What follows belongs to an exercise in optimizing a design on an open flow for a short achievable clock period and few clock cycles; a production flow would make more cautious choices. The RTL was checked by simulation tests, not by an equivalence proof against the original design. The series may have gaps, and a smaller design here may also do less where the tests do not look. In runs 8 to 10 the design's own scripts or RTL, not TritonCTS, make the clock network. The clock input has no modelled driver; a real chip could not lean on it and would need a root buffer or a full tree.

==> design.v <==
module ALU(
	input [31:0] val1, val2,
	input [3:0] exec_cmd,
	input C_in,
	output reg [31:0] ALU_res,
	output reg C_out, V,
	output Z, N
);
	always@(*)begin
    	case (exec_cmd)
	      	4'b0001  : begin  
	      	ALU_res <= val2;
	      	{V, C_out} <= 0;
	      	end
	      	4'b1001  : begin  
	      	ALU_res <= ~val2;
	      	{V, C_out} <= 0; 
	      	end
	      	4'b0010  : begin  
	      	{C_out, ALU_res} <= val1 + val2;
	      	V <= (val1[31] & val2[31] & !ALU_res[31]) || (!val1[31] & !val2[31] & ALU_res[31]);
	      	end
	      	4'b0011  : begin  
	      	{C_out, ALU_res} <= val1 + val2 + C_in;
	      	V <= (val1[31] & val2[31] & !ALU_res[31]) || (!val1[31] & !val2[31] & ALU_res[31]);
	      	end
	      	4'b0100  : begin  
	      	{C_out, ALU_res} <= val1 - val2;
	      	V <= (!val1[31] & val2[31] & ALU_res[31]) || (val1[31] & !val2[31] & !ALU_res[31]);
	      	end
	      	4'b0101  : begin  
	      	{C_out, ALU_res} <= val1 - val2 - C_in;
			V <= (!val1[31] & val2[31] & ALU_res[31]) || (val1[31] & !val2[31] & !ALU_res[31]);
	      	end
	      	4'b0110  : begin  
	      	ALU_res <= val1 & val2;
	      	{V, C_out} <= 0;
	      	end
	      	4'b0111  : begin  
	      	ALU_res <= val1 | val2;
	      	{V, C_out} <= 0;
	      	end
	     	4'b1000  : begin  
	     	ALU_res <= val1 ^ val2;
	     	{V, C_out} <= 0;
	     	end
	      	4'b0100  : begin  
	      	ALU_res <= val1 - val2;
	      	{V, C_out} <= 0;
	      	end
	      	4'b0110  : begin  
	      	ALU_res <= val1 & val2;
	      	{V, C_out} <= 0;
	      	end
	      	4'b0010  : begin  
	      	ALU_res <= val1 + val2;
	      	{V, C_out} <= 0;
	      	end
	     	default  : begin  
			ALU_res <= 32'b0;
	     	{V, C_out} <= 0;
	     	end
    	endcase
	end
    assign N = ALU_res[31];
	assign Z = ~(|ALU_res);
endmodule  
module condition_check (
  input Z, N, C, V,
  input [3:0] cond,
  output reg matched
);
	always @* begin
		case(cond)
			4'b0000: matched <= Z;  
			4'b0001: matched <= !Z;  
			4'b0010: matched <= C;  
			4'b0011: matched <= !C;  
			4'b0100: matched <= N;  
			4'b0101: matched <= !N;  
			4'b0110: matched <= V;  
			4'b0111: matched <= !V;  
			4'b1000: matched <= C && (!Z);  
			4'b1001: matched <= (!C) && Z;  
			4'b1010: matched <= (N == V);  
			4'b1011: matched <= (N != V);  
			4'b1100: matched <= (!Z) && (N == V);  
			4'b1101: matched <= Z || (N != V);  
			4'b1110: matched <= 1;  
			default: matched <= 0;
		endcase
	end
endmodule
module control_unit(
  input [1:0] mode,
  input [3:0] opcode,
  input S_in, I,
  output reg [3:0] exec_cmd,
  output mem_read, mem_write, wb_enable, imm, B,
  output reg S_out
);
  assign B = (mode == 2'b10);  
  assign mem_read = (mode == 2'b01 && S_in==1);  
  assign mem_write = (mode == 2'b01 && S_in==0);  
  assign wb_enable = !(opcode==4'b1010) && !(opcode==4'b1000) && !(mode==2'b10) && !(mode==2'b01 && S_in==0);
  assign imm = I;
  always@(*)begin
    if(mode==2'b00)
      S_out <= S_in;
    else
      S_out <= 0;
  end
  always@(*)begin
    case (opcode)
      4'b1101  : exec_cmd <= 4'b0001;  
      4'b1111  : exec_cmd <= 4'b1001;  
      4'b0100  : exec_cmd <= 4'b0010;  
      4'b0101  : exec_cmd <= 4'b0011;  
      4'b0010  : exec_cmd <= 4'b0100;  
      4'b0110  : exec_cmd <= 4'b0101;  
      4'b0000  : exec_cmd <= 4'b0110;  
      4'b1100  : exec_cmd <= 4'b0111;  
      4'b0001  : exec_cmd <= 4'b1000;  
      4'b1010  : exec_cmd <= 4'b0100;  
      4'b1000  : exec_cmd <= 4'b0110;  
      4'b0100  : exec_cmd <= 4'b0010;  
      default : exec_cmd <= 4'b1111;  
    endcase
  end
endmodule
module forwarding_unit (
  input forwarding,
  input [3:0] src1, src2,
  input MEM_wb_en, WB_wb_en,
  input [3:0] MEM_wb_dest, WB_wb_dest,
  output reg [1:0] sel_src1, sel_src2
);
	always @(*) begin
		if(~forwarding)begin
			sel_src1 <= 2'b00;
		end
		else begin
			if(MEM_wb_en && (MEM_wb_dest==src1))begin
				sel_src1 <= 2'b01;
			end
			else if(WB_wb_en && (WB_wb_dest==src1))begin
				sel_src1 <= 2'b10;
			end
			else begin
				sel_src1 <= 2'b00;
			end
		end
	end
	always @(*) begin
		if(~forwarding)begin
			sel_src2 <= 2'b00;
		end
		else begin
			if(MEM_wb_en && (MEM_wb_dest==src2))begin
				sel_src2 <= 2'b01;
			end
			else if(WB_wb_en && (WB_wb_dest==src2))begin
				sel_src2 <= 2'b10;
			end
			else begin
				sel_src2 <= 2'b00;
			end
		end
	end
endmodule
module hazard_detection_unit (
  input forwarding,
  input [3:0] src1, src2, exec_dest, mem_dest,
  input exec_wb_enable, mem_wb_enable, two_src,
  output reg hazard
);
  always@(*)begin
    if(forwarding) begin
      hazard <= 0;
    end
    else if (
      (exec_wb_enable && exec_dest==src1) ||
      (exec_wb_enable && exec_dest==src2 && two_src) ||
      (mem_wb_enable && mem_dest==src1) ||
      (mem_wb_enable && mem_dest==src2 && two_src)
      ) 
    begin
        hazard <= 1;
    end
    else begin
      hazard <= 0;
    end
  end
endmodule
module register_file(
  input clk, rst,
  input [3:0] src1, src2, dest_wb,
  input[31:0] result_wb,
  input wb_en,
  output [31:0] reg1, reg2
);
  reg [31:0] reg_file [0:14];
  assign reg1 = reg_file[src1];
  assign reg2 = reg_file[src2];
  always@(negedge clk)begin
    if(wb_en)begin
        reg_file[dest_wb] <= result_wb;
    end
  end
endmodule
module status_register(
	input clk, rst, C_in, V_in, Z_in, N_in, S,
	output C_out, V_out, Z_out, N_out
);
	reg C, V, Z, N;
	always @(negedge clk, posedge rst) begin
		if(rst) begin
		 {C,V,Z,N} <= 4'b0;
		end
		else if(S) begin  
			C <= C_in;	
			V <= V_in;	
			Z <= Z_in;	
			N <= N_in;	
		end
	end
	assign C_out = C;	
	assign V_out = V;	
	assign Z_out = Z;	
	assign N_out = N;
endmodule
module val2_generator(
  input [31:0] val_Rm,
  input [11:0] shift_operand,
  input imm, load_store,
  output reg [31:0] val2
);
  reg [31:0] imm_32bit;
  reg [63:0] rot_tmp;
  always@(*)begin
    rot_tmp = 64'b0;
    imm_32bit = 32'b0;
    if(load_store) begin
      val2 = {{20{shift_operand[11]}},shift_operand};
    end
    else if (imm) begin
      rot_tmp = {24'b0, shift_operand[7:0], 24'b0, shift_operand[7:0]} >> {shift_operand[11:8], 1'b0};
      imm_32bit = rot_tmp[31:0];
	    val2 = imm_32bit;
	  end  
    else begin
      case (shift_operand[6:5])
        2'b00: val2 = val_Rm << shift_operand[11:7];  
        2'b01: val2 = val_Rm >> shift_operand[11:7];  
        2'b10: val2 = val_Rm >>> shift_operand[11:7];  
        2'b11: begin  
          rot_tmp = {val_Rm, val_Rm} >> shift_operand[11:7];
          val2 = rot_tmp[31:0];
        end
      endcase
    end
  end
endmodule
module IF_stage (
  input clk, rst, freeze, branch_taken, 
  input [31:0] branch_addr,
  input [31:0] imem_rdata,
  output [31:0] imem_addr,
  output [31:0] PC_out, instruction
);
  reg [31:0] PC;
  always@(posedge clk, posedge rst)begin
    if(rst)
      PC <= 32'b0;
    else if(!freeze)begin
      if(branch_taken)
        PC <= branch_addr;
      else
        PC <= PC+4;
    end
  end
  assign imem_addr = PC;
  assign instruction = imem_rdata;
  assign PC_out = PC+4;
endmodule
module IF_stage_reg(
  input clk, rst, freeze, flush, 
  input [31:0] PC_in, Instruction_in, 
  output reg [31:0] PC_out, Instruction_out
);
  always@(posedge clk, posedge rst) begin
    if(rst) begin 
      PC_out <= 32'b0;
      Instruction_out <= 32'b0;
    end
    else if(flush) begin 
      PC_out <= 32'b0;
      Instruction_out <= 32'b0;
    end
    else if(!freeze) begin 
      PC_out <= PC_in;
      Instruction_out <= Instruction_in;  
    end 
  end
endmodule  
module ID_stage (
  input clk, rst, 
  input [31:0] PC_in,
  input [31:0] instruction, 
  input [31:0] result_wb, 
  input write_back,
  input [3:0] dest_wb,
  input hazard, 
  input Z, N, C,V,	
  output [31:0] PC_out,
  output reg wb_enable,
  output reg mem_read, 
  output mem_write, 
  output reg B, S, imm,
  output reg [3:0] exec_cmd,
  output [31:0] val_Rn, val_Rm,
  output [3:0] Rd,
  output [11:0] shift_operand,
  output [23:0] signed_imm_24,
  output [3:0] src1, src2,
  output two_src 
);
	wire [3:0] cu_exec_cmd;
	reg [3:0] src2_mux_out;
	wire cu_mem_read, cu_mem_write, cu_wb_enable, cu_imm, cu_B, cu_S, cond_matched; 
	reg mem_write_mux_out;
	assign PC_out = PC_in;
	assign src1 = instruction[19:16];
	assign src2 = src2_mux_out;
	assign two_src = cu_mem_write || !cu_imm;
	control_unit cu(instruction[27:26], instruction[24:21], instruction[20], instruction[25],
	cu_exec_cmd, cu_mem_read, cu_mem_write, cu_wb_enable, cu_imm, cu_B, cu_S);
	condition_check cc(Z, N, C, V, instruction[31:28], cond_matched);
	always @(*) begin
		if(hazard || !cond_matched) begin
			{wb_enable, mem_read, mem_write_mux_out, exec_cmd, B, S, imm} <= 10'b0;
		end
		else begin
			{wb_enable, mem_read, mem_write_mux_out, exec_cmd, B, S, imm} <= {cu_wb_enable, cu_mem_read, cu_mem_write, cu_exec_cmd, cu_B, cu_S, cu_imm};
		end
	end
	always @(*) begin
		if(cu_mem_write) begin  
			src2_mux_out <= instruction[15:12];
		end
		else begin
			src2_mux_out <= instruction[3:0];
		end
	end
	register_file rf(clk, rst, instruction[19:16], src2_mux_out, dest_wb, result_wb, write_back, val_Rn, val_Rm);
	assign signed_imm_24 = instruction[23:0];
	assign Rd = instruction[15:12];
	assign shift_operand = instruction[11:0];
	assign mem_write = mem_write_mux_out;
endmodule
module ID_stage_reg(
  input clk, rst, flush, 
  input [31:0] PC_in,
  input wb_enable_in, mem_read_in, mem_write_in, B_in, S_in, imm_in,
  input [3:0] exec_cmd_in,
  input [31:0] val_Rn_in, val_Rm_in,
  input [3:0] Rd_in,
  input [11:0] shift_operand_in,
  input [23:0] signed_imm_24_in,
  input C_in,
  input [3:0] src1_in, src2_in,
  output reg [31:0] PC_out,
  output reg wb_enable_out, mem_read_out, mem_write_out, B_out, S_out, imm_out,
  output reg [3:0] exec_cmd_out,
  output reg [31:0] val_Rn_out, val_Rm_out,
  output reg [3:0] Rd_out,
  output reg [11:0] shift_operand_out,
  output reg [23:0] signed_imm_24_out,
  output reg C_out,
  output reg [3:0] src1_out, src2_out
);
  always@(posedge clk, posedge rst) begin
    if(rst)begin
      PC_out <= 32'b0;
      {wb_enable_out, mem_read_out, mem_write_out, B_out, S_out, imm_out} <= 6'b0;
      {val_Rn_out, val_Rm_out, Rd_out} <= 68'b0;
      {exec_cmd_out, shift_operand_out, signed_imm_24_out, C_out} <= 42'b0;
      {src1_out, src2_out} <= 8'b0;
    end
    else if(flush) begin
      PC_out <= 32'b0;
      {wb_enable_out, mem_read_out, mem_write_out, B_out, S_out, imm_out} <= 6'b0;
      {val_Rn_out, val_Rm_out, Rd_out} <= 68'b0;
      {exec_cmd_out, shift_operand_out, signed_imm_24_out, C_out} <= 42'b0;
      {src1_out, src2_out} <= 8'b0;
    end
    else begin
      PC_out <= PC_in;
      wb_enable_out <= wb_enable_in;
      mem_read_out <= mem_read_in;
      mem_write_out <= mem_write_in;
      B_out <= B_in;
      S_out <= S_in;
      imm_out <= imm_in;
      exec_cmd_out <= exec_cmd_in;
      val_Rn_out <= val_Rn_in;
      val_Rm_out <= val_Rm_in;
      Rd_out <= Rd_in;
      shift_operand_out <= shift_operand_in;
      signed_imm_24_out <= signed_imm_24_in;
      C_out <= C_in;
      src1_out <= src1_in;
      src2_out <= src2_in;
    end
  end
endmodule  
module exec_stage (
  input clk, 
  input [31:0] PC_in,
  input [3:0] exec_cmd, 
  input mem_write, mem_read, imm,
  input [31:0] val_Rn, val_Rm,
  input [11:0] shift_operand,
  input [23:0] signed_imm_24,
  input C_in,
  input [1:0] sel_src1, sel_src2,
  input [31:0] MEM_wb_val, WB_wb_val,
  output[31:0] PC_out,
  output [31:0] ALU_res, branch_addr,
  output C_out, V, Z, N,
  output [31:0] val_Rm_out
);
wire [31:0] val2;
wire load_store;
wire [31:0] extended_signed_im;
reg [31:0] src1_mux_out, src2_mux_out;
assign PC_out = PC_in;
assign load_store = mem_write || mem_read;
assign extended_signed_im = {{8{signed_imm_24[23]}}, signed_imm_24} << 2;
assign val_Rm_out = src2_mux_out;
always @(*) begin
  case(sel_src1)
    2'b00: src1_mux_out <= val_Rn;
    2'b01: src1_mux_out <= MEM_wb_val;
    2'b10: src1_mux_out <= WB_wb_val;
    default: src1_mux_out <= val_Rn;
  endcase
end
always @(*) begin
  case(sel_src2)
    2'b00: src2_mux_out <= val_Rm;
    2'b01: src2_mux_out <= MEM_wb_val;
    2'b10: src2_mux_out <= WB_wb_val;
    default: src2_mux_out <= val_Rm;
  endcase
end
val2_generator val2_gen(
  src2_mux_out,
  shift_operand,
  imm, load_store,
  val2
);
ALU alu( 
	src1_mux_out, val2,
	exec_cmd,
	C_in,
	ALU_res,
	C_out, V, Z, N
);
assign branch_addr = PC_in + extended_signed_im;
endmodule
module exec_stage_reg(
  	input clk, rst,
  	input [31:0] PC_in,
	input wb_enable_in, mem_read_in, mem_write_in,
	input [31:0] ALU_res_in, val_Rm_in,
	input [3:0 ] Rd_in,
  	output reg [31:0] PC_out,
  	output reg wb_enable_out, mem_read_out, mem_write_out,
	output reg [31:0] ALU_res_out, val_Rm_out,
	output reg [3:0] Rd_out
);
  always@(posedge clk, posedge rst) begin
    if(rst)begin
    	PC_out <= 32'b0;
    	{wb_enable_out, mem_read_out, mem_write_out} <= 3'b0;
    	{ALU_res_out, val_Rm_out} <= 64'b0;
    	Rd_out <= 4'b0;
    end
    else begin
      PC_out <= PC_in;
      wb_enable_out <= wb_enable_in;
      mem_read_out <= mem_read_in;
      mem_write_out <= mem_write_in;
      ALU_res_out <= ALU_res_in;
      val_Rm_out <= val_Rm_in;
      Rd_out <= Rd_in;
    end
  end
endmodule
module mem_stage (
  input clk, rst,
  input [31:0] PC_in, ALU_result, val_Rm,
  input mem_read, mem_write,
  input [31:0] dmem_rdata,
  output [31:0] dmem_addr, dmem_wdata,
  output dmem_we, dmem_re,
  output [31:0] PC_out, mem_result,
  output reg [31:0] wb_result
);
  always @(*) begin
    if(mem_read)begin
      wb_result <= mem_result;
    end
    else begin
      wb_result <= ALU_result;
    end
  end
  assign PC_out = PC_in;
  assign dmem_addr = ALU_result;
  assign dmem_wdata = val_Rm;
  assign dmem_we = mem_write;
  assign dmem_re = mem_read;
  assign mem_result = dmem_rdata;
endmodule
module mem_stage_reg(
  input clk, rst,
  input [31:0] PC_in,
  input mem_read_in, wb_enable_in,
  input [3:0] wb_dest_in,
  input [31:0] ALU_result_in, mem_result_in,
  output reg [31:0] PC_out,
  output reg mem_read_out, wb_enable_out,
  output reg [3:0] wb_dest_out,
  output reg [31:0] ALU_result_out, mem_result_out
);
  always@(posedge clk, posedge rst) begin
    if(rst) begin
      PC_out <= 32'b0;
      {mem_read_out, wb_enable_out, wb_dest_out, ALU_result_out, mem_result_out} <= 0;
    end
    else begin
      PC_out <= PC_in;
      {mem_read_out, wb_enable_out, wb_dest_out, ALU_result_out, mem_result_out} <= 
          {mem_read_in, wb_enable_in, wb_dest_in, ALU_result_in, mem_result_in};
    end
  end
endmodule
module WB_stage (
  input clk, rst, 
  input [31:0] PC_in, 
  input mem_read,
  input [31:0] mem_res, alu_res,
  output [31:0] PC_out,
  output reg [31:0] wb_val
);
  assign PC_out = PC_in;
  always @(*)begin
	  if(mem_read)
	  	wb_val <= mem_res;
	  else
	  	wb_val <= alu_res;
  end
endmodule
module ARM (
  input clk, rst,
  output [31:0] imem_addr,
  input [31:0] imem_rdata,
  output [31:0] dmem_addr, dmem_wdata,
  output dmem_we, dmem_re,
  input [31:0] dmem_rdata
);
wire forwarding = 1'b1;
wire hazard;
wire [31:0] PC_IF_out, PC_ID_in, PC_ID_out, PC_exec_in, PC_exec_out, PC_mem_in, PC_mem_out, PC_WB_in, PC_WB_out;
wire [31:0] inst_IF, inst_ID;
wire [31:0] wb_result_WB_out;
wire wb_enable_ID_out, mem_read_ID_out, mem_write_ID_out, B_ID_out, S_ID_out, imm_ID_out;
wire [3:0] exec_cmd_ID_out, Rd_ID_out;
wire [31:0] val_Rn_ID_out, val_Rm_ID_out;
wire [11:0] shift_operand_ID_out;
wire [23:0] signed_imm_24_ID_out;
wire [3:0] src1_ID_out, src2_ID_out;
wire two_src_ID_out;
wire Z, N, C, V;
wire wb_enable_exec_in, mem_read_exec_in, mem_write_exec_in, B_exec_in, S_exec_in, imm_exec_in, C_exec_in;
wire [3:0] exec_cmd_exec_in, Rd_exec_in;
wire [31:0] val_Rn_exec_in, val_Rm_exec_in;
wire [11:0] shift_operand_exec_in;
wire [23:0] signed_imm_24_exec_in;
wire [3:0] src1_exec_in, src2_exec_in;
wire C_exec_out, V_exec_out, Z_exec_out, N_exec_out;
wire [31:0] ALU_res_exec_out, branch_addr_exec_out, val_Rm_exec_out;
wire mem_read_wb_in, wb_enable_wb_in;
wire [3:0] wb_dest_wb_in;
wire [31:0] ALU_result_wb_in, mem_result_wb_in;
wire [3:0] Rd_mem_in;
wire wb_enable_mem_in;
wire [31:0] val_Rm_mem_in;
wire [31:0] ALU_res_mem_in;
wire [31:0] mem_result_mem_out, wb_result_mem_out;
wire [1:0] sel_src1, sel_src2;
IF_stage IF(clk, rst, hazard, B_exec_in, branch_addr_exec_out, imem_rdata, imem_addr, PC_IF_out, inst_IF);
IF_stage_reg IF_reg(clk, rst, hazard, B_exec_in, PC_IF_out, inst_IF, PC_ID_in, inst_ID);
status_register sr(
clk, rst, C_exec_out, V_exec_out, Z_exec_out, N_exec_out, 
S_exec_in,
C, V, Z, N);
ID_stage ID(clk, rst, PC_ID_in, inst_ID, wb_result_WB_out, wb_enable_wb_in, wb_dest_wb_in, hazard, Z, N, C, V,
PC_ID_out, wb_enable_ID_out, mem_read_ID_out, mem_write_ID_out, B_ID_out, S_ID_out, imm_ID_out,
exec_cmd_ID_out, val_Rn_ID_out, val_Rm_ID_out, Rd_ID_out, shift_operand_ID_out, signed_imm_24_ID_out,
src1_ID_out, src2_ID_out, two_src_ID_out);
ID_stage_reg ID_reg(clk, rst, B_exec_in, PC_ID_out, wb_enable_ID_out, mem_read_ID_out,
mem_write_ID_out, B_ID_out, S_ID_out, imm_ID_out, exec_cmd_ID_out, val_Rn_ID_out,val_Rm_ID_out,
Rd_ID_out, shift_operand_ID_out, signed_imm_24_ID_out, C, src1_ID_out, src2_ID_out,
PC_exec_in, wb_enable_exec_in, mem_read_exec_in, mem_write_exec_in, B_exec_in, S_exec_in,
imm_exec_in, exec_cmd_exec_in, val_Rn_exec_in, val_Rm_exec_in, Rd_exec_in,
shift_operand_exec_in, signed_imm_24_exec_in, C_exec_in, src1_exec_in, src2_exec_in);
exec_stage exec(
clk, PC_exec_in, exec_cmd_exec_in, 
mem_write_exec_in, mem_read_exec_in, imm_exec_in,
val_Rn_exec_in, val_Rm_exec_in,
shift_operand_exec_in,
signed_imm_24_exec_in,
C_exec_in,
sel_src1, sel_src2,
wb_result_mem_out, wb_result_WB_out,
PC_exec_out, 
ALU_res_exec_out, branch_addr_exec_out, 
C_exec_out, V_exec_out, Z_exec_out, N_exec_out, val_Rm_exec_out);
exec_stage_reg exec_reg(clk, rst, PC_exec_out, 
wb_enable_exec_in, mem_read_exec_in, mem_write_exec_in,
ALU_res_exec_out, val_Rm_exec_out, Rd_exec_in,
PC_mem_in,
wb_enable_mem_in, mem_read_mem_in, mem_write_mem_in,
ALU_res_mem_in, val_Rm_mem_in, Rd_mem_in);
mem_stage mem(clk, rst, PC_mem_in, ALU_res_mem_in, val_Rm_mem_in, mem_read_mem_in, mem_write_mem_in,
dmem_rdata, dmem_addr, dmem_wdata, dmem_we, dmem_re,
PC_mem_out, mem_result_mem_out, wb_result_mem_out);
mem_stage_reg mem_reg(clk, rst, PC_mem_out, mem_read_mem_in, wb_enable_mem_in, Rd_mem_in, 
ALU_res_mem_in, mem_result_mem_out,
PC_WB_in, mem_read_wb_in, wb_enable_wb_in, wb_dest_wb_in, ALU_result_wb_in, mem_result_wb_in);
WB_stage WB(clk, rst, PC_WB_in, mem_read_wb_in, mem_result_wb_in, ALU_result_wb_in, PC_WB_out, wb_result_WB_out);
hazard_detection_unit hazard_detect(forwarding, src1_ID_out, src2_ID_out, Rd_exec_in, Rd_mem_in, 
wb_enable_exec_in, wb_enable_mem_in, two_src_ID_out, hazard);
forwarding_unit forward_unit (forwarding, src1_exec_in, src2_exec_in,
  wb_enable_mem_in, wb_enable_wb_in, 
  Rd_mem_in, wb_dest_wb_in,
  sel_src1, sel_src2
);
endmodule
==> run.sh <==
#!/bin/bash
# synth_recipe.tcl (not shown) runs the flow's synth.tcl, then flattens the netlist and writes it again
# the make line also repeats each setting of config.mk as NAME=value (left out here)
make -C /OpenROAD-flow-scripts/flow DESIGN_CONFIG=/design/flow/config.mk WORK_HOME=/design/flow/orfs CLKGATE_MAP_FILE= SYNTH_SCRIPT=/design/flow/synth_recipe.tcl finish
==> config.mk <==
export PLATFORM = sky130hd
export DESIGN_NAME = ARM
export DESIGN_NICKNAME = ARM
export VERILOG_FILES = /design/flow/design.v
export SDC_FILE = /design/flow/constraint.sdc
export NUM_CORES = 4
export LEC_CHECK = 0
export CAP_MARGIN = 20
export CORE_MARGIN = 2
export CORE_UTILIZATION = 40
export SLEW_MARGIN = 20
==> constraint.sdc <==
create_clock -name core_clock -period 33.0 [get_ports {clk}]
set_input_delay 6.6000 -clock core_clock [delete_from_list [all_inputs] [get_ports {clk}]]
set_output_delay 6.6000 -clock core_clock [all_outputs]
set_load 0.01 [all_outputs]
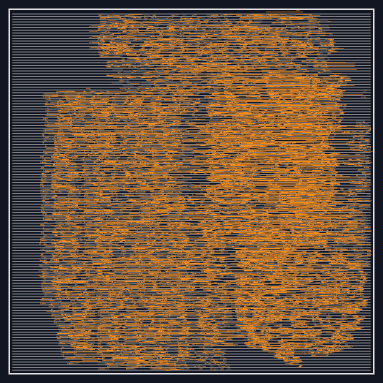
(run_1/layer_met1.png)
Scale: 1 px per µm. Supply wires on this layer in gray.
The wires run mostly horizontal. 5391 nets have wire on it. The layer carries 79.7 mm of wire. The layer holds 38% of the routed length.

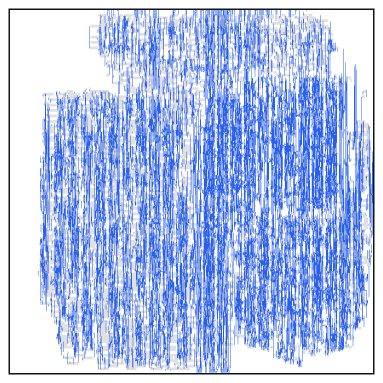
(run_1/layer_met2.png)
Scale: 1 px per µm.
The layer holds 45% of the routed length. The wires run mostly vertical. 4730 nets have wire on it.

==> results.yml, run 1 <==
placed_design:
  place_hpwl_mm: 142
  dp_cells: 6580
  gp_congestion: 1.06
clock_network:
  ctsHoldBuffers: 0
  cts_tree: "yes"
  cts_num_sinks: 856
  clock_path_buffers: 3
logic_synthesis:
  synth_cells: 4998
  synthArstFlopShare_pct: 43.9
  synth-edff-count: 480
  synth_simple_gate_area_share_pct: 16.1
  synth.most_common_cell: "nand2_1"
  synth_top_cells_by_count: "nand2_1 (723), edfxtp_1 (480), dfrtp_1 (372)"
  synth-xor-area-share_pct: 2.92
cells_and_area:
  diodes: 0
  seq_area_um2: 23800
  final_util_pct: 47.0
  drive_above_1_share_pct: 11.4
run_status:
  status: "complete, no violations"
die:
  dieArea_um2: 132000
  die_h_um: 363
  initial_core_util_pct: 40.4
  die_w_um: 363
route:
  drt_iter0_markers: 5765
  via_count: 45200
  drc_errors: 0
  wl_per_cell_um: 28.9
sta:
  worst_slack_ns: 1.53
  slew_headroom_pct: 17.9
setup_path:
  cpMaxStageDelayCell: "nor4bb_1"
  end_kind: "register"
  critPathKind: "input port to register"
Testbench counts for the RTL of run 1, summed over its fixed seeds: cycles 42,383.
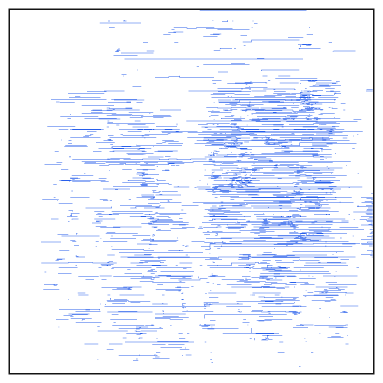
(run_1/layer_met3.png)
Scale: 1 px per µm.
The longest straight run is 178 µm. The layer holds 10% of the routed length.

==> run 1: flip-flops by register name, summed over array words and instances (netlist names), 3 cells and up <==
| register | count |
|---|---|
| ID_reg.signed_imm_24_out | 7 |
| ID_reg.Rd_out | 3 |
| ID.rf.reg_file | 480 |
| ID_reg.src2_out | 4 |
| IF.PC | 32 |
| mem_reg.mem_result_out | 32 |
| IF_reg.PC_out | 32 |
| ID_reg.shift_operand_out | 11 |
| mem_reg.ALU_result_out | 32 |
| ID_reg.exec_cmd_out | 4 |
| IF_reg.Instruction_out | 32 |
| mem_reg.wb_dest_out | 4 |
| ID_reg.val_Rm_out | 32 |
| ID_reg.src1_out | 3 |
| exec_reg.val_Rm_out | 32 |
| exec_reg.ALU_res_out | 32 |
| ID_reg.val_Rn_out | 32 |
| ID_reg.PC_out | 32 |
| exec_reg.Rd_out | 4 |
==> run 1: final cells by class <==
cell class              count  area share [%]
clock buffers             120            4.36
inverters                 167            1.05
multi-input cells        3605            43.0
repair buffers            289            4.30
well taps                1662            3.47
clock inverters           538            4.10
flip-flops and latches    856            39.8
==> run 1: worst max-delay path, delay by kind of cell <==
kind | cells | cell delay, ns
buffers and inverters | 3 | 0.86
XOR/XNOR | 2 | 0.40
multiplexers | 4 | 1.35
AO/OA/AOI/OAI | 13 | 4.04
adder cells (fa/ha/maj) | 1 | 0.46
AND/OR/NAND/NOR | 6 | 1.72
==> run 1: layer usage <==
metal	vias up	GRT usage, %	wire length, µm
li1	19700	-	-
met1	22300	39.5	79700
met2	2653	47.9	94100
met3	611	7.54	21600
met4	6	18.5	13500
met5	-	0.835	181
==> run 1: path summary, 6_finish.rpt <==
check | start | end | slack, ns | cells past startpoint
worst max-delay path | dmem_rdata[5] | sr.V | 1.53 | 29
worst min-delay path | ID_reg.wb_enable_out | exec_reg.wb_enable_out | 0.36 | 0
worst max register to register | mem_reg.mem_read_out | sr.Z | 5.99 | 28
worst min register to register | ID_reg.wb_enable_out | exec_reg.wb_enable_out | 0.36 | 0
max in group asynchronous | rst | sr.Z | 9.71 | 2
min in group asynchronous | rst | mem_reg.mem_result_out[4] | 6.40 | 2
==> run_1/chip.png <==
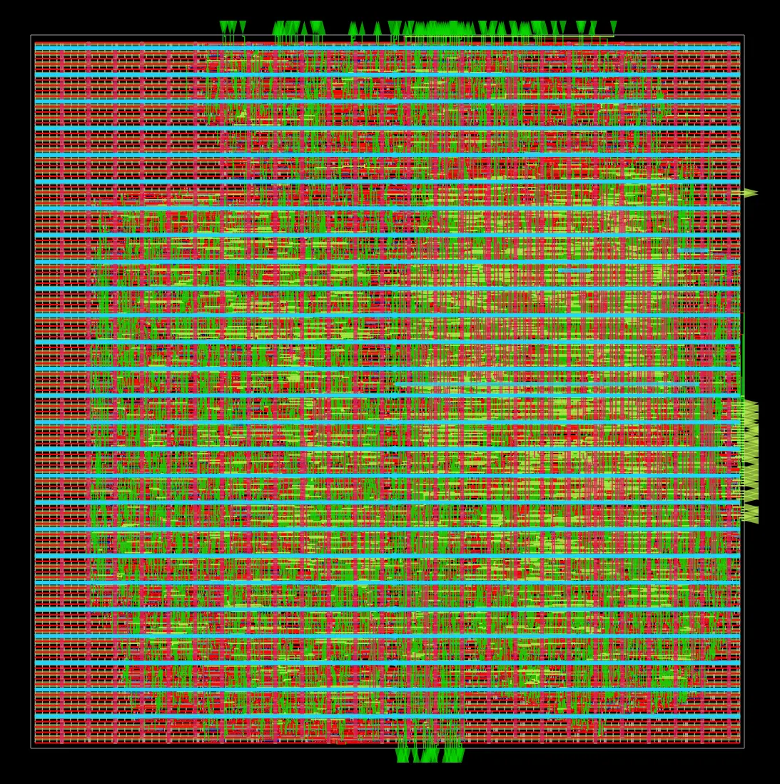

==> run 2: a larger rewrite; changed files in full <==
==> design.v <==
module ARM (
  input clk, rst,
  output [31:0] imem_addr,
  input [31:0] imem_rdata,
  output [31:0] dmem_addr, dmem_wdata,
  output dmem_we, dmem_re,
  input [31:0] dmem_rdata
);
  function cond_ok(input [3:0] cond, input n, input z, input c, input v);
    case (cond)
      4'b0000: cond_ok = z;
      4'b0001: cond_ok = !z;
      4'b0010: cond_ok = c;
      4'b0011: cond_ok = !c;
      4'b0100: cond_ok = n;
      4'b0101: cond_ok = !n;
      4'b0110: cond_ok = v;
      4'b0111: cond_ok = !v;
      4'b1000: cond_ok = c & !z;
      4'b1001: cond_ok = !c & z;
      4'b1010: cond_ok = (n == v);
      4'b1011: cond_ok = (n != v);
      4'b1100: cond_ok = !z & (n == v);
      4'b1101: cond_ok = z | (n != v);
      4'b1110: cond_ok = 1'b1;
      default: cond_ok = 1'b0;
    endcase
  endfunction
  reg [29:0] pc;                  
  reg [31:0] ir, ir_hold;
  reg        use_hold;
  reg [29:0] id_pc4;              
  reg        id_valid;
  reg        fN, fZ, fC, fV;
  reg        ex_wb, ex_S, ex_ld, ex_st;
  reg [3:0]  ex_cond, ex_rd;
  reg [31:0] ex_a, ex_m, ex_imm, ex_mask;
  reg [4:0]  ex_rot;
  reg [3:0]  sa, sm;              
  reg        ex_arith, ex_sub, ex_c1, ex_cuse, ex_cinv;
  reg        ex_and, ex_orr, ex_eor, ex_mov, ex_mvn;
  reg [31:0] mem_res, mem_wdata;
  reg [3:0]  mem_rd;
  reg        mem_wb, mem_we, mem_re;
  reg [31:0] wb_ld, wb_alu;
  reg        wb_isld, wb_wb;
  reg [3:0]  wb_rd;
  reg [31:0] rf [0:14];
  wire cp = cond_ok(ex_cond, fN, fZ, fC, fV);
  wire [31:0] A = ({32{sa[0]}} & mem_res) | ({32{sa[1]}} & wb_ld) |
                  ({32{sa[2]}} & wb_alu)  | ({32{sa[3]}} & ex_a);
  wire [31:0] M = ({32{sm[0]}} & mem_res) | ({32{sm[1]}} & wb_ld) |
                  ({32{sm[2]}} & wb_alu)  | ({32{sm[3]}} & ex_m);
  wire [63:0] rot2 = {M, M} >> ex_rot;
  wire [31:0] B = (rot2[31:0] & ex_mask) | ex_imm;
  wire [31:0] Bx = B ^ {32{ex_sub}};
  wire cin = ex_c1 | (ex_cuse & (fC ^ ex_cinv));
  wire [32:0] sum = {1'b0, A} + {1'b0, Bx} + {32'd0, cin};
  wire [31:0] lres = ({32{ex_and}} & (A & B)) | ({32{ex_orr}} & (A | B)) |
                     ({32{ex_eor}} & (A ^ B)) | ({32{ex_mov}} & B) |
                     ({32{ex_mvn}} & ~B);
  wire [31:0] res = ex_arith ? sum[31:0] : lres;
  wire [31:0] pp = A ^ Bx;
  wire [31:0] kk = {A[30:0] | Bx[30:0], cin};
  wire z_arith = &(~(pp ^ kk));
  wire z_logic = ~|lres;
  wire nN = res[31];
  wire nZ = ex_arith ? z_arith : z_logic;
  wire nC = ex_arith & (sum[32] ^ ex_sub);
  wire nV = ex_arith & ((A[31] & Bx[31] & !sum[31]) | (!A[31] & !Bx[31] & sum[31]));
  wire setf = ex_S & cp;
  wire fN_n = setf ? nN : fN;
  wire fZ_n = setf ? nZ : fZ;
  wire fC_n = setf ? nC : fC;
  wire fV_n = setf ? nV : fV;
  wire [31:0] di = use_hold ? ir_hold : ir;
  wire [1:0] mode = di[27:26];
  wire [3:0] opc = di[24:21];
  wire       is_br = (mode == 2'b10);
  wire       is_mem = (mode == 2'b01);
  wire       d_ld = is_mem & di[20];
  wire       d_st = is_mem & !di[20];
  wire       d_S = (mode == 2'b00) & di[20];
  wire       d_wb = !(opc == 4'b1010) & !(opc == 4'b1000) & !is_br & !d_st;
  wire       d_useimm = is_mem | di[25];
  wire [3:0] rn = di[19:16];
  wire [3:0] rd = di[15:12];
  wire [3:0] s2 = d_st ? rd : di[3:0];
  wire       use_rn = !((mode != 2'b01) & ((opc == 4'b1101) | (opc == 4'b1111)));
  wire       use_s2 = d_st | !d_useimm;
  wire br_taken = id_valid & is_br & cond_ok(di[31:28], fN_n, fZ_n, fC_n, fV_n);
  wire [29:0] br_target = id_pc4 + {{6{di[23]}}, di[23:0]};
  wire ex_w = ex_wb & cp;
  wire stall = id_valid & !is_br & ex_ld & cp &
               ((use_rn & (ex_rd == rn)) | (use_s2 & (ex_rd == s2)));
  wire [63:0] irot = {24'd0, di[7:0], 24'd0, di[7:0]} >> {di[11:8], 1'b0};
  wire [31:0] d_imm = is_mem ? {{20{di[11]}}, di[11:0]} :
                      di[25] ? irot[31:0] : 32'd0;
  wire [4:0] shamt = di[11:7];
  wire [1:0] shtyp = di[6:5];
  wire [4:0] d_rot = (shtyp == 2'b00) ? (5'd0 - shamt) : shamt;
  wire [31:0] d_mask = d_useimm ? 32'd0 :
                       (shtyp == 2'b00) ? (32'hffffffff << shamt) :
                       (shtyp == 2'b11) ? 32'hffffffff :
                       (32'hffffffff >> shamt);
  wire o_mov = (opc == 4'b1101), o_mvn = (opc == 4'b1111);
  wire o_add = (opc == 4'b0100), o_adc = (opc == 4'b0101);
  wire o_sub = (opc == 4'b0010) | (opc == 4'b1010), o_sbc = (opc == 4'b0110);
  wire o_and = (opc == 4'b0000) | (opc == 4'b1000), o_orr = (opc == 4'b1100);
  wire o_eor = (opc == 4'b0001);
  wire [31:0] wb_val = wb_isld ? wb_ld : wb_alu;
  wire [31:0] rf_rn = (rn == 4'd15) ? 32'd0 : rf[rn];
  wire [31:0] rf_s2 = (s2 == 4'd15) ? 32'd0 : rf[s2];
  wire [31:0] rn_val = (wb_wb & (wb_rd == rn)) ? wb_val : rf_rn;
  wire [31:0] s2_val = (wb_wb & (wb_rd == s2)) ? wb_val : rf_s2;
  wire hE_a = ex_w & (ex_rd == rn);
  wire hM_a = mem_wb & (mem_rd == rn);
  wire hE_m = ex_w & (ex_rd == s2);
  wire hM_m = mem_wb & (mem_rd == s2);
  wire go = id_valid & !is_br & !stall;
  always @(posedge clk or posedge rst) begin
    if (rst) begin
      pc <= 30'd0;
      id_valid <= 1'b0;
      use_hold <= 1'b0;
      {fN, fZ, fC, fV} <= 4'b0;
      {ex_wb, ex_S, ex_ld, ex_st} <= 4'b0;
      {mem_wb, mem_we, mem_re} <= 3'b0;
      wb_wb <= 1'b0;
    end else begin
      use_hold <= stall;
      if (stall) begin
        pc <= pc;
      end else if (br_taken) begin
        pc <= br_target;
        id_valid <= 1'b0;
      end else begin
        pc <= pc + 30'd1;
        id_valid <= 1'b1;
      end
      {fN, fZ, fC, fV} <= {fN_n, fZ_n, fC_n, fV_n};
      ex_wb <= go & d_wb;
      ex_S  <= go & d_S;
      ex_ld <= go & d_ld;
      ex_st <= go & d_st;
      mem_wb <= ex_w;
      mem_we <= ex_st & cp;
      mem_re <= ex_ld & cp;
      wb_wb <= mem_wb;
    end
  end
  always @(posedge clk) begin
    ir <= imem_rdata;
    if (stall) ir_hold <= di;
    if (!stall) id_pc4 <= pc + 30'd1;
    ex_cond <= di[31:28];
    ex_rd <= rd;
    ex_a <= rn_val;
    ex_m <= s2_val;
    ex_imm <= d_imm;
    ex_mask <= d_mask;
    ex_rot <= d_rot;
    sa <= {!hE_a & !hM_a, !hE_a & hM_a & !mem_re, !hE_a & hM_a & mem_re, hE_a};
    sm <= {!hE_m & !hM_m, !hE_m & hM_m & !mem_re, !hE_m & hM_m & mem_re, hE_m};
    ex_arith <= o_add | o_adc | o_sub | o_sbc;
    ex_sub <= o_sub | o_sbc;
    ex_c1 <= o_sub;
    ex_cuse <= o_adc | o_sbc;
    ex_cinv <= o_sbc;
    ex_and <= o_and;
    ex_orr <= o_orr;
    ex_eor <= o_eor;
    ex_mov <= o_mov;
    ex_mvn <= o_mvn;
    mem_res <= res;
    mem_wdata <= M;
    mem_rd <= ex_rd;
    wb_ld <= dmem_rdata;
    wb_alu <= mem_res;
    wb_isld <= mem_re;
    wb_rd <= mem_rd;
    if (wb_wb && wb_rd != 4'd15) rf[wb_rd] <= wb_val;
  end
  assign imem_addr = {pc, 2'b00};
  assign dmem_addr = mem_res;
  assign dmem_wdata = mem_wdata;
  assign dmem_we = mem_we;
  assign dmem_re = mem_re;
endmodule
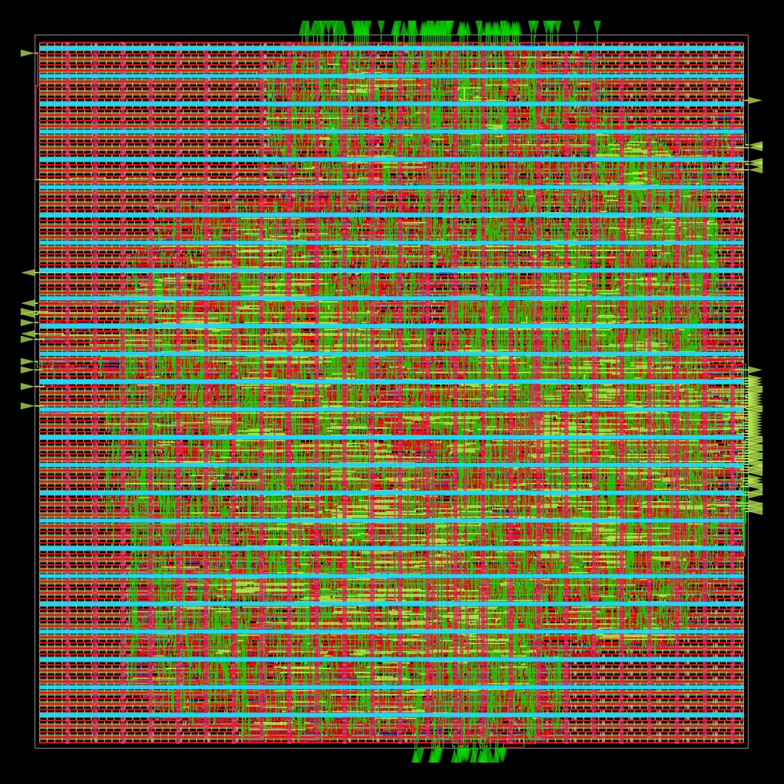
(run_2/chip.png)
final WL: 161 mm
Die Area: 122000 µm²

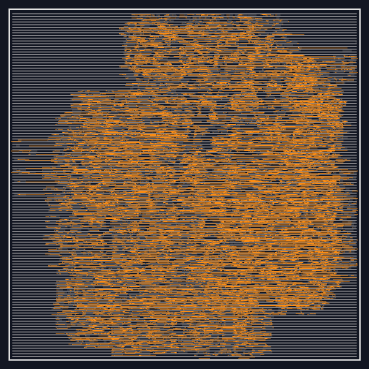
(run_2/layer_met1.png)
Scale: 1 px per µm. Supply wires on this layer in gray.
4153 nets have wire on it. The layer holds 41% of the routed length. The layer carries 66.4 mm of wire.

==> results.yml, run 2 <==
run_status:
  status: "complete, no violations"
clock_network:
  cts_tree: "yes"
  cts_post_setup_buffers_inserted: 0
  clock_path_buffers: 3
  clk_latency_ns: 0.72
  ctsHoldBuffers: 0
  cts_num_sinks: 914
route:
  drt_iter0_markers: 4351
  via_count: 35700
  drc_errors: 0
  wl_per_cell_um: 27.6
sta:
  skew_ns: 0.0534
  period_share_pct: 26.7
  setup_viol: 0
  slew_headroom_pct: 24.6
logic_synthesis:
  synth-edff-count: 542
  synth.most_common_cell: "edfxtp_1"
  synth_cells: 4107
  synth_top_cells_by_count: "edfxtp_1 (542), nand2_1 (439), a21oi_1 (341)"
  synthArstFlopShare_pct: 4.81
  synth_area_leader_cell: "edfxtp_1"
cells_and_area:
  largest-register: "rf"
  final_common_cell: "edfxtp_1"
  diodes: 0
  drive_above_1_share_pct: 15.2
  final_cell_mix: "edfxtp_1 (542), nand2_1 (439), a21oi_1 (338)"
  largest_reg_flops: 480
setup_path:
  timing.rr.start: "ex_rot[2]"
  slowest_delay_ns: 0.99
  critical_path_required_ns: 33.56
  cpMaxStageDelayCell: "o41ai_1"
  crit_family: "compound AO/OA/AOI/OAI gates"
  end_kind: "register"
  crit_chain: "buf_4, inv_2, buf_4, mux4_2, mux4_2, a221oi_2, xnor2_1, ha_1, a211oi_1, nor2_1, o211ai_1, nand3_1, or4b_1, a21o_1, and3_1, o41ai_1, mux2i_4, and2_1, o2111ai_1, o2111ai_4, o31ai_4, buf_4, mux2_1, o22a_1"
  critPathKind: "register to register"
  critPathBufInv: 4
  cp-startpoint: "ex_rot[2]"
die:
  initial_core_util_pct: 40.4
  die_h_um: 349
  die_w_um: 349
placed_design:
  place_hpwl_mm: 107
  gp_congestion: 0.960
global_route:
  grt_max_degree: 98
worst_hold_path:
  worstHoldStart: "mem_rd[3]"
Testbench counts for the RTL of run 2, summed over its fixed seeds: cycles 40,670.
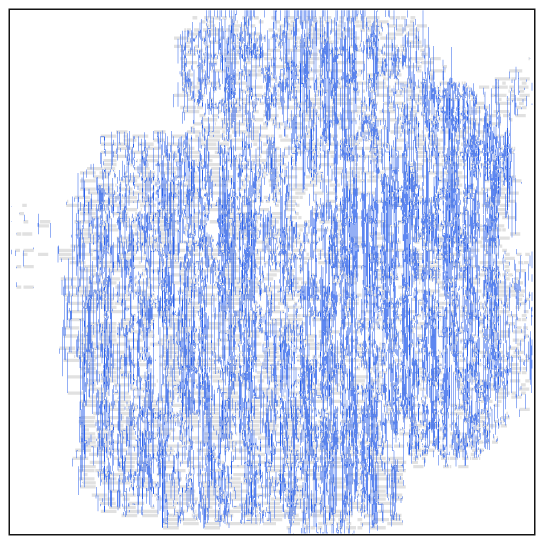
(run_2/layer_met2.png)
Scale: 1.5 px per µm.
The layer holds 46% of the routed length. 3665 nets have wire on it. The layer carries 73.3 mm of wire.

run 2: changes by cell type after synthesis, moves of 68 or more:
cell      previous run  this run
a22oi_1             40       136
a21oi_1            183       341
nor2b_1            146        14
mux4_2             163       253
nand3_1            228        56
nand2_1            723       439
dfrtp_1            372        44
a311oi_1           109         5
o21ai_0            223       151
nor2_1             290       222
clkbuf_1           268       168
dfxtp_1              0       328
run 2: path summary, 6_finish.rpt:
check	to	slack [ns]	cells after the start
worst max-delay path	pc[24]	24.19	24
worst min-delay path	wb_rd[3]	0.37	0
worst max register to register	pc[24]	24.19	24
worst min register to register	wb_rd[3]	0.37	0
max in group asynchronous	use_hold	26.08	3
min in group asynchronous	pc[24]	6.41	3
run 2: area by class of cell:
class | count | area, µm²
inverter | 243 | 922
fill | 10500 | 63400
clock inverter | 48 | 722
tap | 1536 | 1920
clock buffer | 142 | 2940
sequential | 914 | 23900
multi-input combinational | 2699 | 21900
timing repair buffer | 247 | 2280
run 2: stage by stage:
step	instances	util, %	worst slack, ns	area [µm²]
CTS	5829	46.3	24.20	54700
global route	5829	46.3	23.78	54700
floorplan	4108	-	25.37	47700
finish	5829	46.3	24.19	54700
detailed placement	5639	43.2	24.26	51000
global placement	5639	43.2	24.34	51000
run 2: cell families after synthesis:
| kind of cell | after synthesis | share of synthesized area, % |
|---|---|---|
| AOI/OAI and AO/OA | 1009 | 14.1 |
| DFF | 914 | 50.2 |
| buffers and inverters | 495 | 4.20 |
| and+or+nand+nor | 963 | 9.11 |
| muxes | 389 | 14.9 |
| adders and majority gates | 166 | 4.40 |
| xor gates and xnor gates | 170 | 3.12 |
| other | 1 | 0.00787 |
run 2: routing by layer:
layer	up-vias	part of all wire [%]	GRT usage [%]	wire, µm
li1	15600	-	-	-
met1	18000	41	35.9	66400
met2	1830	46	40.4	73300
met3	287	9.2	4.56	14800
met4	0	4.0	9.89	6380
met5	-	0	0	0
==> run 3: changes to the inputs <==
--- a/config.mk
+++ b/config.mk
@@ -5,7 +5,8 @@
 export SDC_FILE = /design/flow/constraint.sdc
 export NUM_CORES = 4
 export LEC_CHECK = 0
+export ABC_CLOCK_PERIOD_IN_PS = 3000
 export CAP_MARGIN = 20
 export CORE_MARGIN = 2
-export CORE_UTILIZATION = 40
+export CORE_UTILIZATION = 50
 export SLEW_MARGIN = 20
==> results.yml, run 3 <==
run_status:
  status: "complete, no violations"
clock_network:
  cts_post_setup_buffers_inserted: 0
  cts_tree: "yes"
  cts_num_sinks: 914
route:
  drt_iter0_markers: 4596
  wl_mm: 158
  via_count: 35400
  drc_errors: 0
  wl_per_cell_um: 28.4
global_route:
  grtUsageMet2_pct: 48.1
  grt.busiest_layer: "met2"
  use_met3_pct: 5.05
setup_path:
  crit_family: "compound AO/OA/AOI/OAI gates"
  critPathKind: "register to register"
  rr_worst_depth: 24
  r2r-end: "pc[11]"
  reg2reg_slack_ns: 24.27
  end_kind: "register"
  critical_path_required_ns: 33.57
  timing.rr.start: "ex_rot[2]"
sta:
  slew_headroom_pct: 26.2
  setup_viol: 0
  skew_ns: 0.0374
  period_share_pct: 26.4
die:
  dieArea_um2: 97800
  initial_core_util_pct: 50.3
  die_h_um: 313
logic_synthesis:
  synth_area_leader_cell: "edfxtp_1"
  synth_top_cells_by_count: "edfxtp_1 (542), nand2_1 (439), a21oi_1 (341)"
  synth-edff-count: 542
  synthArstFlopShare_pct: 4.81
placed_design:
  place_hpwl_mm: 107
cells_and_area:
  n_fill_cell: 7925
  largest-register: "rf"
  drive_above_1_share_pct: 15.0
  seq_area_um2: 23900
worst_hold_path:
  worstHoldStart: "ex_rd[3]"
  whs_endpoint: "mem_rd[3]"
## run 3: worst max-delay path by stage
stage                     startpoint  depth (start not counted)       to
final                      ex_rot[2]                         24   pc[11]
after global placement     ex_rot[2]                         24   pc[23]
after global routing       ex_rot[2]                         24   pc[11]
after CTS                     mem_re                          1  dmem_re
after detailed placement   ex_rot[2]                         24    pc[8]
after floorplan                  rst                          1     ex_S
## run 3: per-layer routing
| layer | vias up | routed length (µm) |
|---|---|---|
| met1 | 17800 | 67100 |
| met4 | 0 | 6090 |
| met5 | - | 0 |
| met3 | 293 | 13800 |
| li1 | 15600 | - |
| met2 | 1697 | 70600 |
## run 3: cell type report
class | instances | area share (%)
Sequential cell | 914 | 44.3
Clock buffer | 133 | 5.03
Clock inverter | 52 | 1.13
Tap cell | 1265 | 2.93
Timing Repair Buffer | 250 | 4.27
Antenna cell | 1 | 0.00463
Inverter | 243 | 1.71
Multi-Input combinational cell | 2699 | 40.6
## run 3: kinds of logic (layout without fill, tap and decap cells)
| kind of cell | after synthesis | count (layout) | synth area share [%] |
|---|---|---|---|
| AOI/OAI and AO/OA | 1009 | 1009 | 14.1 |
| and+or+nand+nor | 963 | 963 | 9.11 |
| DFF | 914 | 914 | 50.2 |
| buffers and inverters | 495 | 678 | 4.20 |
| muxes | 389 | 389 | 14.9 |
| xor gates and xnor gates | 170 | 170 | 3.12 |
| adders and majority gates | 166 | 166 | 4.40 |
| other | 1 | 3 | 0.00787 |
## run 3: metrics by stage
step,cells,setup WS (ns),util [%],instance area [µm²]
after CTS,5556,24.49,57.0,54000
after floorplan,4108,25.37,-,47700
after global placement,5371,24.67,53.5,50700
after detailed placement,5371,24.58,53.5,50700
final,5557,24.27,57.0,54000
after global routing,5556,23.76,57.0,54000
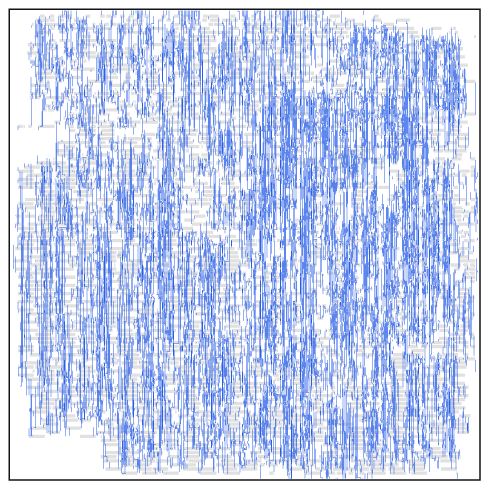
(run_3/layer_met2.png)
Scale: 1.5 px per µm.
The layer holds 45% of the routed length. The wires run mostly vertical. The longest straight run is 111 µm.

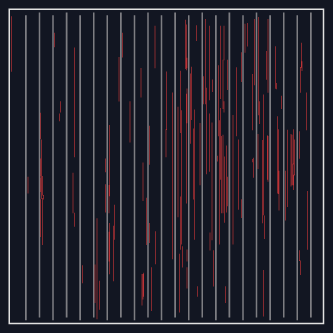
(run_3/layer_met4.png)
Scale: 1 px per µm. Supply wires on this layer in gray.
The layer holds 3.9% of the routed length. 82 nets have wire on it. The longest straight run is 167 µm.

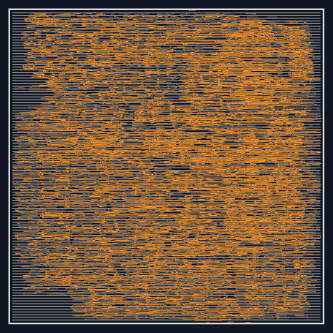
(run_3/layer_met1.png)
Scale: 1 px per µm. Supply wires on this layer in gray.
The longest straight run is 102 µm. The wires run mostly horizontal. The layer holds 43% of the routed length. The layer carries 67.1 mm of wire.

==> run 4: changes to the inputs <==
==> flow/run.sh (new file) <==
#!/bin/bash
# Standard ORFS layout, with the timing repair steps told to aim for a large
# setup slack (the clock period and constraints stay the design's).
set -euo pipefail
MARGIN=$(cat flow/margin.txt)
bash standard.sh SETUP_SLACK_MARGIN=$MARGIN finish > flow_make.log 2>&1
==> flow/margin.txt (new file) <==
26
==> standard.sh (new file) <==
#!/bin/bash
# synth_recipe.tcl (not shown) runs the flow's synth.tcl, then flattens the netlist and writes it again
# the make line also repeats each setting of config.mk as NAME=value (left out here)
make -C /OpenROAD-flow-scripts/flow DESIGN_CONFIG=/design/flow/config.mk WORK_HOME=/design/flow/orfs CLKGATE_MAP_FILE= SYNTH_SCRIPT=/design/flow/synth_recipe.tcl "${@:-finish}"
removed: run.sh
==> results.yml, run 4 <==
logic_synthesis:
  synth-xor-area-share_pct: 3.12
  synth-adder-area-share_pct: 4.40
  synth_top_family_by_area: "multiplexers"
  synth_area_leader_cell: "edfxtp_1"
  synth-edff-count: 542
  synthArstFlopShare_pct: 4.81
  synth_top_cells_by_count: "edfxtp_1 (542), nand2_1 (439), a21oi_1 (341)"
route:
  wl_mm: 164
  drc_errors: 0
  via_count: 36300
  drt_iter0_markers: 4467
run_status:
  status: "complete, no violations"
setup_path:
  rr_worst_depth: 29
  crit_family: "flip-flops"
  cp-startpoint: "pc[26]"
  crit_end: "imem_addr[28]"
  timing.rr.start: "sm[2]"
  critical_path_depth: 1
  reg2reg_slack_ns: 25.57
  r2r-end: "pc[28]"
placed_design:
  placement.cell_area_um2: 50700
  post-place-ws_ns: 24.49
cells_and_area:
  diodes: 0
  largest-register: "rf"
  drive_above_1_share_pct: 24.8
  n_fill_cell: 7713
  final_area_um2: 56800
sta:
  slew_headroom_pct: 26.5
  setup_viol: 0
  worst_slack_ns: 25.13
  period_share_pct: 23.9
die:
  dieArea_um2: 97800
==> run 4: cells by family after synthesis <==
logic type | count (synthesis)
muxes | 389
xor gates and xnor gates | 170
buffers and inverters | 495
and+or+nand+nor | 963
AOI/OAI and AO/OA | 1009
adders and majority gates | 166
other | 1
DFF | 914
==> run 4: area by class of cell <==
| cell class | count | area, µm² | share of cell area (%) |
|---|---|---|---|
| inverters | 243 | 958 | 1.69 |
| clock inverters | 56 | 657 | 1.16 |
| flip-flops and latches | 914 | 24100 | 42.5 |
| well taps | 1265 | 1580 | 2.79 |
| multi-input cells | 2700 | 22700 | 39.9 |
| repair buffers | 421 | 4090 | 7.20 |
| clock buffers | 130 | 2720 | 4.79 |
==> run 4: per-layer routing <==
metal / vias to the layer above / track usage (%) / wire length [µm]
li1: 16000 / - / -
met1: 18300 / 47.7 / 68900
met2: 1812 / 51.2 / 75000
met3: 293 / 4.92 / 14200
met4: 0 / 12.0 / 6260
met5: - / 0 / 0
==> run 4: worst min-delay path by stage <==
stage                       to         from  slack [ns]
floorplan                wb_wb       mem_wb        0.37
global placement    wb_alu[14]  mem_res[14]        0.39
detailed placement  wb_alu[14]  mem_res[14]        0.39
CTS                  mem_rd[3]     ex_rd[3]        0.39
global route         mem_rd[3]     ex_rd[3]        0.40
finish               mem_rd[3]     ex_rd[3]        0.38
==> run 4: per-stage QoR <==
stage          instances
6_report            5729
5_1_grt             5729
4_1_cts             5711
3_5_place_dp        5367
3_3_place_gp        5367
2_1_floorplan       4108
==> run 4: timing repair <==
item	in CTS	in global routing
setup endpoints to repair	128	128
gates cloned	11	0
pin swaps	60	41
buffers inserted	147	18
gates resized for setup	739	82
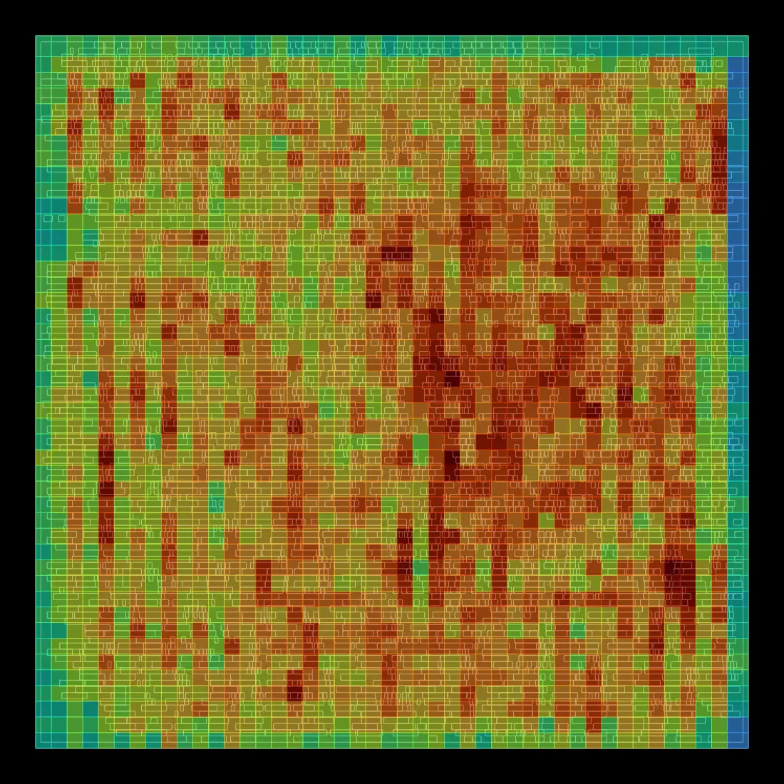
(run_4/congestion.png)
M1 GR Usage: 47.7%
GRT Util Overall: 33.1%
WL/cell: 28.7 µm
Finished Core Util: 60.0%

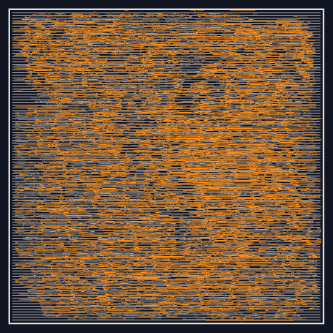
(run_4/layer_met1.png)
Scale: 1 px per µm. Supply wires on this layer in gray.
4310 nets have wire on it. The longest straight run is 87.9 µm. The wires run mostly horizontal. The layer carries 68.9 mm of wire. The layer holds 42% of the routed length.

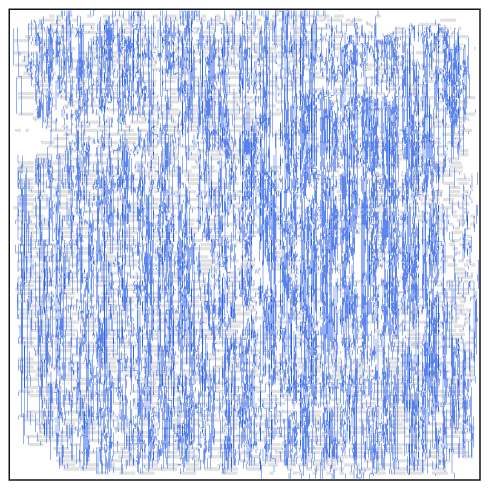
(run_4/layer_met2.png)
Scale: 1.5 px per µm.
3883 nets have wire on it. The wires run mostly vertical.

==> run 5: changes to the inputs <==
--- a/design.v
+++ b/design.v
@@ -29,8 +29,10 @@
   reg [29:0] pc;                  
   reg [31:0] ir, ir_hold;
   reg        use_hold;
-  reg [29:0] id_pc4;              
+  reg [29:0] id_pc, id_pc4;       
   reg        id_valid;
+  reg        btb_v;
+  reg [29:0] btb_tag, btb_tgt;
   reg        fN, fZ, fC, fV;
   reg        ex_wb, ex_S, ex_ld, ex_st;
   reg [3:0]  ex_cond, ex_rd;
@@ -90,6 +92,13 @@
   wire       use_s2 = d_st | !d_useimm;
   wire br_taken = id_valid & is_br & cond_ok(di[31:28], fN_n, fZ_n, fC_n, fV_n);
   wire [29:0] br_target = id_pc4 + {{6{di[23]}}, di[23:0]};
+  wire        pred = btb_v & (pc == btb_tag);
+  wire [29:0] pc_seq = pred ? btb_tgt : pc + 30'd1;
+  wire        eq_t = (pc == br_target);
+  wire        eq_n = (pc == id_pc4);
+  wire [29:0] pc_nt = eq_n ? pc_seq : id_pc4;
+  wire [29:0] pc_t  = eq_t ? pc_seq : br_target;
+  wire        ok_nt = !id_valid | eq_n;
   wire ex_w = ex_wb & cp;
   wire stall = id_valid & !is_br & ex_ld & cp &
                ((use_rn & (ex_rd == rn)) | (use_s2 & (ex_rd == s2)));
@@ -123,6 +132,7 @@
       pc <= 30'd0;
       id_valid <= 1'b0;
       use_hold <= 1'b0;
+      btb_v <= 1'b0;
       {fN, fZ, fC, fV} <= 4'b0;
       {ex_wb, ex_S, ex_ld, ex_st} <= 4'b0;
       {mem_wb, mem_we, mem_re} <= 3'b0;
@@ -132,11 +142,12 @@
       if (stall) begin
         pc <= pc;
       end else if (br_taken) begin
-        pc <= br_target;
-        id_valid <= 1'b0;
+        pc <= pc_t;
+        id_valid <= eq_t;
+        if (!eq_t) btb_v <= 1'b1;
       end else begin
-        pc <= pc + 30'd1;
-        id_valid <= 1'b1;
+        pc <= id_valid ? pc_nt : pc_seq;
+        id_valid <= ok_nt;
       end
       {fN, fZ, fC, fV} <= {fN_n, fZ_n, fC_n, fV_n};
       ex_wb <= go & d_wb;
@@ -152,7 +163,14 @@
   always @(posedge clk) begin
     ir <= imem_rdata;
     if (stall) ir_hold <= di;
-    if (!stall) id_pc4 <= pc + 30'd1;
+    if (!stall) begin
+      id_pc <= pc;
+      id_pc4 <= pc + 30'd1;
+    end
+    if (!stall && br_taken && !eq_t) begin
+      btb_tag <= id_pc;
+      btb_tgt <= br_target;
+    end
     ex_cond <= di[31:28];
     ex_rd <= rd;
     ex_a <= rn_val;
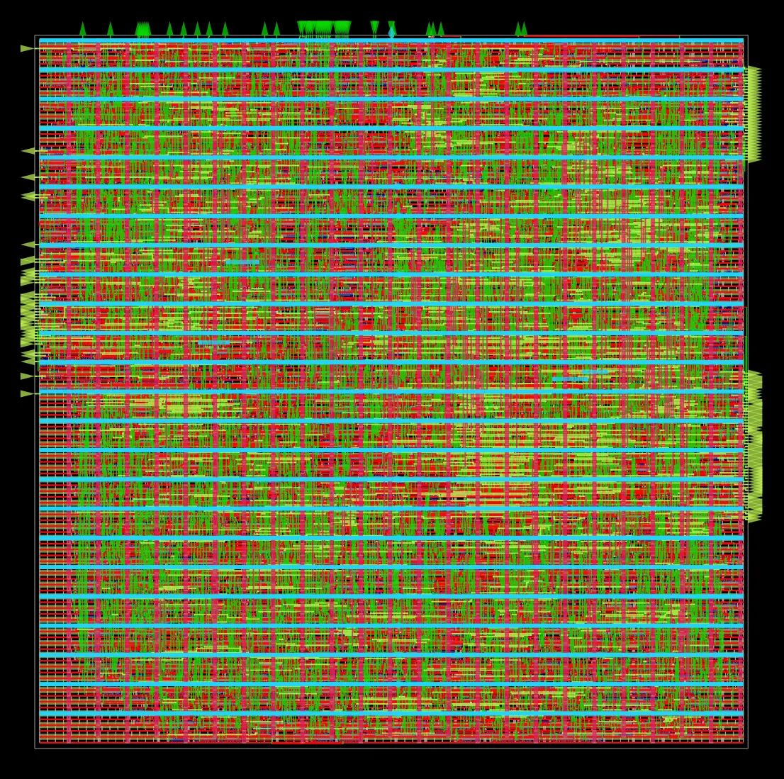
(run_5/chip.png)
I/O pin total: 164
post-route insts no fill: 6714

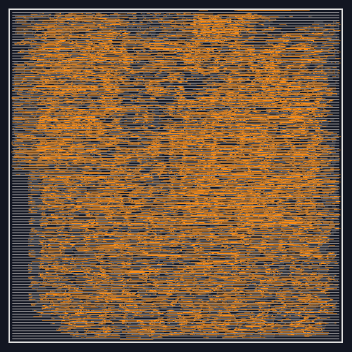
(run_5/layer_met1.png)
Scale: 1 px per µm. Supply wires on this layer in gray.
5081 nets have wire on it. The layer holds 42% of the routed length.

==> results.yml, run 5 <==
cells_and_area:
  n_fill_cell: 8925
  largest-register: "rf"
  final_common_cell: "nand2_1"
  drive_above_1_share_pct: 20.2
die:
  dieArea_um2: 110000
  die_h_um: 332
route:
  wl_per_cell_um: 28.6
  drt_iter0_markers: 5224
  drc_errors: 0
  via_count: 43000
  wl_mm: 192
sta:
  skew_ns: 0.0325
  worst_slack_ns: 25.04
  period_share_pct: 24.1
  max_freq_mhz: 126
  setup_viol: 0
  slew_headroom_pct: 27.3
logic_synthesis:
  synth_top_cells_by_count: "nand2_1 (760), edfxtp_1 (632), dfxtp_1 (328)"
  synth-edff-count: 632
  synth-adder-area-share_pct: 3.89
  synth_area_leader_cell: "edfxtp_1"
  synth-xor-area-share_pct: 4.37
  synth_top_family_by_area: "compound AO/OA/AOI/OAI gates"
  synthArstFlopShare_pct: 4.48
setup_path:
  critical_path_required_ns: 26.40
  crit_chain: "buf_6, buf_6"
  crit_family: "flip-flops"
run_status:
  status: "complete, no violations"
clock_network:
  cts_num_sinks: 1005
placed_design:
  post-place-ws_ns: 24.81
global_route:
  grt_util_all_layers_pct: 34.1
Testbench counts for the RTL of run 5, summed over its fixed seeds: cycles 40,018.
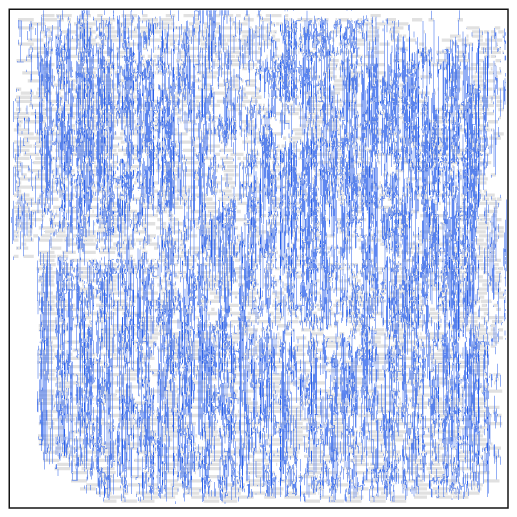
(run_5/layer_met2.png)
Scale: 1.5 px per µm.
The layer holds 44% of the routed length. The longest straight run is 99.6 µm.

==> run 5: worst reg2reg max path, delay by kind of cell (launching register included) <==
family	cells	cell delay (ns)
muxes	4	1.43
adders and majority gates	1	0.43
AOI/OAI and AO/OA	10	2.11
DFF	1	0.40
and+or+nand+nor	7	1.60
buffers and inverters	7	0.94
xor gates and xnor gates	1	0.17
==> run 5: metal layers <==
metal  vias to the layer above  GRT usage [%]  part of all wire (%)
li1                      19000              -                     -
met1                     21300           48.5                    42
met2                      2323           51.6                    44
met3                       412           7.76                    10
met4                         8           11.7                   3.7
met5                         -              0                 0.027
==> run 5: what timing repair did <==
| action | in CTS | in global routing |
|---|---|---|
| cloned | 10 | 4 |
| setup buffers | 123 | 24 |
| resized for setup | 723 | 103 |
| endpoints found under the setup margin | 189 | 188 |
| pin swaps | 30 | 22 |
==> run 5: cells by family (layout without fill, tap and decap cells) <==
| group | after synthesis | count (layout) |
|---|---|---|
| and+or+nand+nor | 1508 | 1508 |
| other | 1 | 4 |
| AOI/OAI and AO/OA | 1136 | 1136 |
| buffers and inverters | 572 | 835 |
| DFF | 1005 | 1005 |
| xor gates and xnor gates | 266 | 266 |
| muxes | 392 | 392 |
| adders and majority gates | 165 | 165 |
==> run 5: layout make-up <==
cell class	instances	area, µm²	share of cell area, %
Inverter	222	868	1.38
Clock buffer	134	2990	4.75
Sequential cell	1005	26800	42.6
Clock inverter	66	852	1.35
Timing Repair Buffer	413	4100	6.50
Antenna cell	2	5.00	0.00794
Tap cell	1403	1760	2.79
Multi-Input combinational cell	3469	25600	40.6
==> run 5: final timing paths <==
kind | startpoint | end | slack (ns) | depth (start not counted)
hold / removal | mem_res[9] | wb_alu[9] | 0.39 | 0
max in group asynchronous | rst | pc[14] | 26.15 | 3
setup / recovery | pc[24] | imem_addr[26] | 25.04 | 2
hold reg to reg | mem_res[9] | wb_alu[9] | 0.39 | 0
setup reg to reg | sm[2] | btb_v | 25.79 | 30
min in group asynchronous | rst | pc[8] | 6.37 | 3
==> run 5: through the flow <==
stage	cells	utilization, %	hold WS [ns]	cell area [µm²]
after global placement	6350	53.0	0.383	56600
final	6714	59.0	0.388	63000
after CTS	6684	58.4	0.396	62300
after global routing	6712	59.0	0.395	63000
after detailed placement	6351	53.0	0.385	56600
after floorplan	5046	-	0.374	53700
==> run 6: changes to the inputs <==
--- a/design.v
+++ b/design.v
@@ -127,6 +127,9 @@
   wire hE_m = ex_w & (ex_rd == s2);
   wire hM_m = mem_wb & (mem_rd == s2);
   wire go = id_valid & !is_br & !stall;
+  wire [29:0] pc_next = (stall | rst) ? pc :
+                        br_taken ? pc_t :
+                        id_valid ? pc_nt : pc_seq;
   always @(posedge clk or posedge rst) begin
     if (rst) begin
       pc <= 30'd0;
@@ -135,18 +138,16 @@
       btb_v <= 1'b0;
       {fN, fZ, fC, fV} <= 4'b0;
       {ex_wb, ex_S, ex_ld, ex_st} <= 4'b0;
-      {mem_wb, mem_we, mem_re} <= 3'b0;
+      {mem_wb, mem_re} <= 2'b0;
       wb_wb <= 1'b0;
     end else begin
       use_hold <= stall;
+      pc <= pc_next;
       if (stall) begin
-        pc <= pc;
       end else if (br_taken) begin
-        pc <= pc_t;
         id_valid <= eq_t;
         if (!eq_t) btb_v <= 1'b1;
       end else begin
-        pc <= id_valid ? pc_nt : pc_seq;
         id_valid <= ok_nt;
       end
       {fN, fZ, fC, fV} <= {fN_n, fZ_n, fC_n, fV_n};
@@ -155,10 +156,18 @@
       ex_ld <= go & d_ld;
       ex_st <= go & d_st;
       mem_wb <= ex_w;
-      mem_we <= ex_st & cp;
       mem_re <= ex_ld & cp;
       wb_wb <= mem_wb;
     end
+  end
+  reg [29:0] o_ia;
+  reg [31:0] o_da;
+  reg        o_re;
+  always @(posedge clk) begin
+    o_ia <= pc_next;
+    o_da <= (ex_ld | ex_st) ? res : 32'd0;
+    o_re <= !rst & ex_ld & cp;
+    mem_we <= !rst & ex_st & cp;
   end
   always @(posedge clk) begin
     ir <= imem_rdata;
@@ -199,9 +208,9 @@
     wb_rd <= mem_rd;
     if (wb_wb && wb_rd != 4'd15) rf[wb_rd] <= wb_val;
   end
-  assign imem_addr = {pc, 2'b00};
-  assign dmem_addr = mem_res;
+  assign imem_addr = {o_ia, 2'b00};
+  assign dmem_addr = o_da;
   assign dmem_wdata = mem_wdata;
   assign dmem_we = mem_we;
-  assign dmem_re = mem_re;
+  assign dmem_re = o_re;
 endmodule
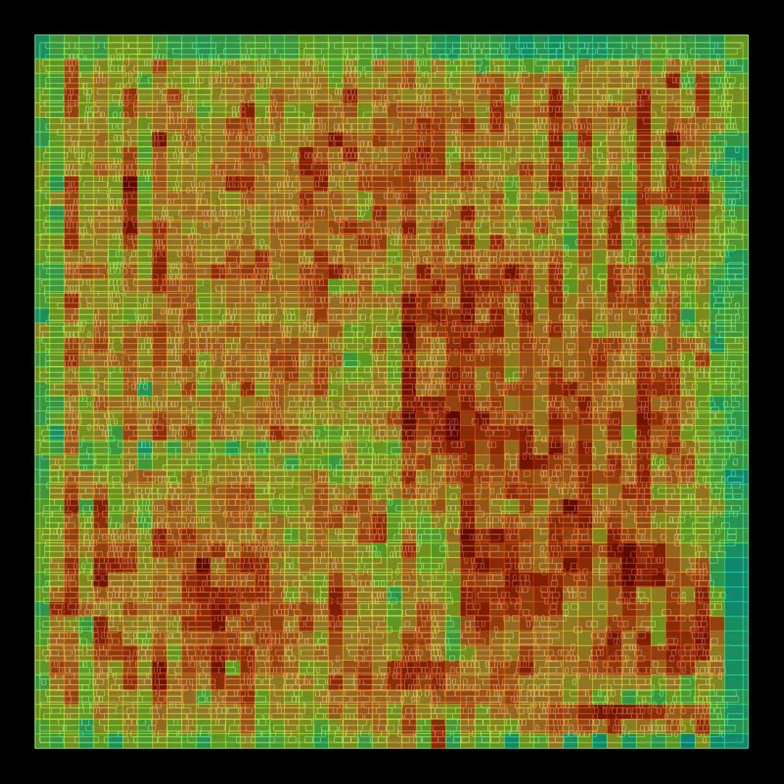
(run_6/congestion.png)
GRT Util Overall: 35.8%
WL/cell: 29.8 µm
M1 GR Usage: 51.3%

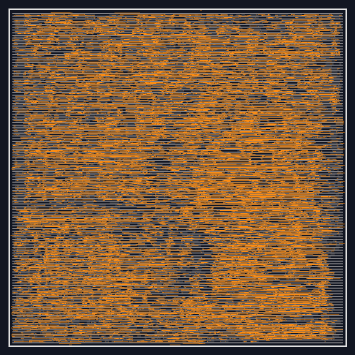
(run_6/layer_met1.png)
Scale: 1 px per µm. Supply wires on this layer in gray.
The longest straight run is 125 µm. The wires run mostly horizontal. The layer holds 42% of the routed length.

==> results.yml, run 6 <==
route:
  via_count: 44400
  drc_errors: 0
logic_synthesis:
  synthArstFlopShare_pct: 4.12
  synth_top_cells_by_count: "nand2_1 (814), edfxtp_1 (632), dfxtp_1 (392)"
  synth-edff-count: 632
setup_path:
  crit_chain: "buf_6"
  crit_family: "flip-flops"
clock_network:
  cts_num_sinks: 1068
die:
  die_h_um: 335
  io_pins: 164
sta:
  whs_ns: 0.368
  worst_slack_ns: 25.18
  slew_headroom_pct: 28.9
  period_share_pct: 23.7
placed_design:
  placement.cell_area_um2: 58000
  dp_cells: 6593
  post-place-ws_ns: 24.04
run_status:
  status: "complete, no violations"
cells_and_area:
  largest-register: "rf"
  n_fill_cell: 9126
  final_util_pct: 59.0
Testbench counts for the RTL of run 6, summed over its fixed seeds: cycles 40,018.
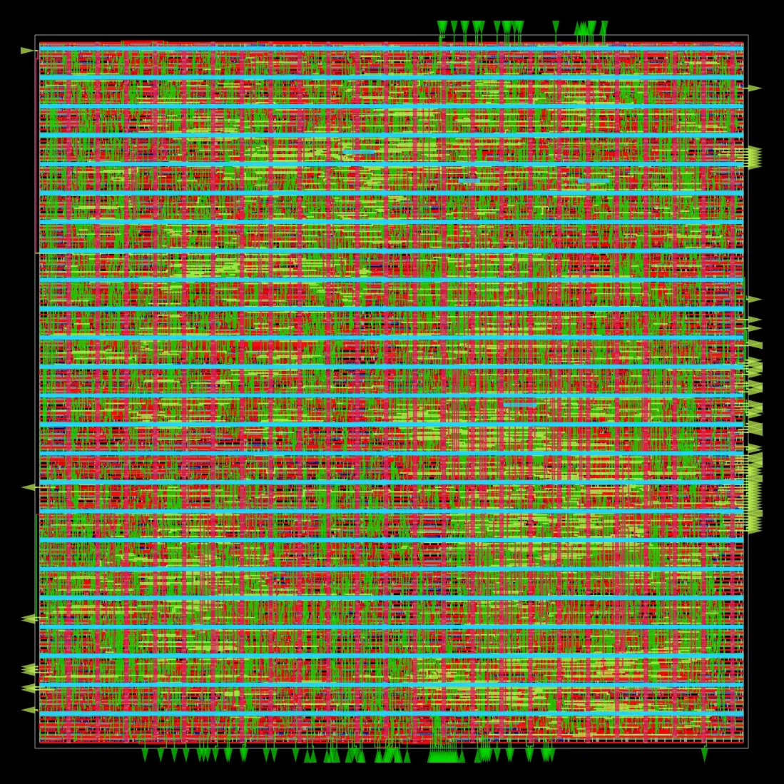
(run_6/chip.png)
# rows: 121
cell area after layout: 64200 µm²
final WL: 206 mm

## run 6: cell types whose count changed in the layout (fill, tap and decap cells not counted), sizes merged, moves of 35 or more
cell	before	now
nand2	760	818
inv	226	263
buf	341	297
dfxtp	328	392
nor2b	11	52
a22oi	178	143
## run 6: timing repair
action | 4_1_cts | 5_1_grt
pin swaps | 63 | 29
buffers inserted | 79 | 9
resized for setup | 734 | 75
endpoints found under the hold margin | 0 | 0
endpoints found under the setup margin | 267 | 219
cloned | 19 | 2
## run 6: worst paths after layout
| check | slack, ns | to | cells after the start | from |
|---|---|---|---|---|
| max | 25.18 | imem_addr[15] | 1 | o_ia[13] |
| min | 0.37 | wb_alu[1] | 0 | mem_res[1] |
| max reg2reg | 25.70 | pc[15] | 32 | sm[2] |
| min reg2reg | 0.37 | wb_alu[1] | 0 | mem_res[1] |
| max in group asynchronous | 26.26 | use_hold | 3 | rst |
| min in group asynchronous | 6.22 | wb_wb | 3 | rst |
## run 6: final cells by class
class | count | area, µm² | share of cell area (%)
inverters | 262 | 1020 | 1.59
multi-input cells | 3595 | 25900 | 40.4
repair buffers | 363 | 3630 | 5.66
clock buffers | 154 | 3260 | 5.08
clock inverters | 61 | 556 | 0.866
flip-flops and latches | 1068 | 28000 | 43.7
well taps | 1414 | 1770 | 2.76
## run 6: logic make-up (layout without fill, tap and decap cells)
group / after synthesis / in the layout / share of synthesized area [%]
XOR/XNOR: 264 / 264 / 4.23
buffers and inverters: 619 / 840 / 4.36
other: 1 / 2 / 0.00683
multiplexers: 361 / 361 / 9.71
AND/OR/NAND/NOR: 1640 / 1649 / 13.4
AO/OA/AOI/OAI: 1154 / 1154 / 13.7
adder cells (fa/ha/maj): 165 / 165 / 3.80
flip-flops: 1068 / 1068 / 50.8
## run 6: routing by layer
layer	vias up	global-route usage, %	share of wire (%)
met5	-	0	0.023
met4	8	13.7	4.1
met3	383	6.52	9.9
met2	2449	54.1	44
met1	22100	51.3	42
li1	19500	-	-
==> run_6/layer_met4.png <==
Scale: 1 px per µm. Supply wires on this layer in gray.
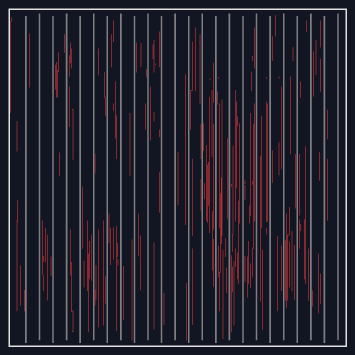

==> run 7: changes to the inputs <==
--- a/design.v
+++ b/design.v
@@ -36,8 +36,8 @@
   reg        fN, fZ, fC, fV;
   reg        ex_wb, ex_S, ex_ld, ex_st;
   reg [3:0]  ex_cond, ex_rd;
-  reg [31:0] ex_a, ex_m, ex_imm, ex_mask;
-  reg [4:0]  ex_rot;
+  reg [31:0] ex_a, ex_m, ex_b;
+  reg        ex_bm;               
   reg [3:0]  sa, sm;              
   reg        ex_arith, ex_sub, ex_c1, ex_cuse, ex_cinv;
   reg        ex_and, ex_orr, ex_eor, ex_mov, ex_mvn;
@@ -53,8 +53,7 @@
                   ({32{sa[2]}} & wb_alu)  | ({32{sa[3]}} & ex_a);
   wire [31:0] M = ({32{sm[0]}} & mem_res) | ({32{sm[1]}} & wb_ld) |
                   ({32{sm[2]}} & wb_alu)  | ({32{sm[3]}} & ex_m);
-  wire [63:0] rot2 = {M, M} >> ex_rot;
-  wire [31:0] B = (rot2[31:0] & ex_mask) | ex_imm;
+  wire [31:0] B = ex_b | ({32{ex_bm}} & M);
   wire [31:0] Bx = B ^ {32{ex_sub}};
   wire cin = ex_c1 | (ex_cuse & (fC ^ ex_cinv));
   wire [32:0] sum = {1'b0, A} + {1'b0, Bx} + {32'd0, cin};
@@ -100,8 +99,14 @@
   wire [29:0] pc_t  = eq_t ? pc_seq : br_target;
   wire        ok_nt = !id_valid | eq_n;
   wire ex_w = ex_wb & cp;
-  wire stall = id_valid & !is_br & ex_ld & cp &
-               ((use_rn & (ex_rd == rn)) | (use_s2 & (ex_rd == s2)));
+  wire hE_a = ex_w & (ex_rd == rn);
+  wire hM_a = mem_wb & (mem_rd == rn);
+  wire hE_m = ex_w & (ex_rd == s2);
+  wire hM_m = mem_wb & (mem_rd == s2);
+  wire need_sh = !d_useimm & (di[11:7] != 5'd0);
+  wire stall = id_valid & !is_br &
+               ((ex_ld & cp & ((use_rn & (ex_rd == rn)) | (use_s2 & (ex_rd == s2)))) |
+                (need_sh & (hE_m | (hM_m & mem_re))));
   wire [63:0] irot = {24'd0, di[7:0], 24'd0, di[7:0]} >> {di[11:8], 1'b0};
   wire [31:0] d_imm = is_mem ? {{20{di[11]}}, di[11:0]} :
                       di[25] ? irot[31:0] : 32'd0;
@@ -122,10 +127,9 @@
   wire [31:0] rf_s2 = (s2 == 4'd15) ? 32'd0 : rf[s2];
   wire [31:0] rn_val = (wb_wb & (wb_rd == rn)) ? wb_val : rf_rn;
   wire [31:0] s2_val = (wb_wb & (wb_rd == s2)) ? wb_val : rf_s2;
-  wire hE_a = ex_w & (ex_rd == rn);
-  wire hM_a = mem_wb & (mem_rd == rn);
-  wire hE_m = ex_w & (ex_rd == s2);
-  wire hM_m = mem_wb & (mem_rd == s2);
+  wire [31:0] m_id = hM_m ? mem_res : s2_val;
+  wire [63:0] rot2 = {m_id, m_id} >> d_rot;
+  wire [31:0] d_b = d_useimm ? d_imm : need_sh ? (rot2[31:0] & d_mask) : 32'd0;
   wire go = id_valid & !is_br & !stall;
   wire [29:0] pc_next = (stall | rst) ? pc :
                         br_taken ? pc_t :
@@ -184,9 +188,8 @@
     ex_rd <= rd;
     ex_a <= rn_val;
     ex_m <= s2_val;
-    ex_imm <= d_imm;
-    ex_mask <= d_mask;
-    ex_rot <= d_rot;
+    ex_b <= d_b;
+    ex_bm <= !d_useimm & !need_sh;
     sa <= {!hE_a & !hM_a, !hE_a & hM_a & !mem_re, !hE_a & hM_a & mem_re, hE_a};
     sm <= {!hE_m & !hM_m, !hE_m & hM_m & !mem_re, !hE_m & hM_m & mem_re, hE_m};
     ex_arith <= o_add | o_adc | o_sub | o_sbc;
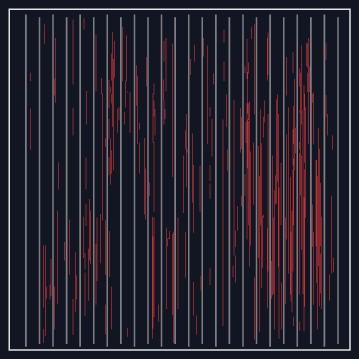
(run_7/layer_met4.png)
Scale: 1 px per µm. Supply wires on this layer in gray.
158 nets have wire on it. The longest straight run is 206 µm. The wires run mostly vertical.

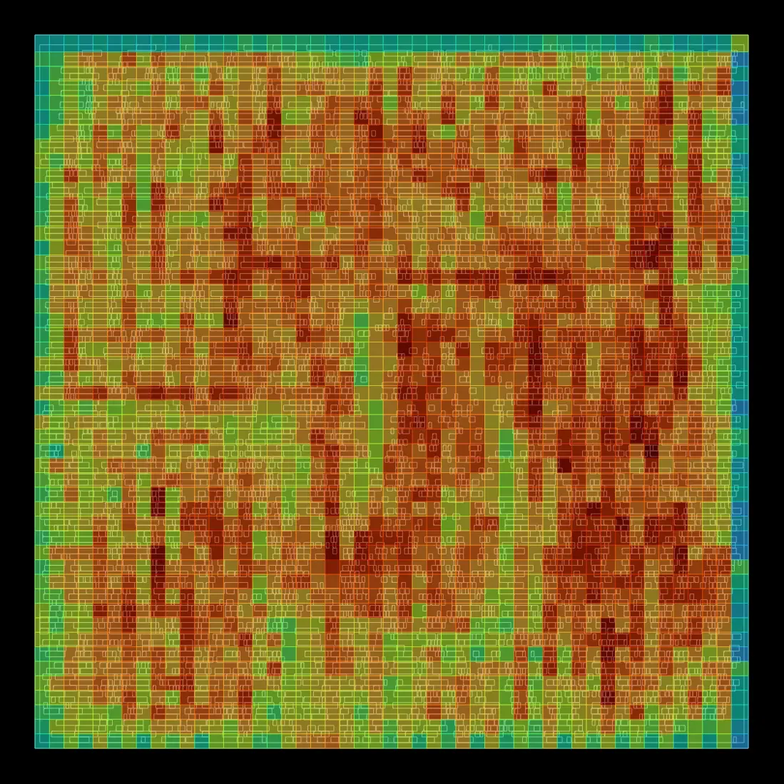
(run_7/congestion.png)
Finished Core Util: 56.7%
gr busiest metal: met2
M1 GR Usage: 51.2%
WL/cell: 30.1 µm

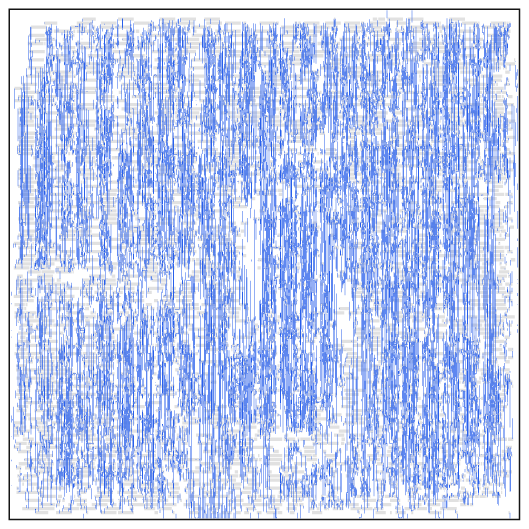
(run_7/layer_met2.png)
Scale: 1.5 px per µm.
The layer carries 95.6 mm of wire. The wires run mostly vertical.

==> results.yml, run 7 <==
logic_synthesis:
  synthArstFlopShare_pct: 4.26
  synthFlopType: "edfxtp_1"
  synth.most_common_cell: "nand2_1"
  synth_top_cells_by_count: "nand2_1 (854), edfxtp_1 (632), dfxtp_1 (356)"
  synth-edff-count: 632
route:
  drt_iter0_markers: 7126
  via_count: 48600
  drc_errors: 0
  final_antenna_net_count: 0
  wl_mm: 221
cells_and_area:
  n_fill_cell: 9789
  nets: 5981
  largest-register: "rf"
  seq_area_um2: 27300
  multi_input_area_um2: 27000
sta:
  slew_headroom_pct: 17.4
  whs_ns: 0.381
  rsz0062_at_grt: "yes"
  period_share_pct: 23.6
setup_path:
  crit_family: "flip-flops"
  critPathKind: "register to primary output"
  critical_path_required_ns: 26.40
  slowest_delay_ns: 0.35
  crit_chain: "buf_6"
  cpMaxStageDelayCell: "dfxtp_2"
die:
  num_rows: 122
  io_pins: 164
  dieArea_um2: 115000
  die_h_um: 339
run_status:
  status: "complete, no violations"
global_route:
  antenna_found_initial: 8
  grt_util_all_layers_pct: 36.9
run:
  drv_cap: 0
clock_network:
  cts_num_sinks: 1032
  clock_path_buffers: 3
Testbench counts for the RTL of run 7, summed over its fixed seeds: cycles 40,413.
## run 7: cell families after synthesis
family | share of synthesized area (%)
and+or+nand+nor | 16.5
muxes | 4.05
buffers and inverters | 4.73
AOI/OAI and AO/OA | 18.5
DFF | 48.4
other | 0.00667
xor gates and xnor gates | 4.12
adders and majority gates | 3.74
## run 7: routing by layer
layer	vias up	wire length (µm)	track usage, %
met5	-	49	0
met4	6	11700	17.5
met3	469	24300	8.02
met2	3065	95600	55.0
met1	23700	89200	51.2
li1	21400	-	-
## run 7: metrics by stage
| stage | setup WS (ns) | std cells | util, % | instance area (µm²) |
|---|---|---|---|---|
| floorplan | 25.33 | 5772 | - | 56400 |
| global placement | 24.62 | 7113 | 53.5 | 59400 |
| detailed placement | 24.62 | 7114 | 53.5 | 59400 |
| CTS | 25.18 | 7318 | 56.4 | 62700 |
| global route | 25.20 | 7324 | 56.7 | 63100 |
| finish | 25.22 | 7326 | 56.7 | 63100 |
## run 7: final cells by class
cell class / instances / area share, %
Tap cell: 1488 / 2.95
Sequential cell: 1032 / 43.2
Antenna cell: 2 / 0.00794
Timing Repair Buffer: 307 / 4.07
Multi-Input combinational cell: 4093 / 42.8
Clock inverter: 52 / 0.804
Clock buffer: 146 / 4.85
Inverter: 206 / 1.25
## run 7: worst paths after layout
path / from / to / slack [ns] / cells past startpoint
max reg2reg: use_hold / ex_b[23] / 26.13 / 15
min reg2reg: ex_rd[1] / mem_rd[1] / 0.38 / 0
min: ex_rd[1] / mem_rd[1] / 0.38 / 0
max in group asynchronous: rst / pc[15] / 26.42 / 3
min in group asynchronous: rst / mem_re / 6.10 / 3
max: o_ia[17] / imem_addr[19] / 25.22 / 1
## run 7: what timing repair did
| item | in CTS | in global routing |
|---|---|---|
| setup buffers | 3 | 4 |
| hold buffers | 0 | 0 |
| endpoints found under the setup margin | 254 | 257 |
| pin swaps | 3 | 2 |
| gates cloned | 3 | 2 |
| gates resized for setup | 420 | 86 |
| endpoints found under the hold margin | 0 | 0 |
==> run 8: changes to the inputs <==
==> flow/run.sh (replaced) <==
#!/bin/bash
# Standard ORFS layout, with two changes in how it is made (the clock period
# and constraints stay the design's):
#  - the timing repair steps aim for a large setup slack (flow/margin.txt);
#  - the clock tree is a balanced two-level tree built by flow/cts_hook.tcl.
set -euo pipefail
MARGIN=$(cat flow/margin.txt)
HOOK=$PWD/flow/cts_hook.tcl
export PRE_CTS_TCL=$HOOK
bash standard.sh SETUP_SLACK_MARGIN=$MARGIN PRE_CTS_TCL=$HOOK finish > flow_make.log 2>&1
==> flow/cts_hook.tcl (new file) <==
# Build a two-level clock tree: NR root clkbuf_16 driven by the clk port, each
# driving a share of K leaf clkbuf_16 placed at k-means centres of the flops.
proc kmeans {pts k iters} {
  # pts: list of {x y}; returns list of centre {x y}
  set n [llength $pts]
  set cs {}
  for {set i 0} {$i < $k} {incr i} { lappend cs [lindex $pts [expr {int($i * $n / $k)}]] }
  for {set it 0} {$it < $iters} {incr it} {
    set sx [lrepeat $k 0.0]; set sy [lrepeat $k 0.0]; set sn [lrepeat $k 0]
    set asg {}
    foreach p $pts {
      lassign $p px py
      set best 0; set bd 1e30; set j 0
      foreach c $cs {
        lassign $c cx cy
        set d [expr {abs($px-$cx)+abs($py-$cy)}]
        if {$d < $bd} { set bd $d; set best $j }
        incr j
      }
      lappend asg $best
      lset sx $best [expr {[lindex $sx $best]+$px}]
      lset sy $best [expr {[lindex $sy $best]+$py}]
      lset sn $best [expr {[lindex $sn $best]+1}]
    }
    set ncs {}
    for {set j 0} {$j < $k} {incr j} {
      if {[lindex $sn $j] > 0} {
        lappend ncs [list [expr {[lindex $sx $j]/[lindex $sn $j]}] [expr {[lindex $sy $j]/[lindex $sn $j]}]]
      } else { lappend ncs [lindex $cs $j] }
    }
    set cs $ncs
  }
  return [list $cs $asg]
}

# Split a group of point indices into groups of at most cap points, by
# repeated two-way k-means.
proc split_group {pts idx cap} {
  if {[llength $idx] <= $cap} { return [list $idx] }
  set sub {}
  foreach i $idx { lappend sub [lindex $pts $i] }
  lassign [kmeans $sub 2 20] cs asg
  set a {}; set b {}
  set j 0
  foreach i $idx {
    if {[lindex $asg $j] == 0} { lappend a $i } else { lappend b $i }
    incr j
  }
  if {[llength $a] == 0 || [llength $b] == 0} {
    set h [expr {[llength $idx] / 2}]
    set a [lrange $idx 0 [expr {$h - 1}]]
    set b [lrange $idx $h end]
  }
  return [concat [split_group $pts $a $cap] [split_group $pts $b $cap]]
}

proc centre {pts idx} {
  set sx 0.0; set sy 0.0
  foreach i $idx { lassign [lindex $pts $i] x y; set sx [expr {$sx + $x}]; set sy [expr {$sy + $y}] }
  set n [llength $idx]
  return [list [expr {$sx / $n}] [expr {$sy / $n}]]
}

proc build_tree {K NR cap} {
  set db [ord::get_db]
  set block [ord::get_db_block]
  set master [$db findMaster sky130_fd_sc_hd__clkbuf_16]
  set clk [$block findNet clk]
  set sinks {}
  set pts {}
  foreach it [$clk getITerms] {
    set inst [$it getInst]
    set bb [$inst getBBox]
    lappend sinks $it
    lappend pts [list [expr {([$bb xMin]+[$bb xMax])/2.0}] [expr {([$bb yMin]+[$bb yMax])/2.0}]]
  }
  lassign [kmeans $pts $K 30] cs asg
  set groups {}
  for {set j 0} {$j < $K} {incr j} { lappend groups {} }
  set i 0
  foreach a $asg { lset groups $a [concat [lindex $groups $a] $i]; incr i }
  set leaves {}
  foreach g $groups {
    if {[llength $g] == 0} { continue }
    foreach h [split_group $pts $g $cap] { lappend leaves $h }
  }
  set lcs {}
  foreach g $leaves { lappend lcs [centre $pts $g] }
  puts "clock tree: [llength $sinks] sinks, [llength $leaves] leaf buffers, $NR roots"
  lassign [kmeans $lcs $NR 30] rcs rasg
  set rnets {}
  for {set r 0} {$r < $NR} {incr r} {
    set b [odb::dbInst_create $block $master "ctsroot_$r"]
    lassign [lindex $rcs $r] x y
    $b setLocation [expr {int($x)}] [expr {int($y)}]
    $b setPlacementStatus PLACED
    [$b findITerm A] connect $clk
    set n [odb::dbNet_create $block "clknet_root_$r"]
    $n setSigType CLOCK
    [$b findITerm X] connect $n
    lappend rnets $n
  }
  set j 0
  foreach g $leaves {
    set b [odb::dbInst_create $block $master "ctsleaf_$j"]
    lassign [lindex $lcs $j] x y
    $b setLocation [expr {int($x)}] [expr {int($y)}]
    $b setPlacementStatus PLACED
    [$b findITerm A] connect [lindex $rnets [lindex $rasg $j]]
    set n [odb::dbNet_create $block "clknet_leaf_$j"]
    $n setSigType CLOCK
    [$b findITerm X] connect $n
    foreach i $g {
      set it [lindex $sinks $i]
      $it disconnect
      $it connect $n
    }
    incr j
  }
}

# Place each output port's flip-flop next to the port's buffer, when the
# flip-flop drives nothing else (the detailed placement after this legalizes).
proc pull_output_flops {} {
  set block [ord::get_db_block]
  set moved 0
  foreach bt [$block getBTerms] {
    if {[$bt getIoType] != "OUTPUT"} { continue }
    set net [$bt getNet]
    set buf ""
    foreach it [$net getITerms] { if {[$it isOutputSignal]} { set buf [$it getInst] } }
    if {$buf == ""} { continue }
    set ait [$buf findITerm A]
    if {$ait == "NULL"} { continue }
    set ain [$ait getNet]
    if {$ain == "NULL"} { continue }
    set ff ""
    set nload 0
    foreach it [$ain getITerms] {
      if {[$it isOutputSignal]} { set ff [$it getInst] } else { incr nload }
    }
    if {$ff == "" || $nload != 1 || ![[$ff getMaster] isSequential]} { continue }
    lassign [$buf getLocation] x y
    $ff setLocation $x $y
    $ff setPlacementStatus PLACED
    incr moved
  }
  puts "pull_output_flops: moved $moved flip-flops"
}

# ---------------------------------------------------------------------------
# Hook run by ORFS's cts.tcl (PRE_CTS_TCL) after the placed design is loaded:
# build a balanced two-level tree (4 root clkbuf_16 on the clock port, leaf
# clkbuf_16 at k-means centres of the flip-flops, at most 20 flip-flops each)
# instead of TritonCTS's three-level H-tree, then make the flow's own
# clock_tree_synthesis call a no-op. Every flip-flop sees the same two buffer
# levels; nothing is skewed on purpose.
pull_output_flops
set nsinks [llength [[[ord::get_db_block] findNet clk] getITerms]]
set nleaf [expr {($nsinks + 17) / 18}]
build_tree $nleaf 4 20
set_propagated_clock [all_clocks]
rename clock_tree_synthesis __orig_clock_tree_synthesis
proc clock_tree_synthesis {args} {
  puts "clock tree built by cts_hook.tcl; TritonCTS skipped"
}
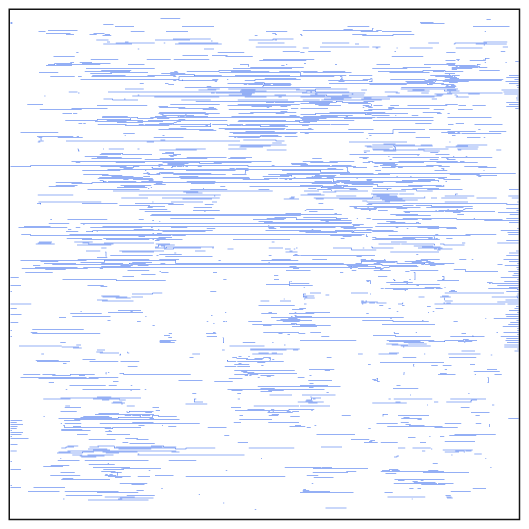
(run_8/layer_met3.png)
Scale: 1.5 px per µm.
The layer holds 11% of the routed length. The longest straight run is 196 µm. The wires run mostly horizontal. The layer carries 23.2 mm of wire.

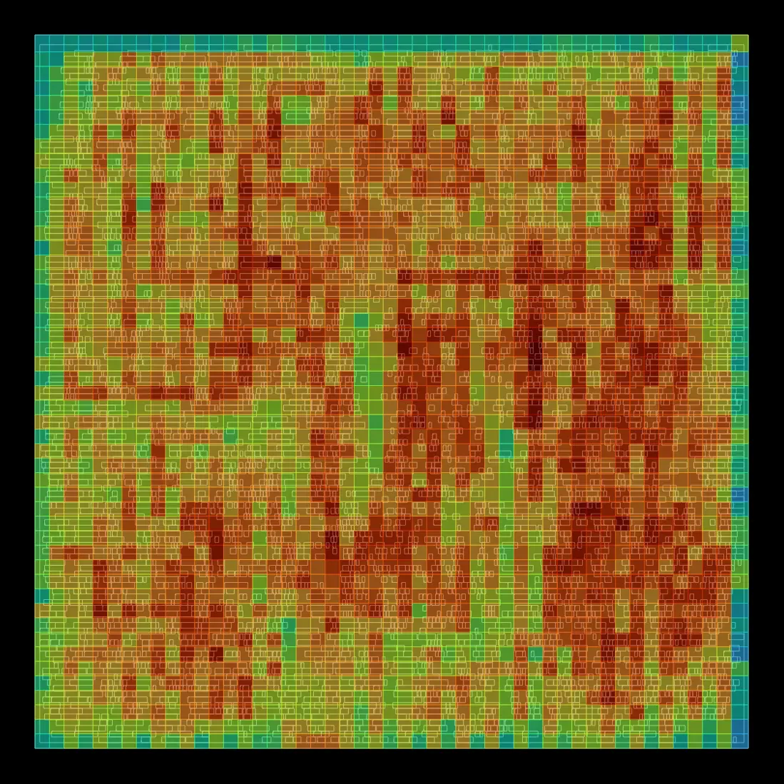
(run_8/congestion.png)
met2 GRT Util: 55.5%
Finished Core Util: 55.7%
grt met3 use: 6.93%
WL/cell: 30.6 µm

==> results.yml, run 8 <==
logic_synthesis:
  synthArstFlopShare_pct: 4.26
  synth_simple_gate_area_share_pct: 16.5
  synth_top_family_by_area: "compound AO/OA/AOI/OAI gates"
  synth.area.mux_share_pct: 4.05
  synth-adder-area-share_pct: 3.74
  synthFlopType: "edfxtp_1"
  synth_top_cells_by_count: "nand2_1 (854), edfxtp_1 (632), dfxtp_1 (356)"
setup_path:
  crit_chain: "buf_2"
  critical_path_required_ns: 26.40
  cpMaxStageDelayCell: "dfxtp_1"
  critPathKind: "register to primary output"
  slowest_delay_ns: 0.32
die:
  num_rows: 122
  io_pins: 164
  dieArea_um2: 115000
placed_design:
  post-place-ws_ns: 24.62
cells_and_area:
  largest-register: "rf"
  nets: 5951
  seq_area_um2: 27300
sta:
  slew_headroom_pct: 15.9
  worst_slack_ns: 25.38
global_route:
  grt_util_all_layers_pct: 36.6
  antenna_found_initial: 7
route:
  drt_iter0_markers: 7370
run_status:
  status: "complete, no violations"
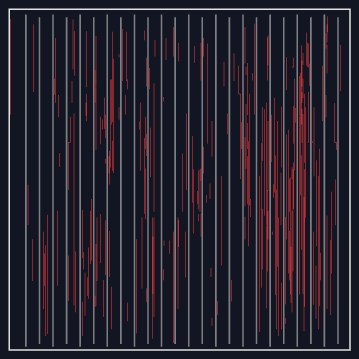
(run_8/layer_met4.png)
Scale: 1 px per µm. Supply wires on this layer in gray.
The longest straight run is 192 µm. 157 nets have wire on it. The layer carries 11300 µm of wire. The layer holds 5.1% of the routed length.

run 8: cell counts after synthesis:
No cell type changed its count.
run 8: final cells by class:
cell class	instances	area share, %
Sequential cell	1032	44.1
Antenna cell	7	0.0283
Timing Repair Buffer	305	4.44
Buffer	79	3.20
Multi-Input combinational cell	4095	43.9
Inverter	206	1.28
Tap cell	1488	3.01
run 8: worst paths after layout:
path	from	end	slack [ns]	cells past startpoint
max in group asynchronous	rst	pc[19]	26.30	3
max reg2reg	use_hold	ex_b[23]	26.17	15
max	o_ia[18]	imem_addr[20]	25.38	1
min in group asynchronous	rst	fN	6.20	3
min reg2reg	ex_rd[2]	mem_rd[2]	0.31	0
min	ex_rd[2]	mem_rd[2]	0.31	0
run 8: logic make-up (layout without fill, tap and decap cells):
family          Yosys count  after routing
compound gates         1500           1500
xor+xnor                253            253
fa+ha+maj               166            166
buf+inv                 652            590
other cells               1              9
simple gates           1962           1969
flops                  1032           1032
mux                     205            205
run 8: timing repair:
action	4_1_cts	5_1_grt
gates cloned	6	1
resized for setup	473	114
setup endpoints to repair	253	197
buffers inserted	3	2
pin swaps	3	2
run 8: through the flow:
stage,utilization (%),cells,hold slack [ns]
final,55.7,7212,0.315
after global routing,55.6,7205,0.339
after CTS,55.2,7202,0.311
after detailed placement,53.5,7114,0.381
after global placement,53.5,7113,0.378
after floorplan,-,5772,0.360
run 8: routing by layer:
metal  vias to the layer above  share of wire, %  global-route usage (%)
li1                      21300                 -                       -
met1                     23500                41                    51.5
met2                      2914                44                    55.5
met3                       465                11                    6.93
met4                         0               5.1                    15.5
met5                         -                 0                       0
==> run 9: changes to the inputs <==
--- a/design.v
+++ b/design.v
@@ -33,6 +33,7 @@
   reg        id_valid;
   reg        btb_v;
   reg [29:0] btb_tag, btb_tgt;
+  reg [3:0]  btb_cond;
   reg        fN, fZ, fC, fV;
   reg        ex_wb, ex_S, ex_ld, ex_st;
   reg [3:0]  ex_cond, ex_rd;
@@ -91,13 +92,6 @@
   wire       use_s2 = d_st | !d_useimm;
   wire br_taken = id_valid & is_br & cond_ok(di[31:28], fN_n, fZ_n, fC_n, fV_n);
   wire [29:0] br_target = id_pc4 + {{6{di[23]}}, di[23:0]};
-  wire        pred = btb_v & (pc == btb_tag);
-  wire [29:0] pc_seq = pred ? btb_tgt : pc + 30'd1;
-  wire        eq_t = (pc == br_target);
-  wire        eq_n = (pc == id_pc4);
-  wire [29:0] pc_nt = eq_n ? pc_seq : id_pc4;
-  wire [29:0] pc_t  = eq_t ? pc_seq : br_target;
-  wire        ok_nt = !id_valid | eq_n;
   wire ex_w = ex_wb & cp;
   wire hE_a = ex_w & (ex_rd == rn);
   wire hM_a = mem_wb & (mem_rd == rn);
@@ -130,6 +124,17 @@
   wire [31:0] m_id = hM_m ? mem_res : s2_val;
   wire [63:0] rot2 = {m_id, m_id} >> d_rot;
   wire [31:0] d_b = d_useimm ? d_imm : need_sh ? (rot2[31:0] & d_mask) : 32'd0;
+  wire        zp_ok = id_valid & d_S & (di[31:28] == 4'b1110) & di[25] & o_sub &
+                      !hE_a & !hM_a;
+  wire        zp = (rn_val == d_imm);
+  wire        zp_nt = zp_ok & (((btb_cond == 4'b0001) & zp) | ((btb_cond == 4'b0000) & !zp));
+  wire        pred = btb_v & (pc == btb_tag) & !zp_nt;
+  wire [29:0] pc_seq = pred ? btb_tgt : pc + 30'd1;
+  wire        eq_t = (pc == br_target);
+  wire        eq_n = (pc == id_pc4);
+  wire [29:0] pc_nt = eq_n ? pc_seq : id_pc4;
+  wire [29:0] pc_t  = eq_t ? pc_seq : br_target;
+  wire        ok_nt = !id_valid | eq_n;
   wire go = id_valid & !is_br & !stall;
   wire [29:0] pc_next = (stall | rst) ? pc :
                         br_taken ? pc_t :
@@ -183,6 +188,7 @@
     if (!stall && br_taken && !eq_t) begin
       btb_tag <= id_pc;
       btb_tgt <= br_target;
+      btb_cond <= di[31:28];
     end
     ex_cond <= di[31:28];
     ex_rd <= rd;
--- a/flow/cts_hook.tcl
+++ b/flow/cts_hook.tcl
@@ -87,7 +87,35 @@
   set lcs {}
   foreach g $leaves { lappend lcs [centre $pts $g] }
   puts "clock tree: [llength $sinks] sinks, [llength $leaves] leaf buffers, $NR roots"
-  lassign [kmeans $lcs $NR 30] rcs rasg
+  # roots: split the leaves into NR (1, 2 or 4) equal groups, by x then by y
+  set order [lsort -real -index 1 [lmap c $lcs i [lsearch -all $lcs *] {list $i [lindex $c 0]}]]
+  set nl [llength $lcs]
+  set halves [list [lrange $order 0 [expr {$nl / 2 - 1}]] [lrange $order [expr {$nl / 2}] end]]
+  if {$NR == 1} { set halves [list $order] }
+  set groups2 {}
+  foreach h $halves {
+    if {$NR == 4} {
+      set hy [lsort -real -index 1 [lmap e $h {list [lindex $e 0] [lindex [lindex $lcs [lindex $e 0]] 1]}]]
+      set m [expr {[llength $hy] / 2}]
+      lappend groups2 [lrange $hy 0 [expr {$m - 1}]] [lrange $hy $m end]
+    } else {
+      lappend groups2 $h
+    }
+  }
+  set rasg [lrepeat $nl 0]
+  set rcs {}
+  set r 0
+  foreach g $groups2 {
+    set sx 0.0; set sy 0.0
+    foreach e $g {
+      set j [lindex $e 0]
+      lset rasg $j $r
+      lassign [lindex $lcs $j] x y
+      set sx [expr {$sx + $x}]; set sy [expr {$sy + $y}]
+    }
+    lappend rcs [list [expr {$sx / [llength $g]}] [expr {$sy / [llength $g]}]]
+    incr r
+  }
   set rnets {}
   for {set r 0} {$r < $NR} {incr r} {
     set b [odb::dbInst_create $block $master "ctsroot_$r"]
@@ -151,14 +179,14 @@
 # ---------------------------------------------------------------------------
 # Hook run by ORFS's cts.tcl (PRE_CTS_TCL) after the placed design is loaded:
 # build a balanced two-level tree (4 root clkbuf_16 on the clock port, leaf
-# clkbuf_16 at k-means centres of the flip-flops, at most 20 flip-flops each)
+# clkbuf_16 at k-means centres of the flip-flops, at most 24 flip-flops each, a quarter of the leaves on each root)
 # instead of TritonCTS's three-level H-tree, then make the flow's own
 # clock_tree_synthesis call a no-op. Every flip-flop sees the same two buffer
 # levels; nothing is skewed on purpose.
 pull_output_flops
 set nsinks [llength [[[ord::get_db_block] findNet clk] getITerms]]
-set nleaf [expr {($nsinks + 17) / 18}]
-build_tree $nleaf 4 20
+set nleaf [expr {($nsinks + 21) / 22}]
+build_tree $nleaf 4 24
 set_propagated_clock [all_clocks]
 rename clock_tree_synthesis __orig_clock_tree_synthesis
 proc clock_tree_synthesis {args} {
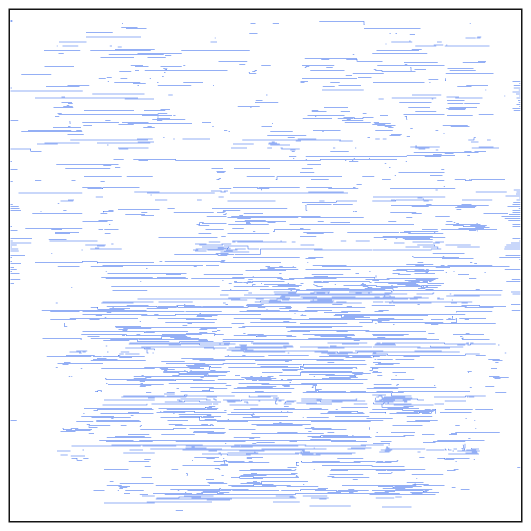
(run_9/layer_met3.png)
Scale: 1.5 px per µm.
The longest straight run is 144 µm. The layer holds 10% of the routed length. The wires run mostly horizontal.

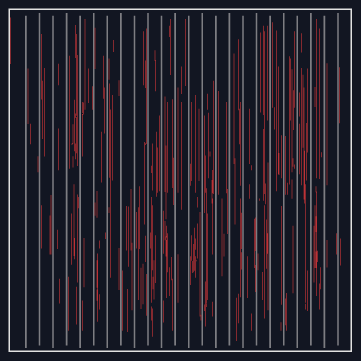
(run_9/layer_met4.png)
Scale: 1 px per µm. Supply wires on this layer in gray.
The wires run mostly vertical. 167 nets have wire on it. The layer carries 11400 µm of wire. The longest straight run is 168 µm.

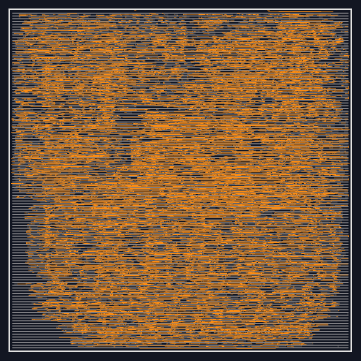
(run_9/layer_met1.png)
Scale: 1 px per µm. Supply wires on this layer in gray.
The layer holds 41% of the routed length. 5297 nets have wire on it. The layer carries 89.3 mm of wire.

==> results.yml, run 9 <==
run_status:
  status: "complete, no violations"
route:
  wl_per_cell_um: 31.8
  drt_iter0_markers: 6234
  dr.pass1.iters: 6
die:
  die_h_um: 341
  initial_core_util_pct: 50.4
  io_pins: 164
  num_rows: 123
  dieArea_um2: 116000
logic_synthesis:
  synth.area.mux_share_pct: 10.8
  synth-adder-area-share_pct: 3.71
  ys.warnings.count: 1
  synth-edff-count: 636
  yosysSeqAreaShare_pct: 48.2
  synthArstFlopShare_pct: 4.25
  synth_top_cells_by_count: "edfxtp_1 (636), nand2_1 (578), dfxtp_1 (356)"
  synth_top_family_by_area: "compound AO/OA/AOI/OAI gates"
  synth_simple_gate_area_share_pct: 11.0
  syn_area_um2: 56600
  synthFlopType: "edfxtp_1"
  synth_top_area_share_pct: 33.7
worst_hold_path:
  hold_path_class: "register to register"
  whs_endpoint: "btb_tag[9]"
  worstHoldStart: "id_pc[9]"
global_route:
  antenna_found_initial: 10
  grt_util_all_layers_pct: 36.6
  first_global_vias: 43800
setup_path:
  slowest_delay_ns: 0.32
  critPathKind: "register to primary output"
  rr_worst_depth: 18
  r2r-end: "o_ia[29]"
  crit_chain: "buf_2"
  reg2reg_slack_ns: 25.94
  timing.rr.start: "use_hold"
  cpMaxStageDelayCell: "dfxtp_1"
  end_kind: "primary output"
  critical_path_required_ns: 26.40
sta:
  slew_headroom_pct: 20.3
  hold_viol_final: 0
  period_share_pct: 22.9
  drv_slew: 0
  whs_ns: 0.386
clock_network:
  clk_pin_slew_worst_paths_ns: 0.10
cells_and_area:
  seq_area_um2: 27400
  nets: 5665
  largest-register: "rf"
  n_fill_cell: 9605
placed_design:
  place_hpwl_mm: 147
  placement.cell_area_um2: 59900
Testbench counts for the RTL of run 9, summed over its fixed seeds: cycles 39,811.
## run 9: cell types whose count changed in the layout (fill, tap and decap cells not counted), sizes merged, moves of 55 or more
cell    before  now
nand3      247  110
mux2        69  124
o21ai      269  329
and3       209   26
a211oi     197   74
nand2      854  578
a21oi      255  339
nor2b        9   87
mux4        10   96
mux2i      126  248
## run 9: worst max-delay path by stage
stage,startpoint,to,slack (ns),depth (start not counted)
2_1_floorplan,rst,pc[29],25.03,4
3_3_place_gp,rst,pc[29],23.83,5
3_5_place_dp,rst,pc[29],23.81,5
4_1_cts,mem_wdata[8],dmem_wdata[8],25.42,1
5_1_grt,o_ia[23],imem_addr[25],25.43,1
6_report,o_ia[21],imem_addr[23],25.46,1
## run 9: per-stage QoR
stage | cells | worst slack, ns | utilization, %
2_1_floorplan | 5395 | 25.03 | -
3_5_place_dp | 6809 | 23.81 | 53.3
6_report | 6933 | 25.46 | 56.2
5_1_grt | 6931 | 25.43 | 56.2
4_1_cts | 6907 | 25.42 | 55.3
3_3_place_gp | 6809 | 23.83 | 53.3
## run 9: cell type report
class	count	share of cell area, %
repair buffers	354	5.53
flip-flops and latches	1036	43.4
repair inverters	1	0.00792
inverters	227	1.37
plain buffers	67	2.65
diodes	2	0.00792
well taps	1500	2.97
multi-input cells	3746	44.0
## run 9: logic make-up after synthesis
| kind of cell | count (synthesis) |
|---|---|
| compound gates | 1490 |
| simple gates | 1335 |
| flops | 1036 |
| buf+inv | 616 |
| mux | 468 |
| xor+xnor | 282 |
| fa+ha+maj | 166 |
| other cells | 1 |
## run 9: what timing repair did
item                                    in CTS  in global routing
resized for setup                          582                151
endpoints found under the setup margin     295                203
hold buffers                                 0                  0
pin swaps                                   25                 26
gates cloned                                 6                  3
buffers inserted                            25                 20
## run 9: routing by layer
metal	up-vias	GRT usage [%]	part of all wire [%]
met3	489	6.30	10
met5	-	0	0.019
li1	20100	-	-
met1	23000	51.6	41
met4	6	15.2	5.2
met2	2848	55.8	44
==> run_9/layer_met2.png <==
Scale: 1.5 px per µm.
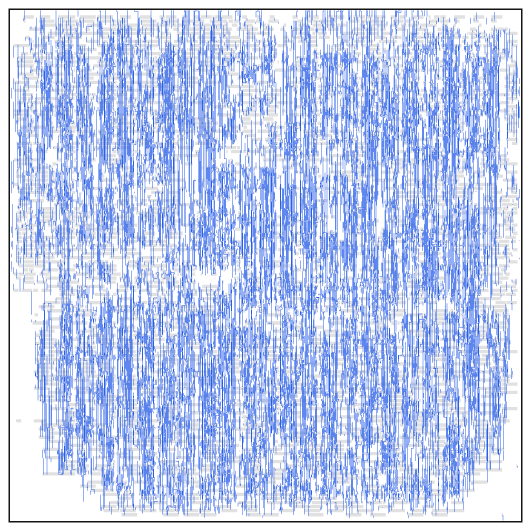

==> run 10: changes to the inputs <==
--- a/config.mk
+++ b/config.mk
@@ -8,5 +8,5 @@
 export ABC_CLOCK_PERIOD_IN_PS = 3000
 export CAP_MARGIN = 20
 export CORE_MARGIN = 2
-export CORE_UTILIZATION = 50
+export CORE_UTILIZATION = 65
 export SLEW_MARGIN = 20
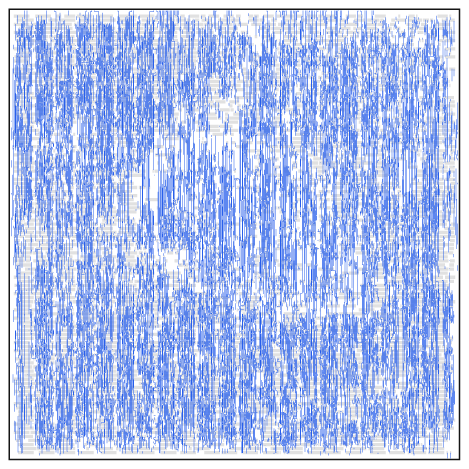
(run_10/layer_met2.png)
Scale: 1.5 px per µm.
The wires run mostly vertical. The layer holds 42% of the routed length. 4785 nets have wire on it.

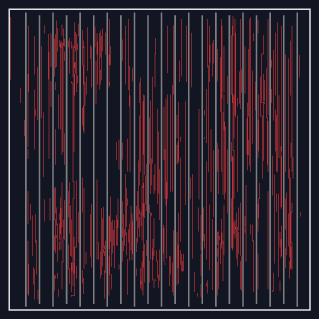
(run_10/layer_met4.png)
Scale: 1 px per µm. Supply wires on this layer in gray.
The wires run mostly vertical. The layer holds 7.7% of the routed length.

==> results.yml, run 10 <==
cells_and_area:
  seq_cells: 1036
  diodes: 5
  largestClassByArea: "multi-input gates"
  seq_share_pct: 44.1
  nets: 5626
  seq_area_um2: 27400
  num-multi-input-gates: 3746
logic_synthesis:
  synth-adder-area-share_pct: 3.71
  ys.warnings.count: 1
  yosysSeqAreaShare_pct: 48.2
  syn_area_um2: 56600
  synth.area.mux_share_pct: 10.8
  synth_top_family_by_area: "compound AO/OA/AOI/OAI gates"
  synthArstFlopShare_pct: 4.25
  synth_top_area_share_pct: 33.7
die:
  num_rows: 108
  dieArea_um2: 89500
  initial_core_util_pct: 65.4
  io_pins: 164
global_route:
  grt_util_all_layers_pct: 45.5
  antenna_found_initial: 10
setup_path:
  r2r-end: "o_ia[29]"
  timing.rr.start: "use_hold"
  crit_chain: "buf_6"
  end_kind: "primary output"
  critical_path_required_ns: 26.40
  slowest_delay_ns: 0.33
  cpMaxStageDelayCell: "dfxtp_2"
  critPathKind: "register to primary output"
run_status:
  status: "complete, no violations"
worst_hold_path:
  whs_endpoint: "wb_alu[0]"
  hold_path_class: "register to register"
sta:
  drv_slew: 0
  period_share_pct: 22.9
placed_design:
  place_hpwl_mm: 140
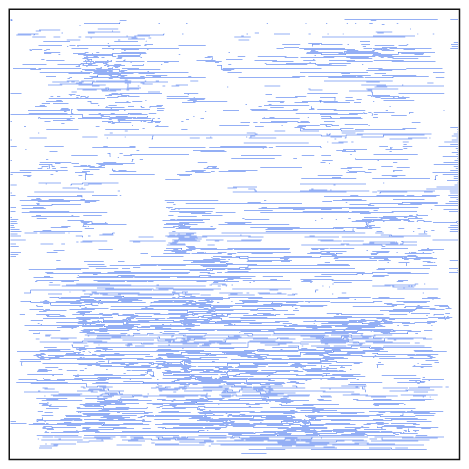
(run_10/layer_met3.png)
Scale: 1.5 px per µm.
The wires run mostly horizontal. The longest straight run is 170 µm. 1005 nets have wire on it. The layer holds 14% of the routed length.

## run 10: cell counts after synthesis
No cell type changed its count.
## run 10: how the worst max path moves through the flow
stage | startpoint | end | slack (ns) | depth (start not counted)
2_1_floorplan | rst | pc[29] | 25.03 | 4
3_3_place_gp | rst | pc[29] | 23.72 | 6
3_5_place_dp | rst | pc[29] | 23.66 | 6
4_1_cts | mem_wdata[31] | dmem_wdata[31] | 25.44 | 1
5_1_grt | mem_wdata[31] | dmem_wdata[31] | 25.43 | 1
6_report | o_re | dmem_re | 25.46 | 1
## run 10: worst register-to-register path, stage by stage, from the launching register on
cell and delay [ns]:
dfrtp_4 0.66, buf_12 0.29, buf_4 0.46, nor2b_2 0.26
buf_4 0.30, a22oi_1 0.29, o221ai_1 0.14, a222oi_1 1.14
a31o_2 0.42, xor2_1 0.09, o21bai_1 0.19, or4_1 0.60
nor4_2 0.49, nand3_1 0.15, a41oi_1 0.53, mux2_1 0.43
mux2i_1 0.27, o311ai_4 0.15
## run 10: cells by family after synthesis
group | Yosys count
flops | 1036
xor+xnor | 282
compound gates | 1490
fa+ha+maj | 166
mux | 468
buf+inv | 616
other cells | 1
simple gates | 1335
## run 10: stage by stage
step	cell area (µm²)	setup slack (ns)	hold slack (ns)
3_3_place_gp	59300	23.72	0.381
6_report	62200	25.46	0.397
4_1_cts	61400	25.44	0.395
3_5_place_dp	59300	23.66	0.383
2_1_floorplan	56700	25.03	0.365
5_1_grt	62100	25.43	0.403
## run 10: repair_timing
| item | 4_1_cts | 5_1_grt |
|---|---|---|
| hold buffers | 0 | 0 |
| buffers inserted | 18 | 10 |
| endpoints found under the hold margin | 0 | 0 |
| gates resized for setup | 558 | 130 |
| gates cloned | 7 | 0 |
| setup endpoints to repair | 299 | 211 |
| pin swaps | 24 | 34 |
## run 10: metal layers
| metal | vias to the layer above | part of all wire (%) | track usage (%) |
|---|---|---|---|
| met1 | 22900 | 36 | 60.6 |
| met5 | - | 0.028 | 0 |
| met4 | 8 | 7.7 | 27.5 |
| met2 | 4142 | 42 | 67.4 |
| li1 | 20000 | - | - |
| met3 | 897 | 14 | 11.7 |

==> notes/layouts.md <==
Pictures saved along the way, in no particular order.

The whole layout, all layers.
image #1
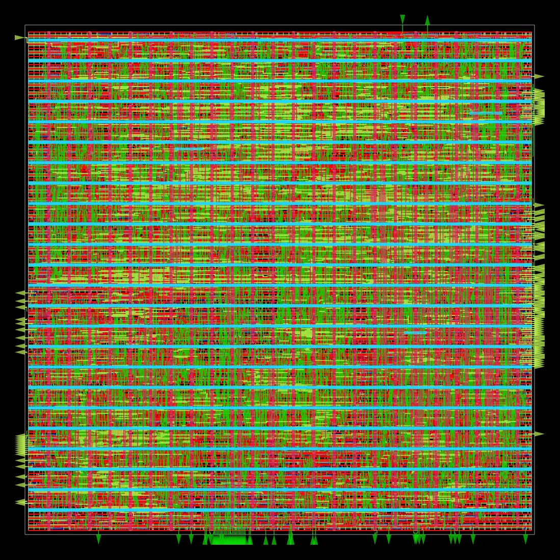
image #2
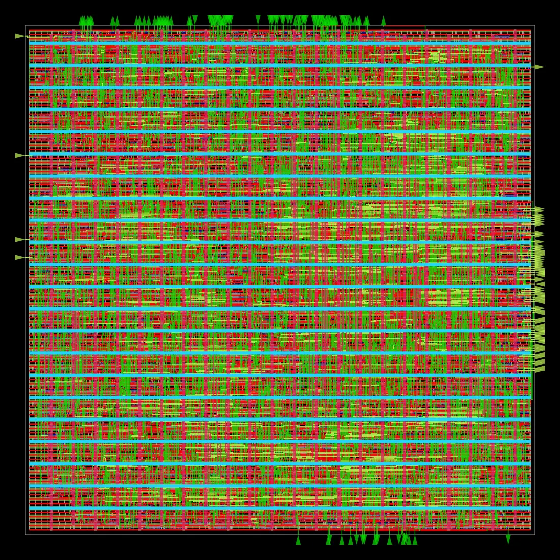
image #3
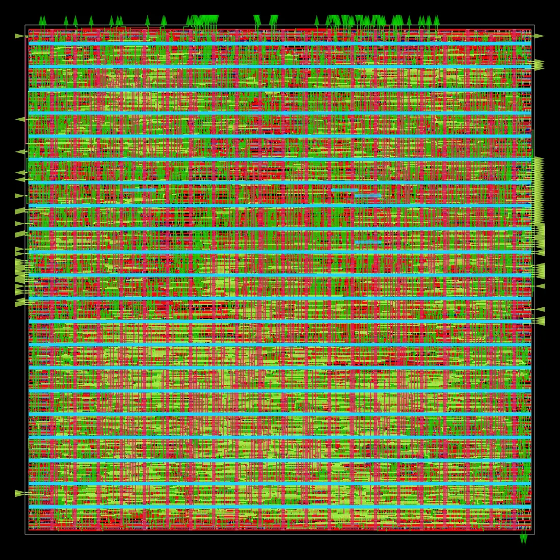
image #4
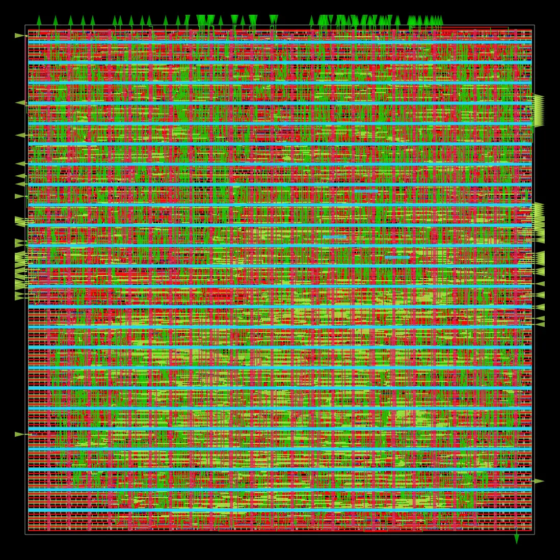
The one with the highest utilization is image #3.
The one with the least wire is image #2.
| from | picture |
|---|---|
| run 4 | image #2 |
| run 7 | image #1 |
| run 9 | image #4 |
| run 10 | image #3 |


## Gallery

The metal 4 layer.
Scale: 1 px per µm. Supply wires on this layer in gray.
Plate I
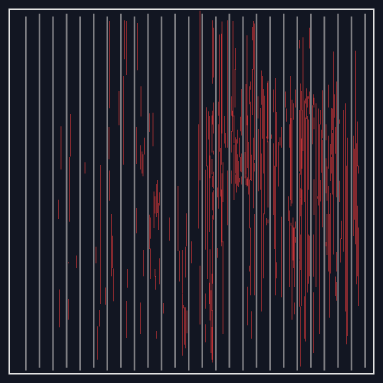
Plate II
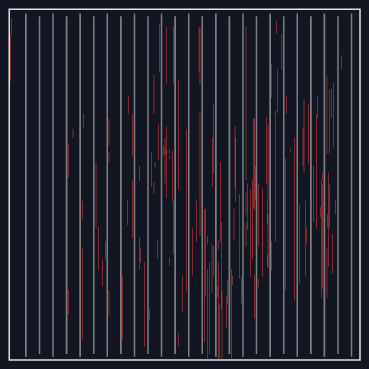
Plate III
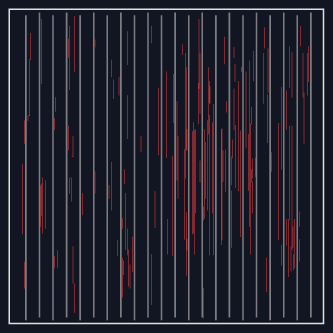
The one with the smallest die is Plate III.
- run 2 = Plate II
- run 1 = Plate I
- run 4 = Plate III

-- static timing again, ports no longer ideal --
In the flow no input, the clock included, has a driving cell. The finished layouts below were timed again as built, in two steps.
Step 1 assumes that a clkbuf_16 drives the clock port and a buf_2 every other input.
Step 2, shift: input delay + t, output delay - t, t = (earliest + latest rising clock arrival at the registers) / 2. This alone moves slack from input paths to output paths.
Three values: ideal, step 1, step 2; two values: the first two.
| run | shift t [ns] | setup slack, ns | hold WS [ns] | cell pins on the clock port's net |
|---|---|---|---|---|
| run 2 | 0.768 | 24.194 / 24.194 / 24.194 | 0.367 / 0.367 / 0.367 | 1 |
| run 3 | 0.748 | 24.275 / 24.275 / 24.275 | 0.399 / 0.399 / 0.399 | 1 |
| run 4 | 0.767 | 25.129 / 25.050 / 25.453 | 0.384 / 0.384 / 0.384 | 1 |
| run 5 | 0.790 | 25.042 / 24.966 / 25.407 | 0.388 / 0.388 / 0.388 | 1 |
| run 6 | 0.792 | 25.183 / 25.110 / 25.111 | 0.368 / 0.368 / 0.368 | 1 |
| run 7 | 0.798 | 25.216 / 25.136 / 25.299 | 0.381 / 0.381 / 0.381 | 1 |
| run 8 | 0.721 | 25.384 / 25.196 / 25.395 | 0.315 / 0.314 / 0.314 | 4 |
| run 9 | 0.653 | 25.459 / 25.291 / 25.238 | 0.386 / 0.386 / 0.386 | 4 |
| run 10 | 0.639 | 25.457 / 25.294 / 25.308 | 0.397 / 0.397 / 0.397 | 4 |
After both steps every run listed still meets setup and hold. The setup slack of run 9, which loses most, moves by -0.168 ns with the drivers and by -0.221 ns with both steps. The worst setup slack also covers recovery checks on asynchronous resets.
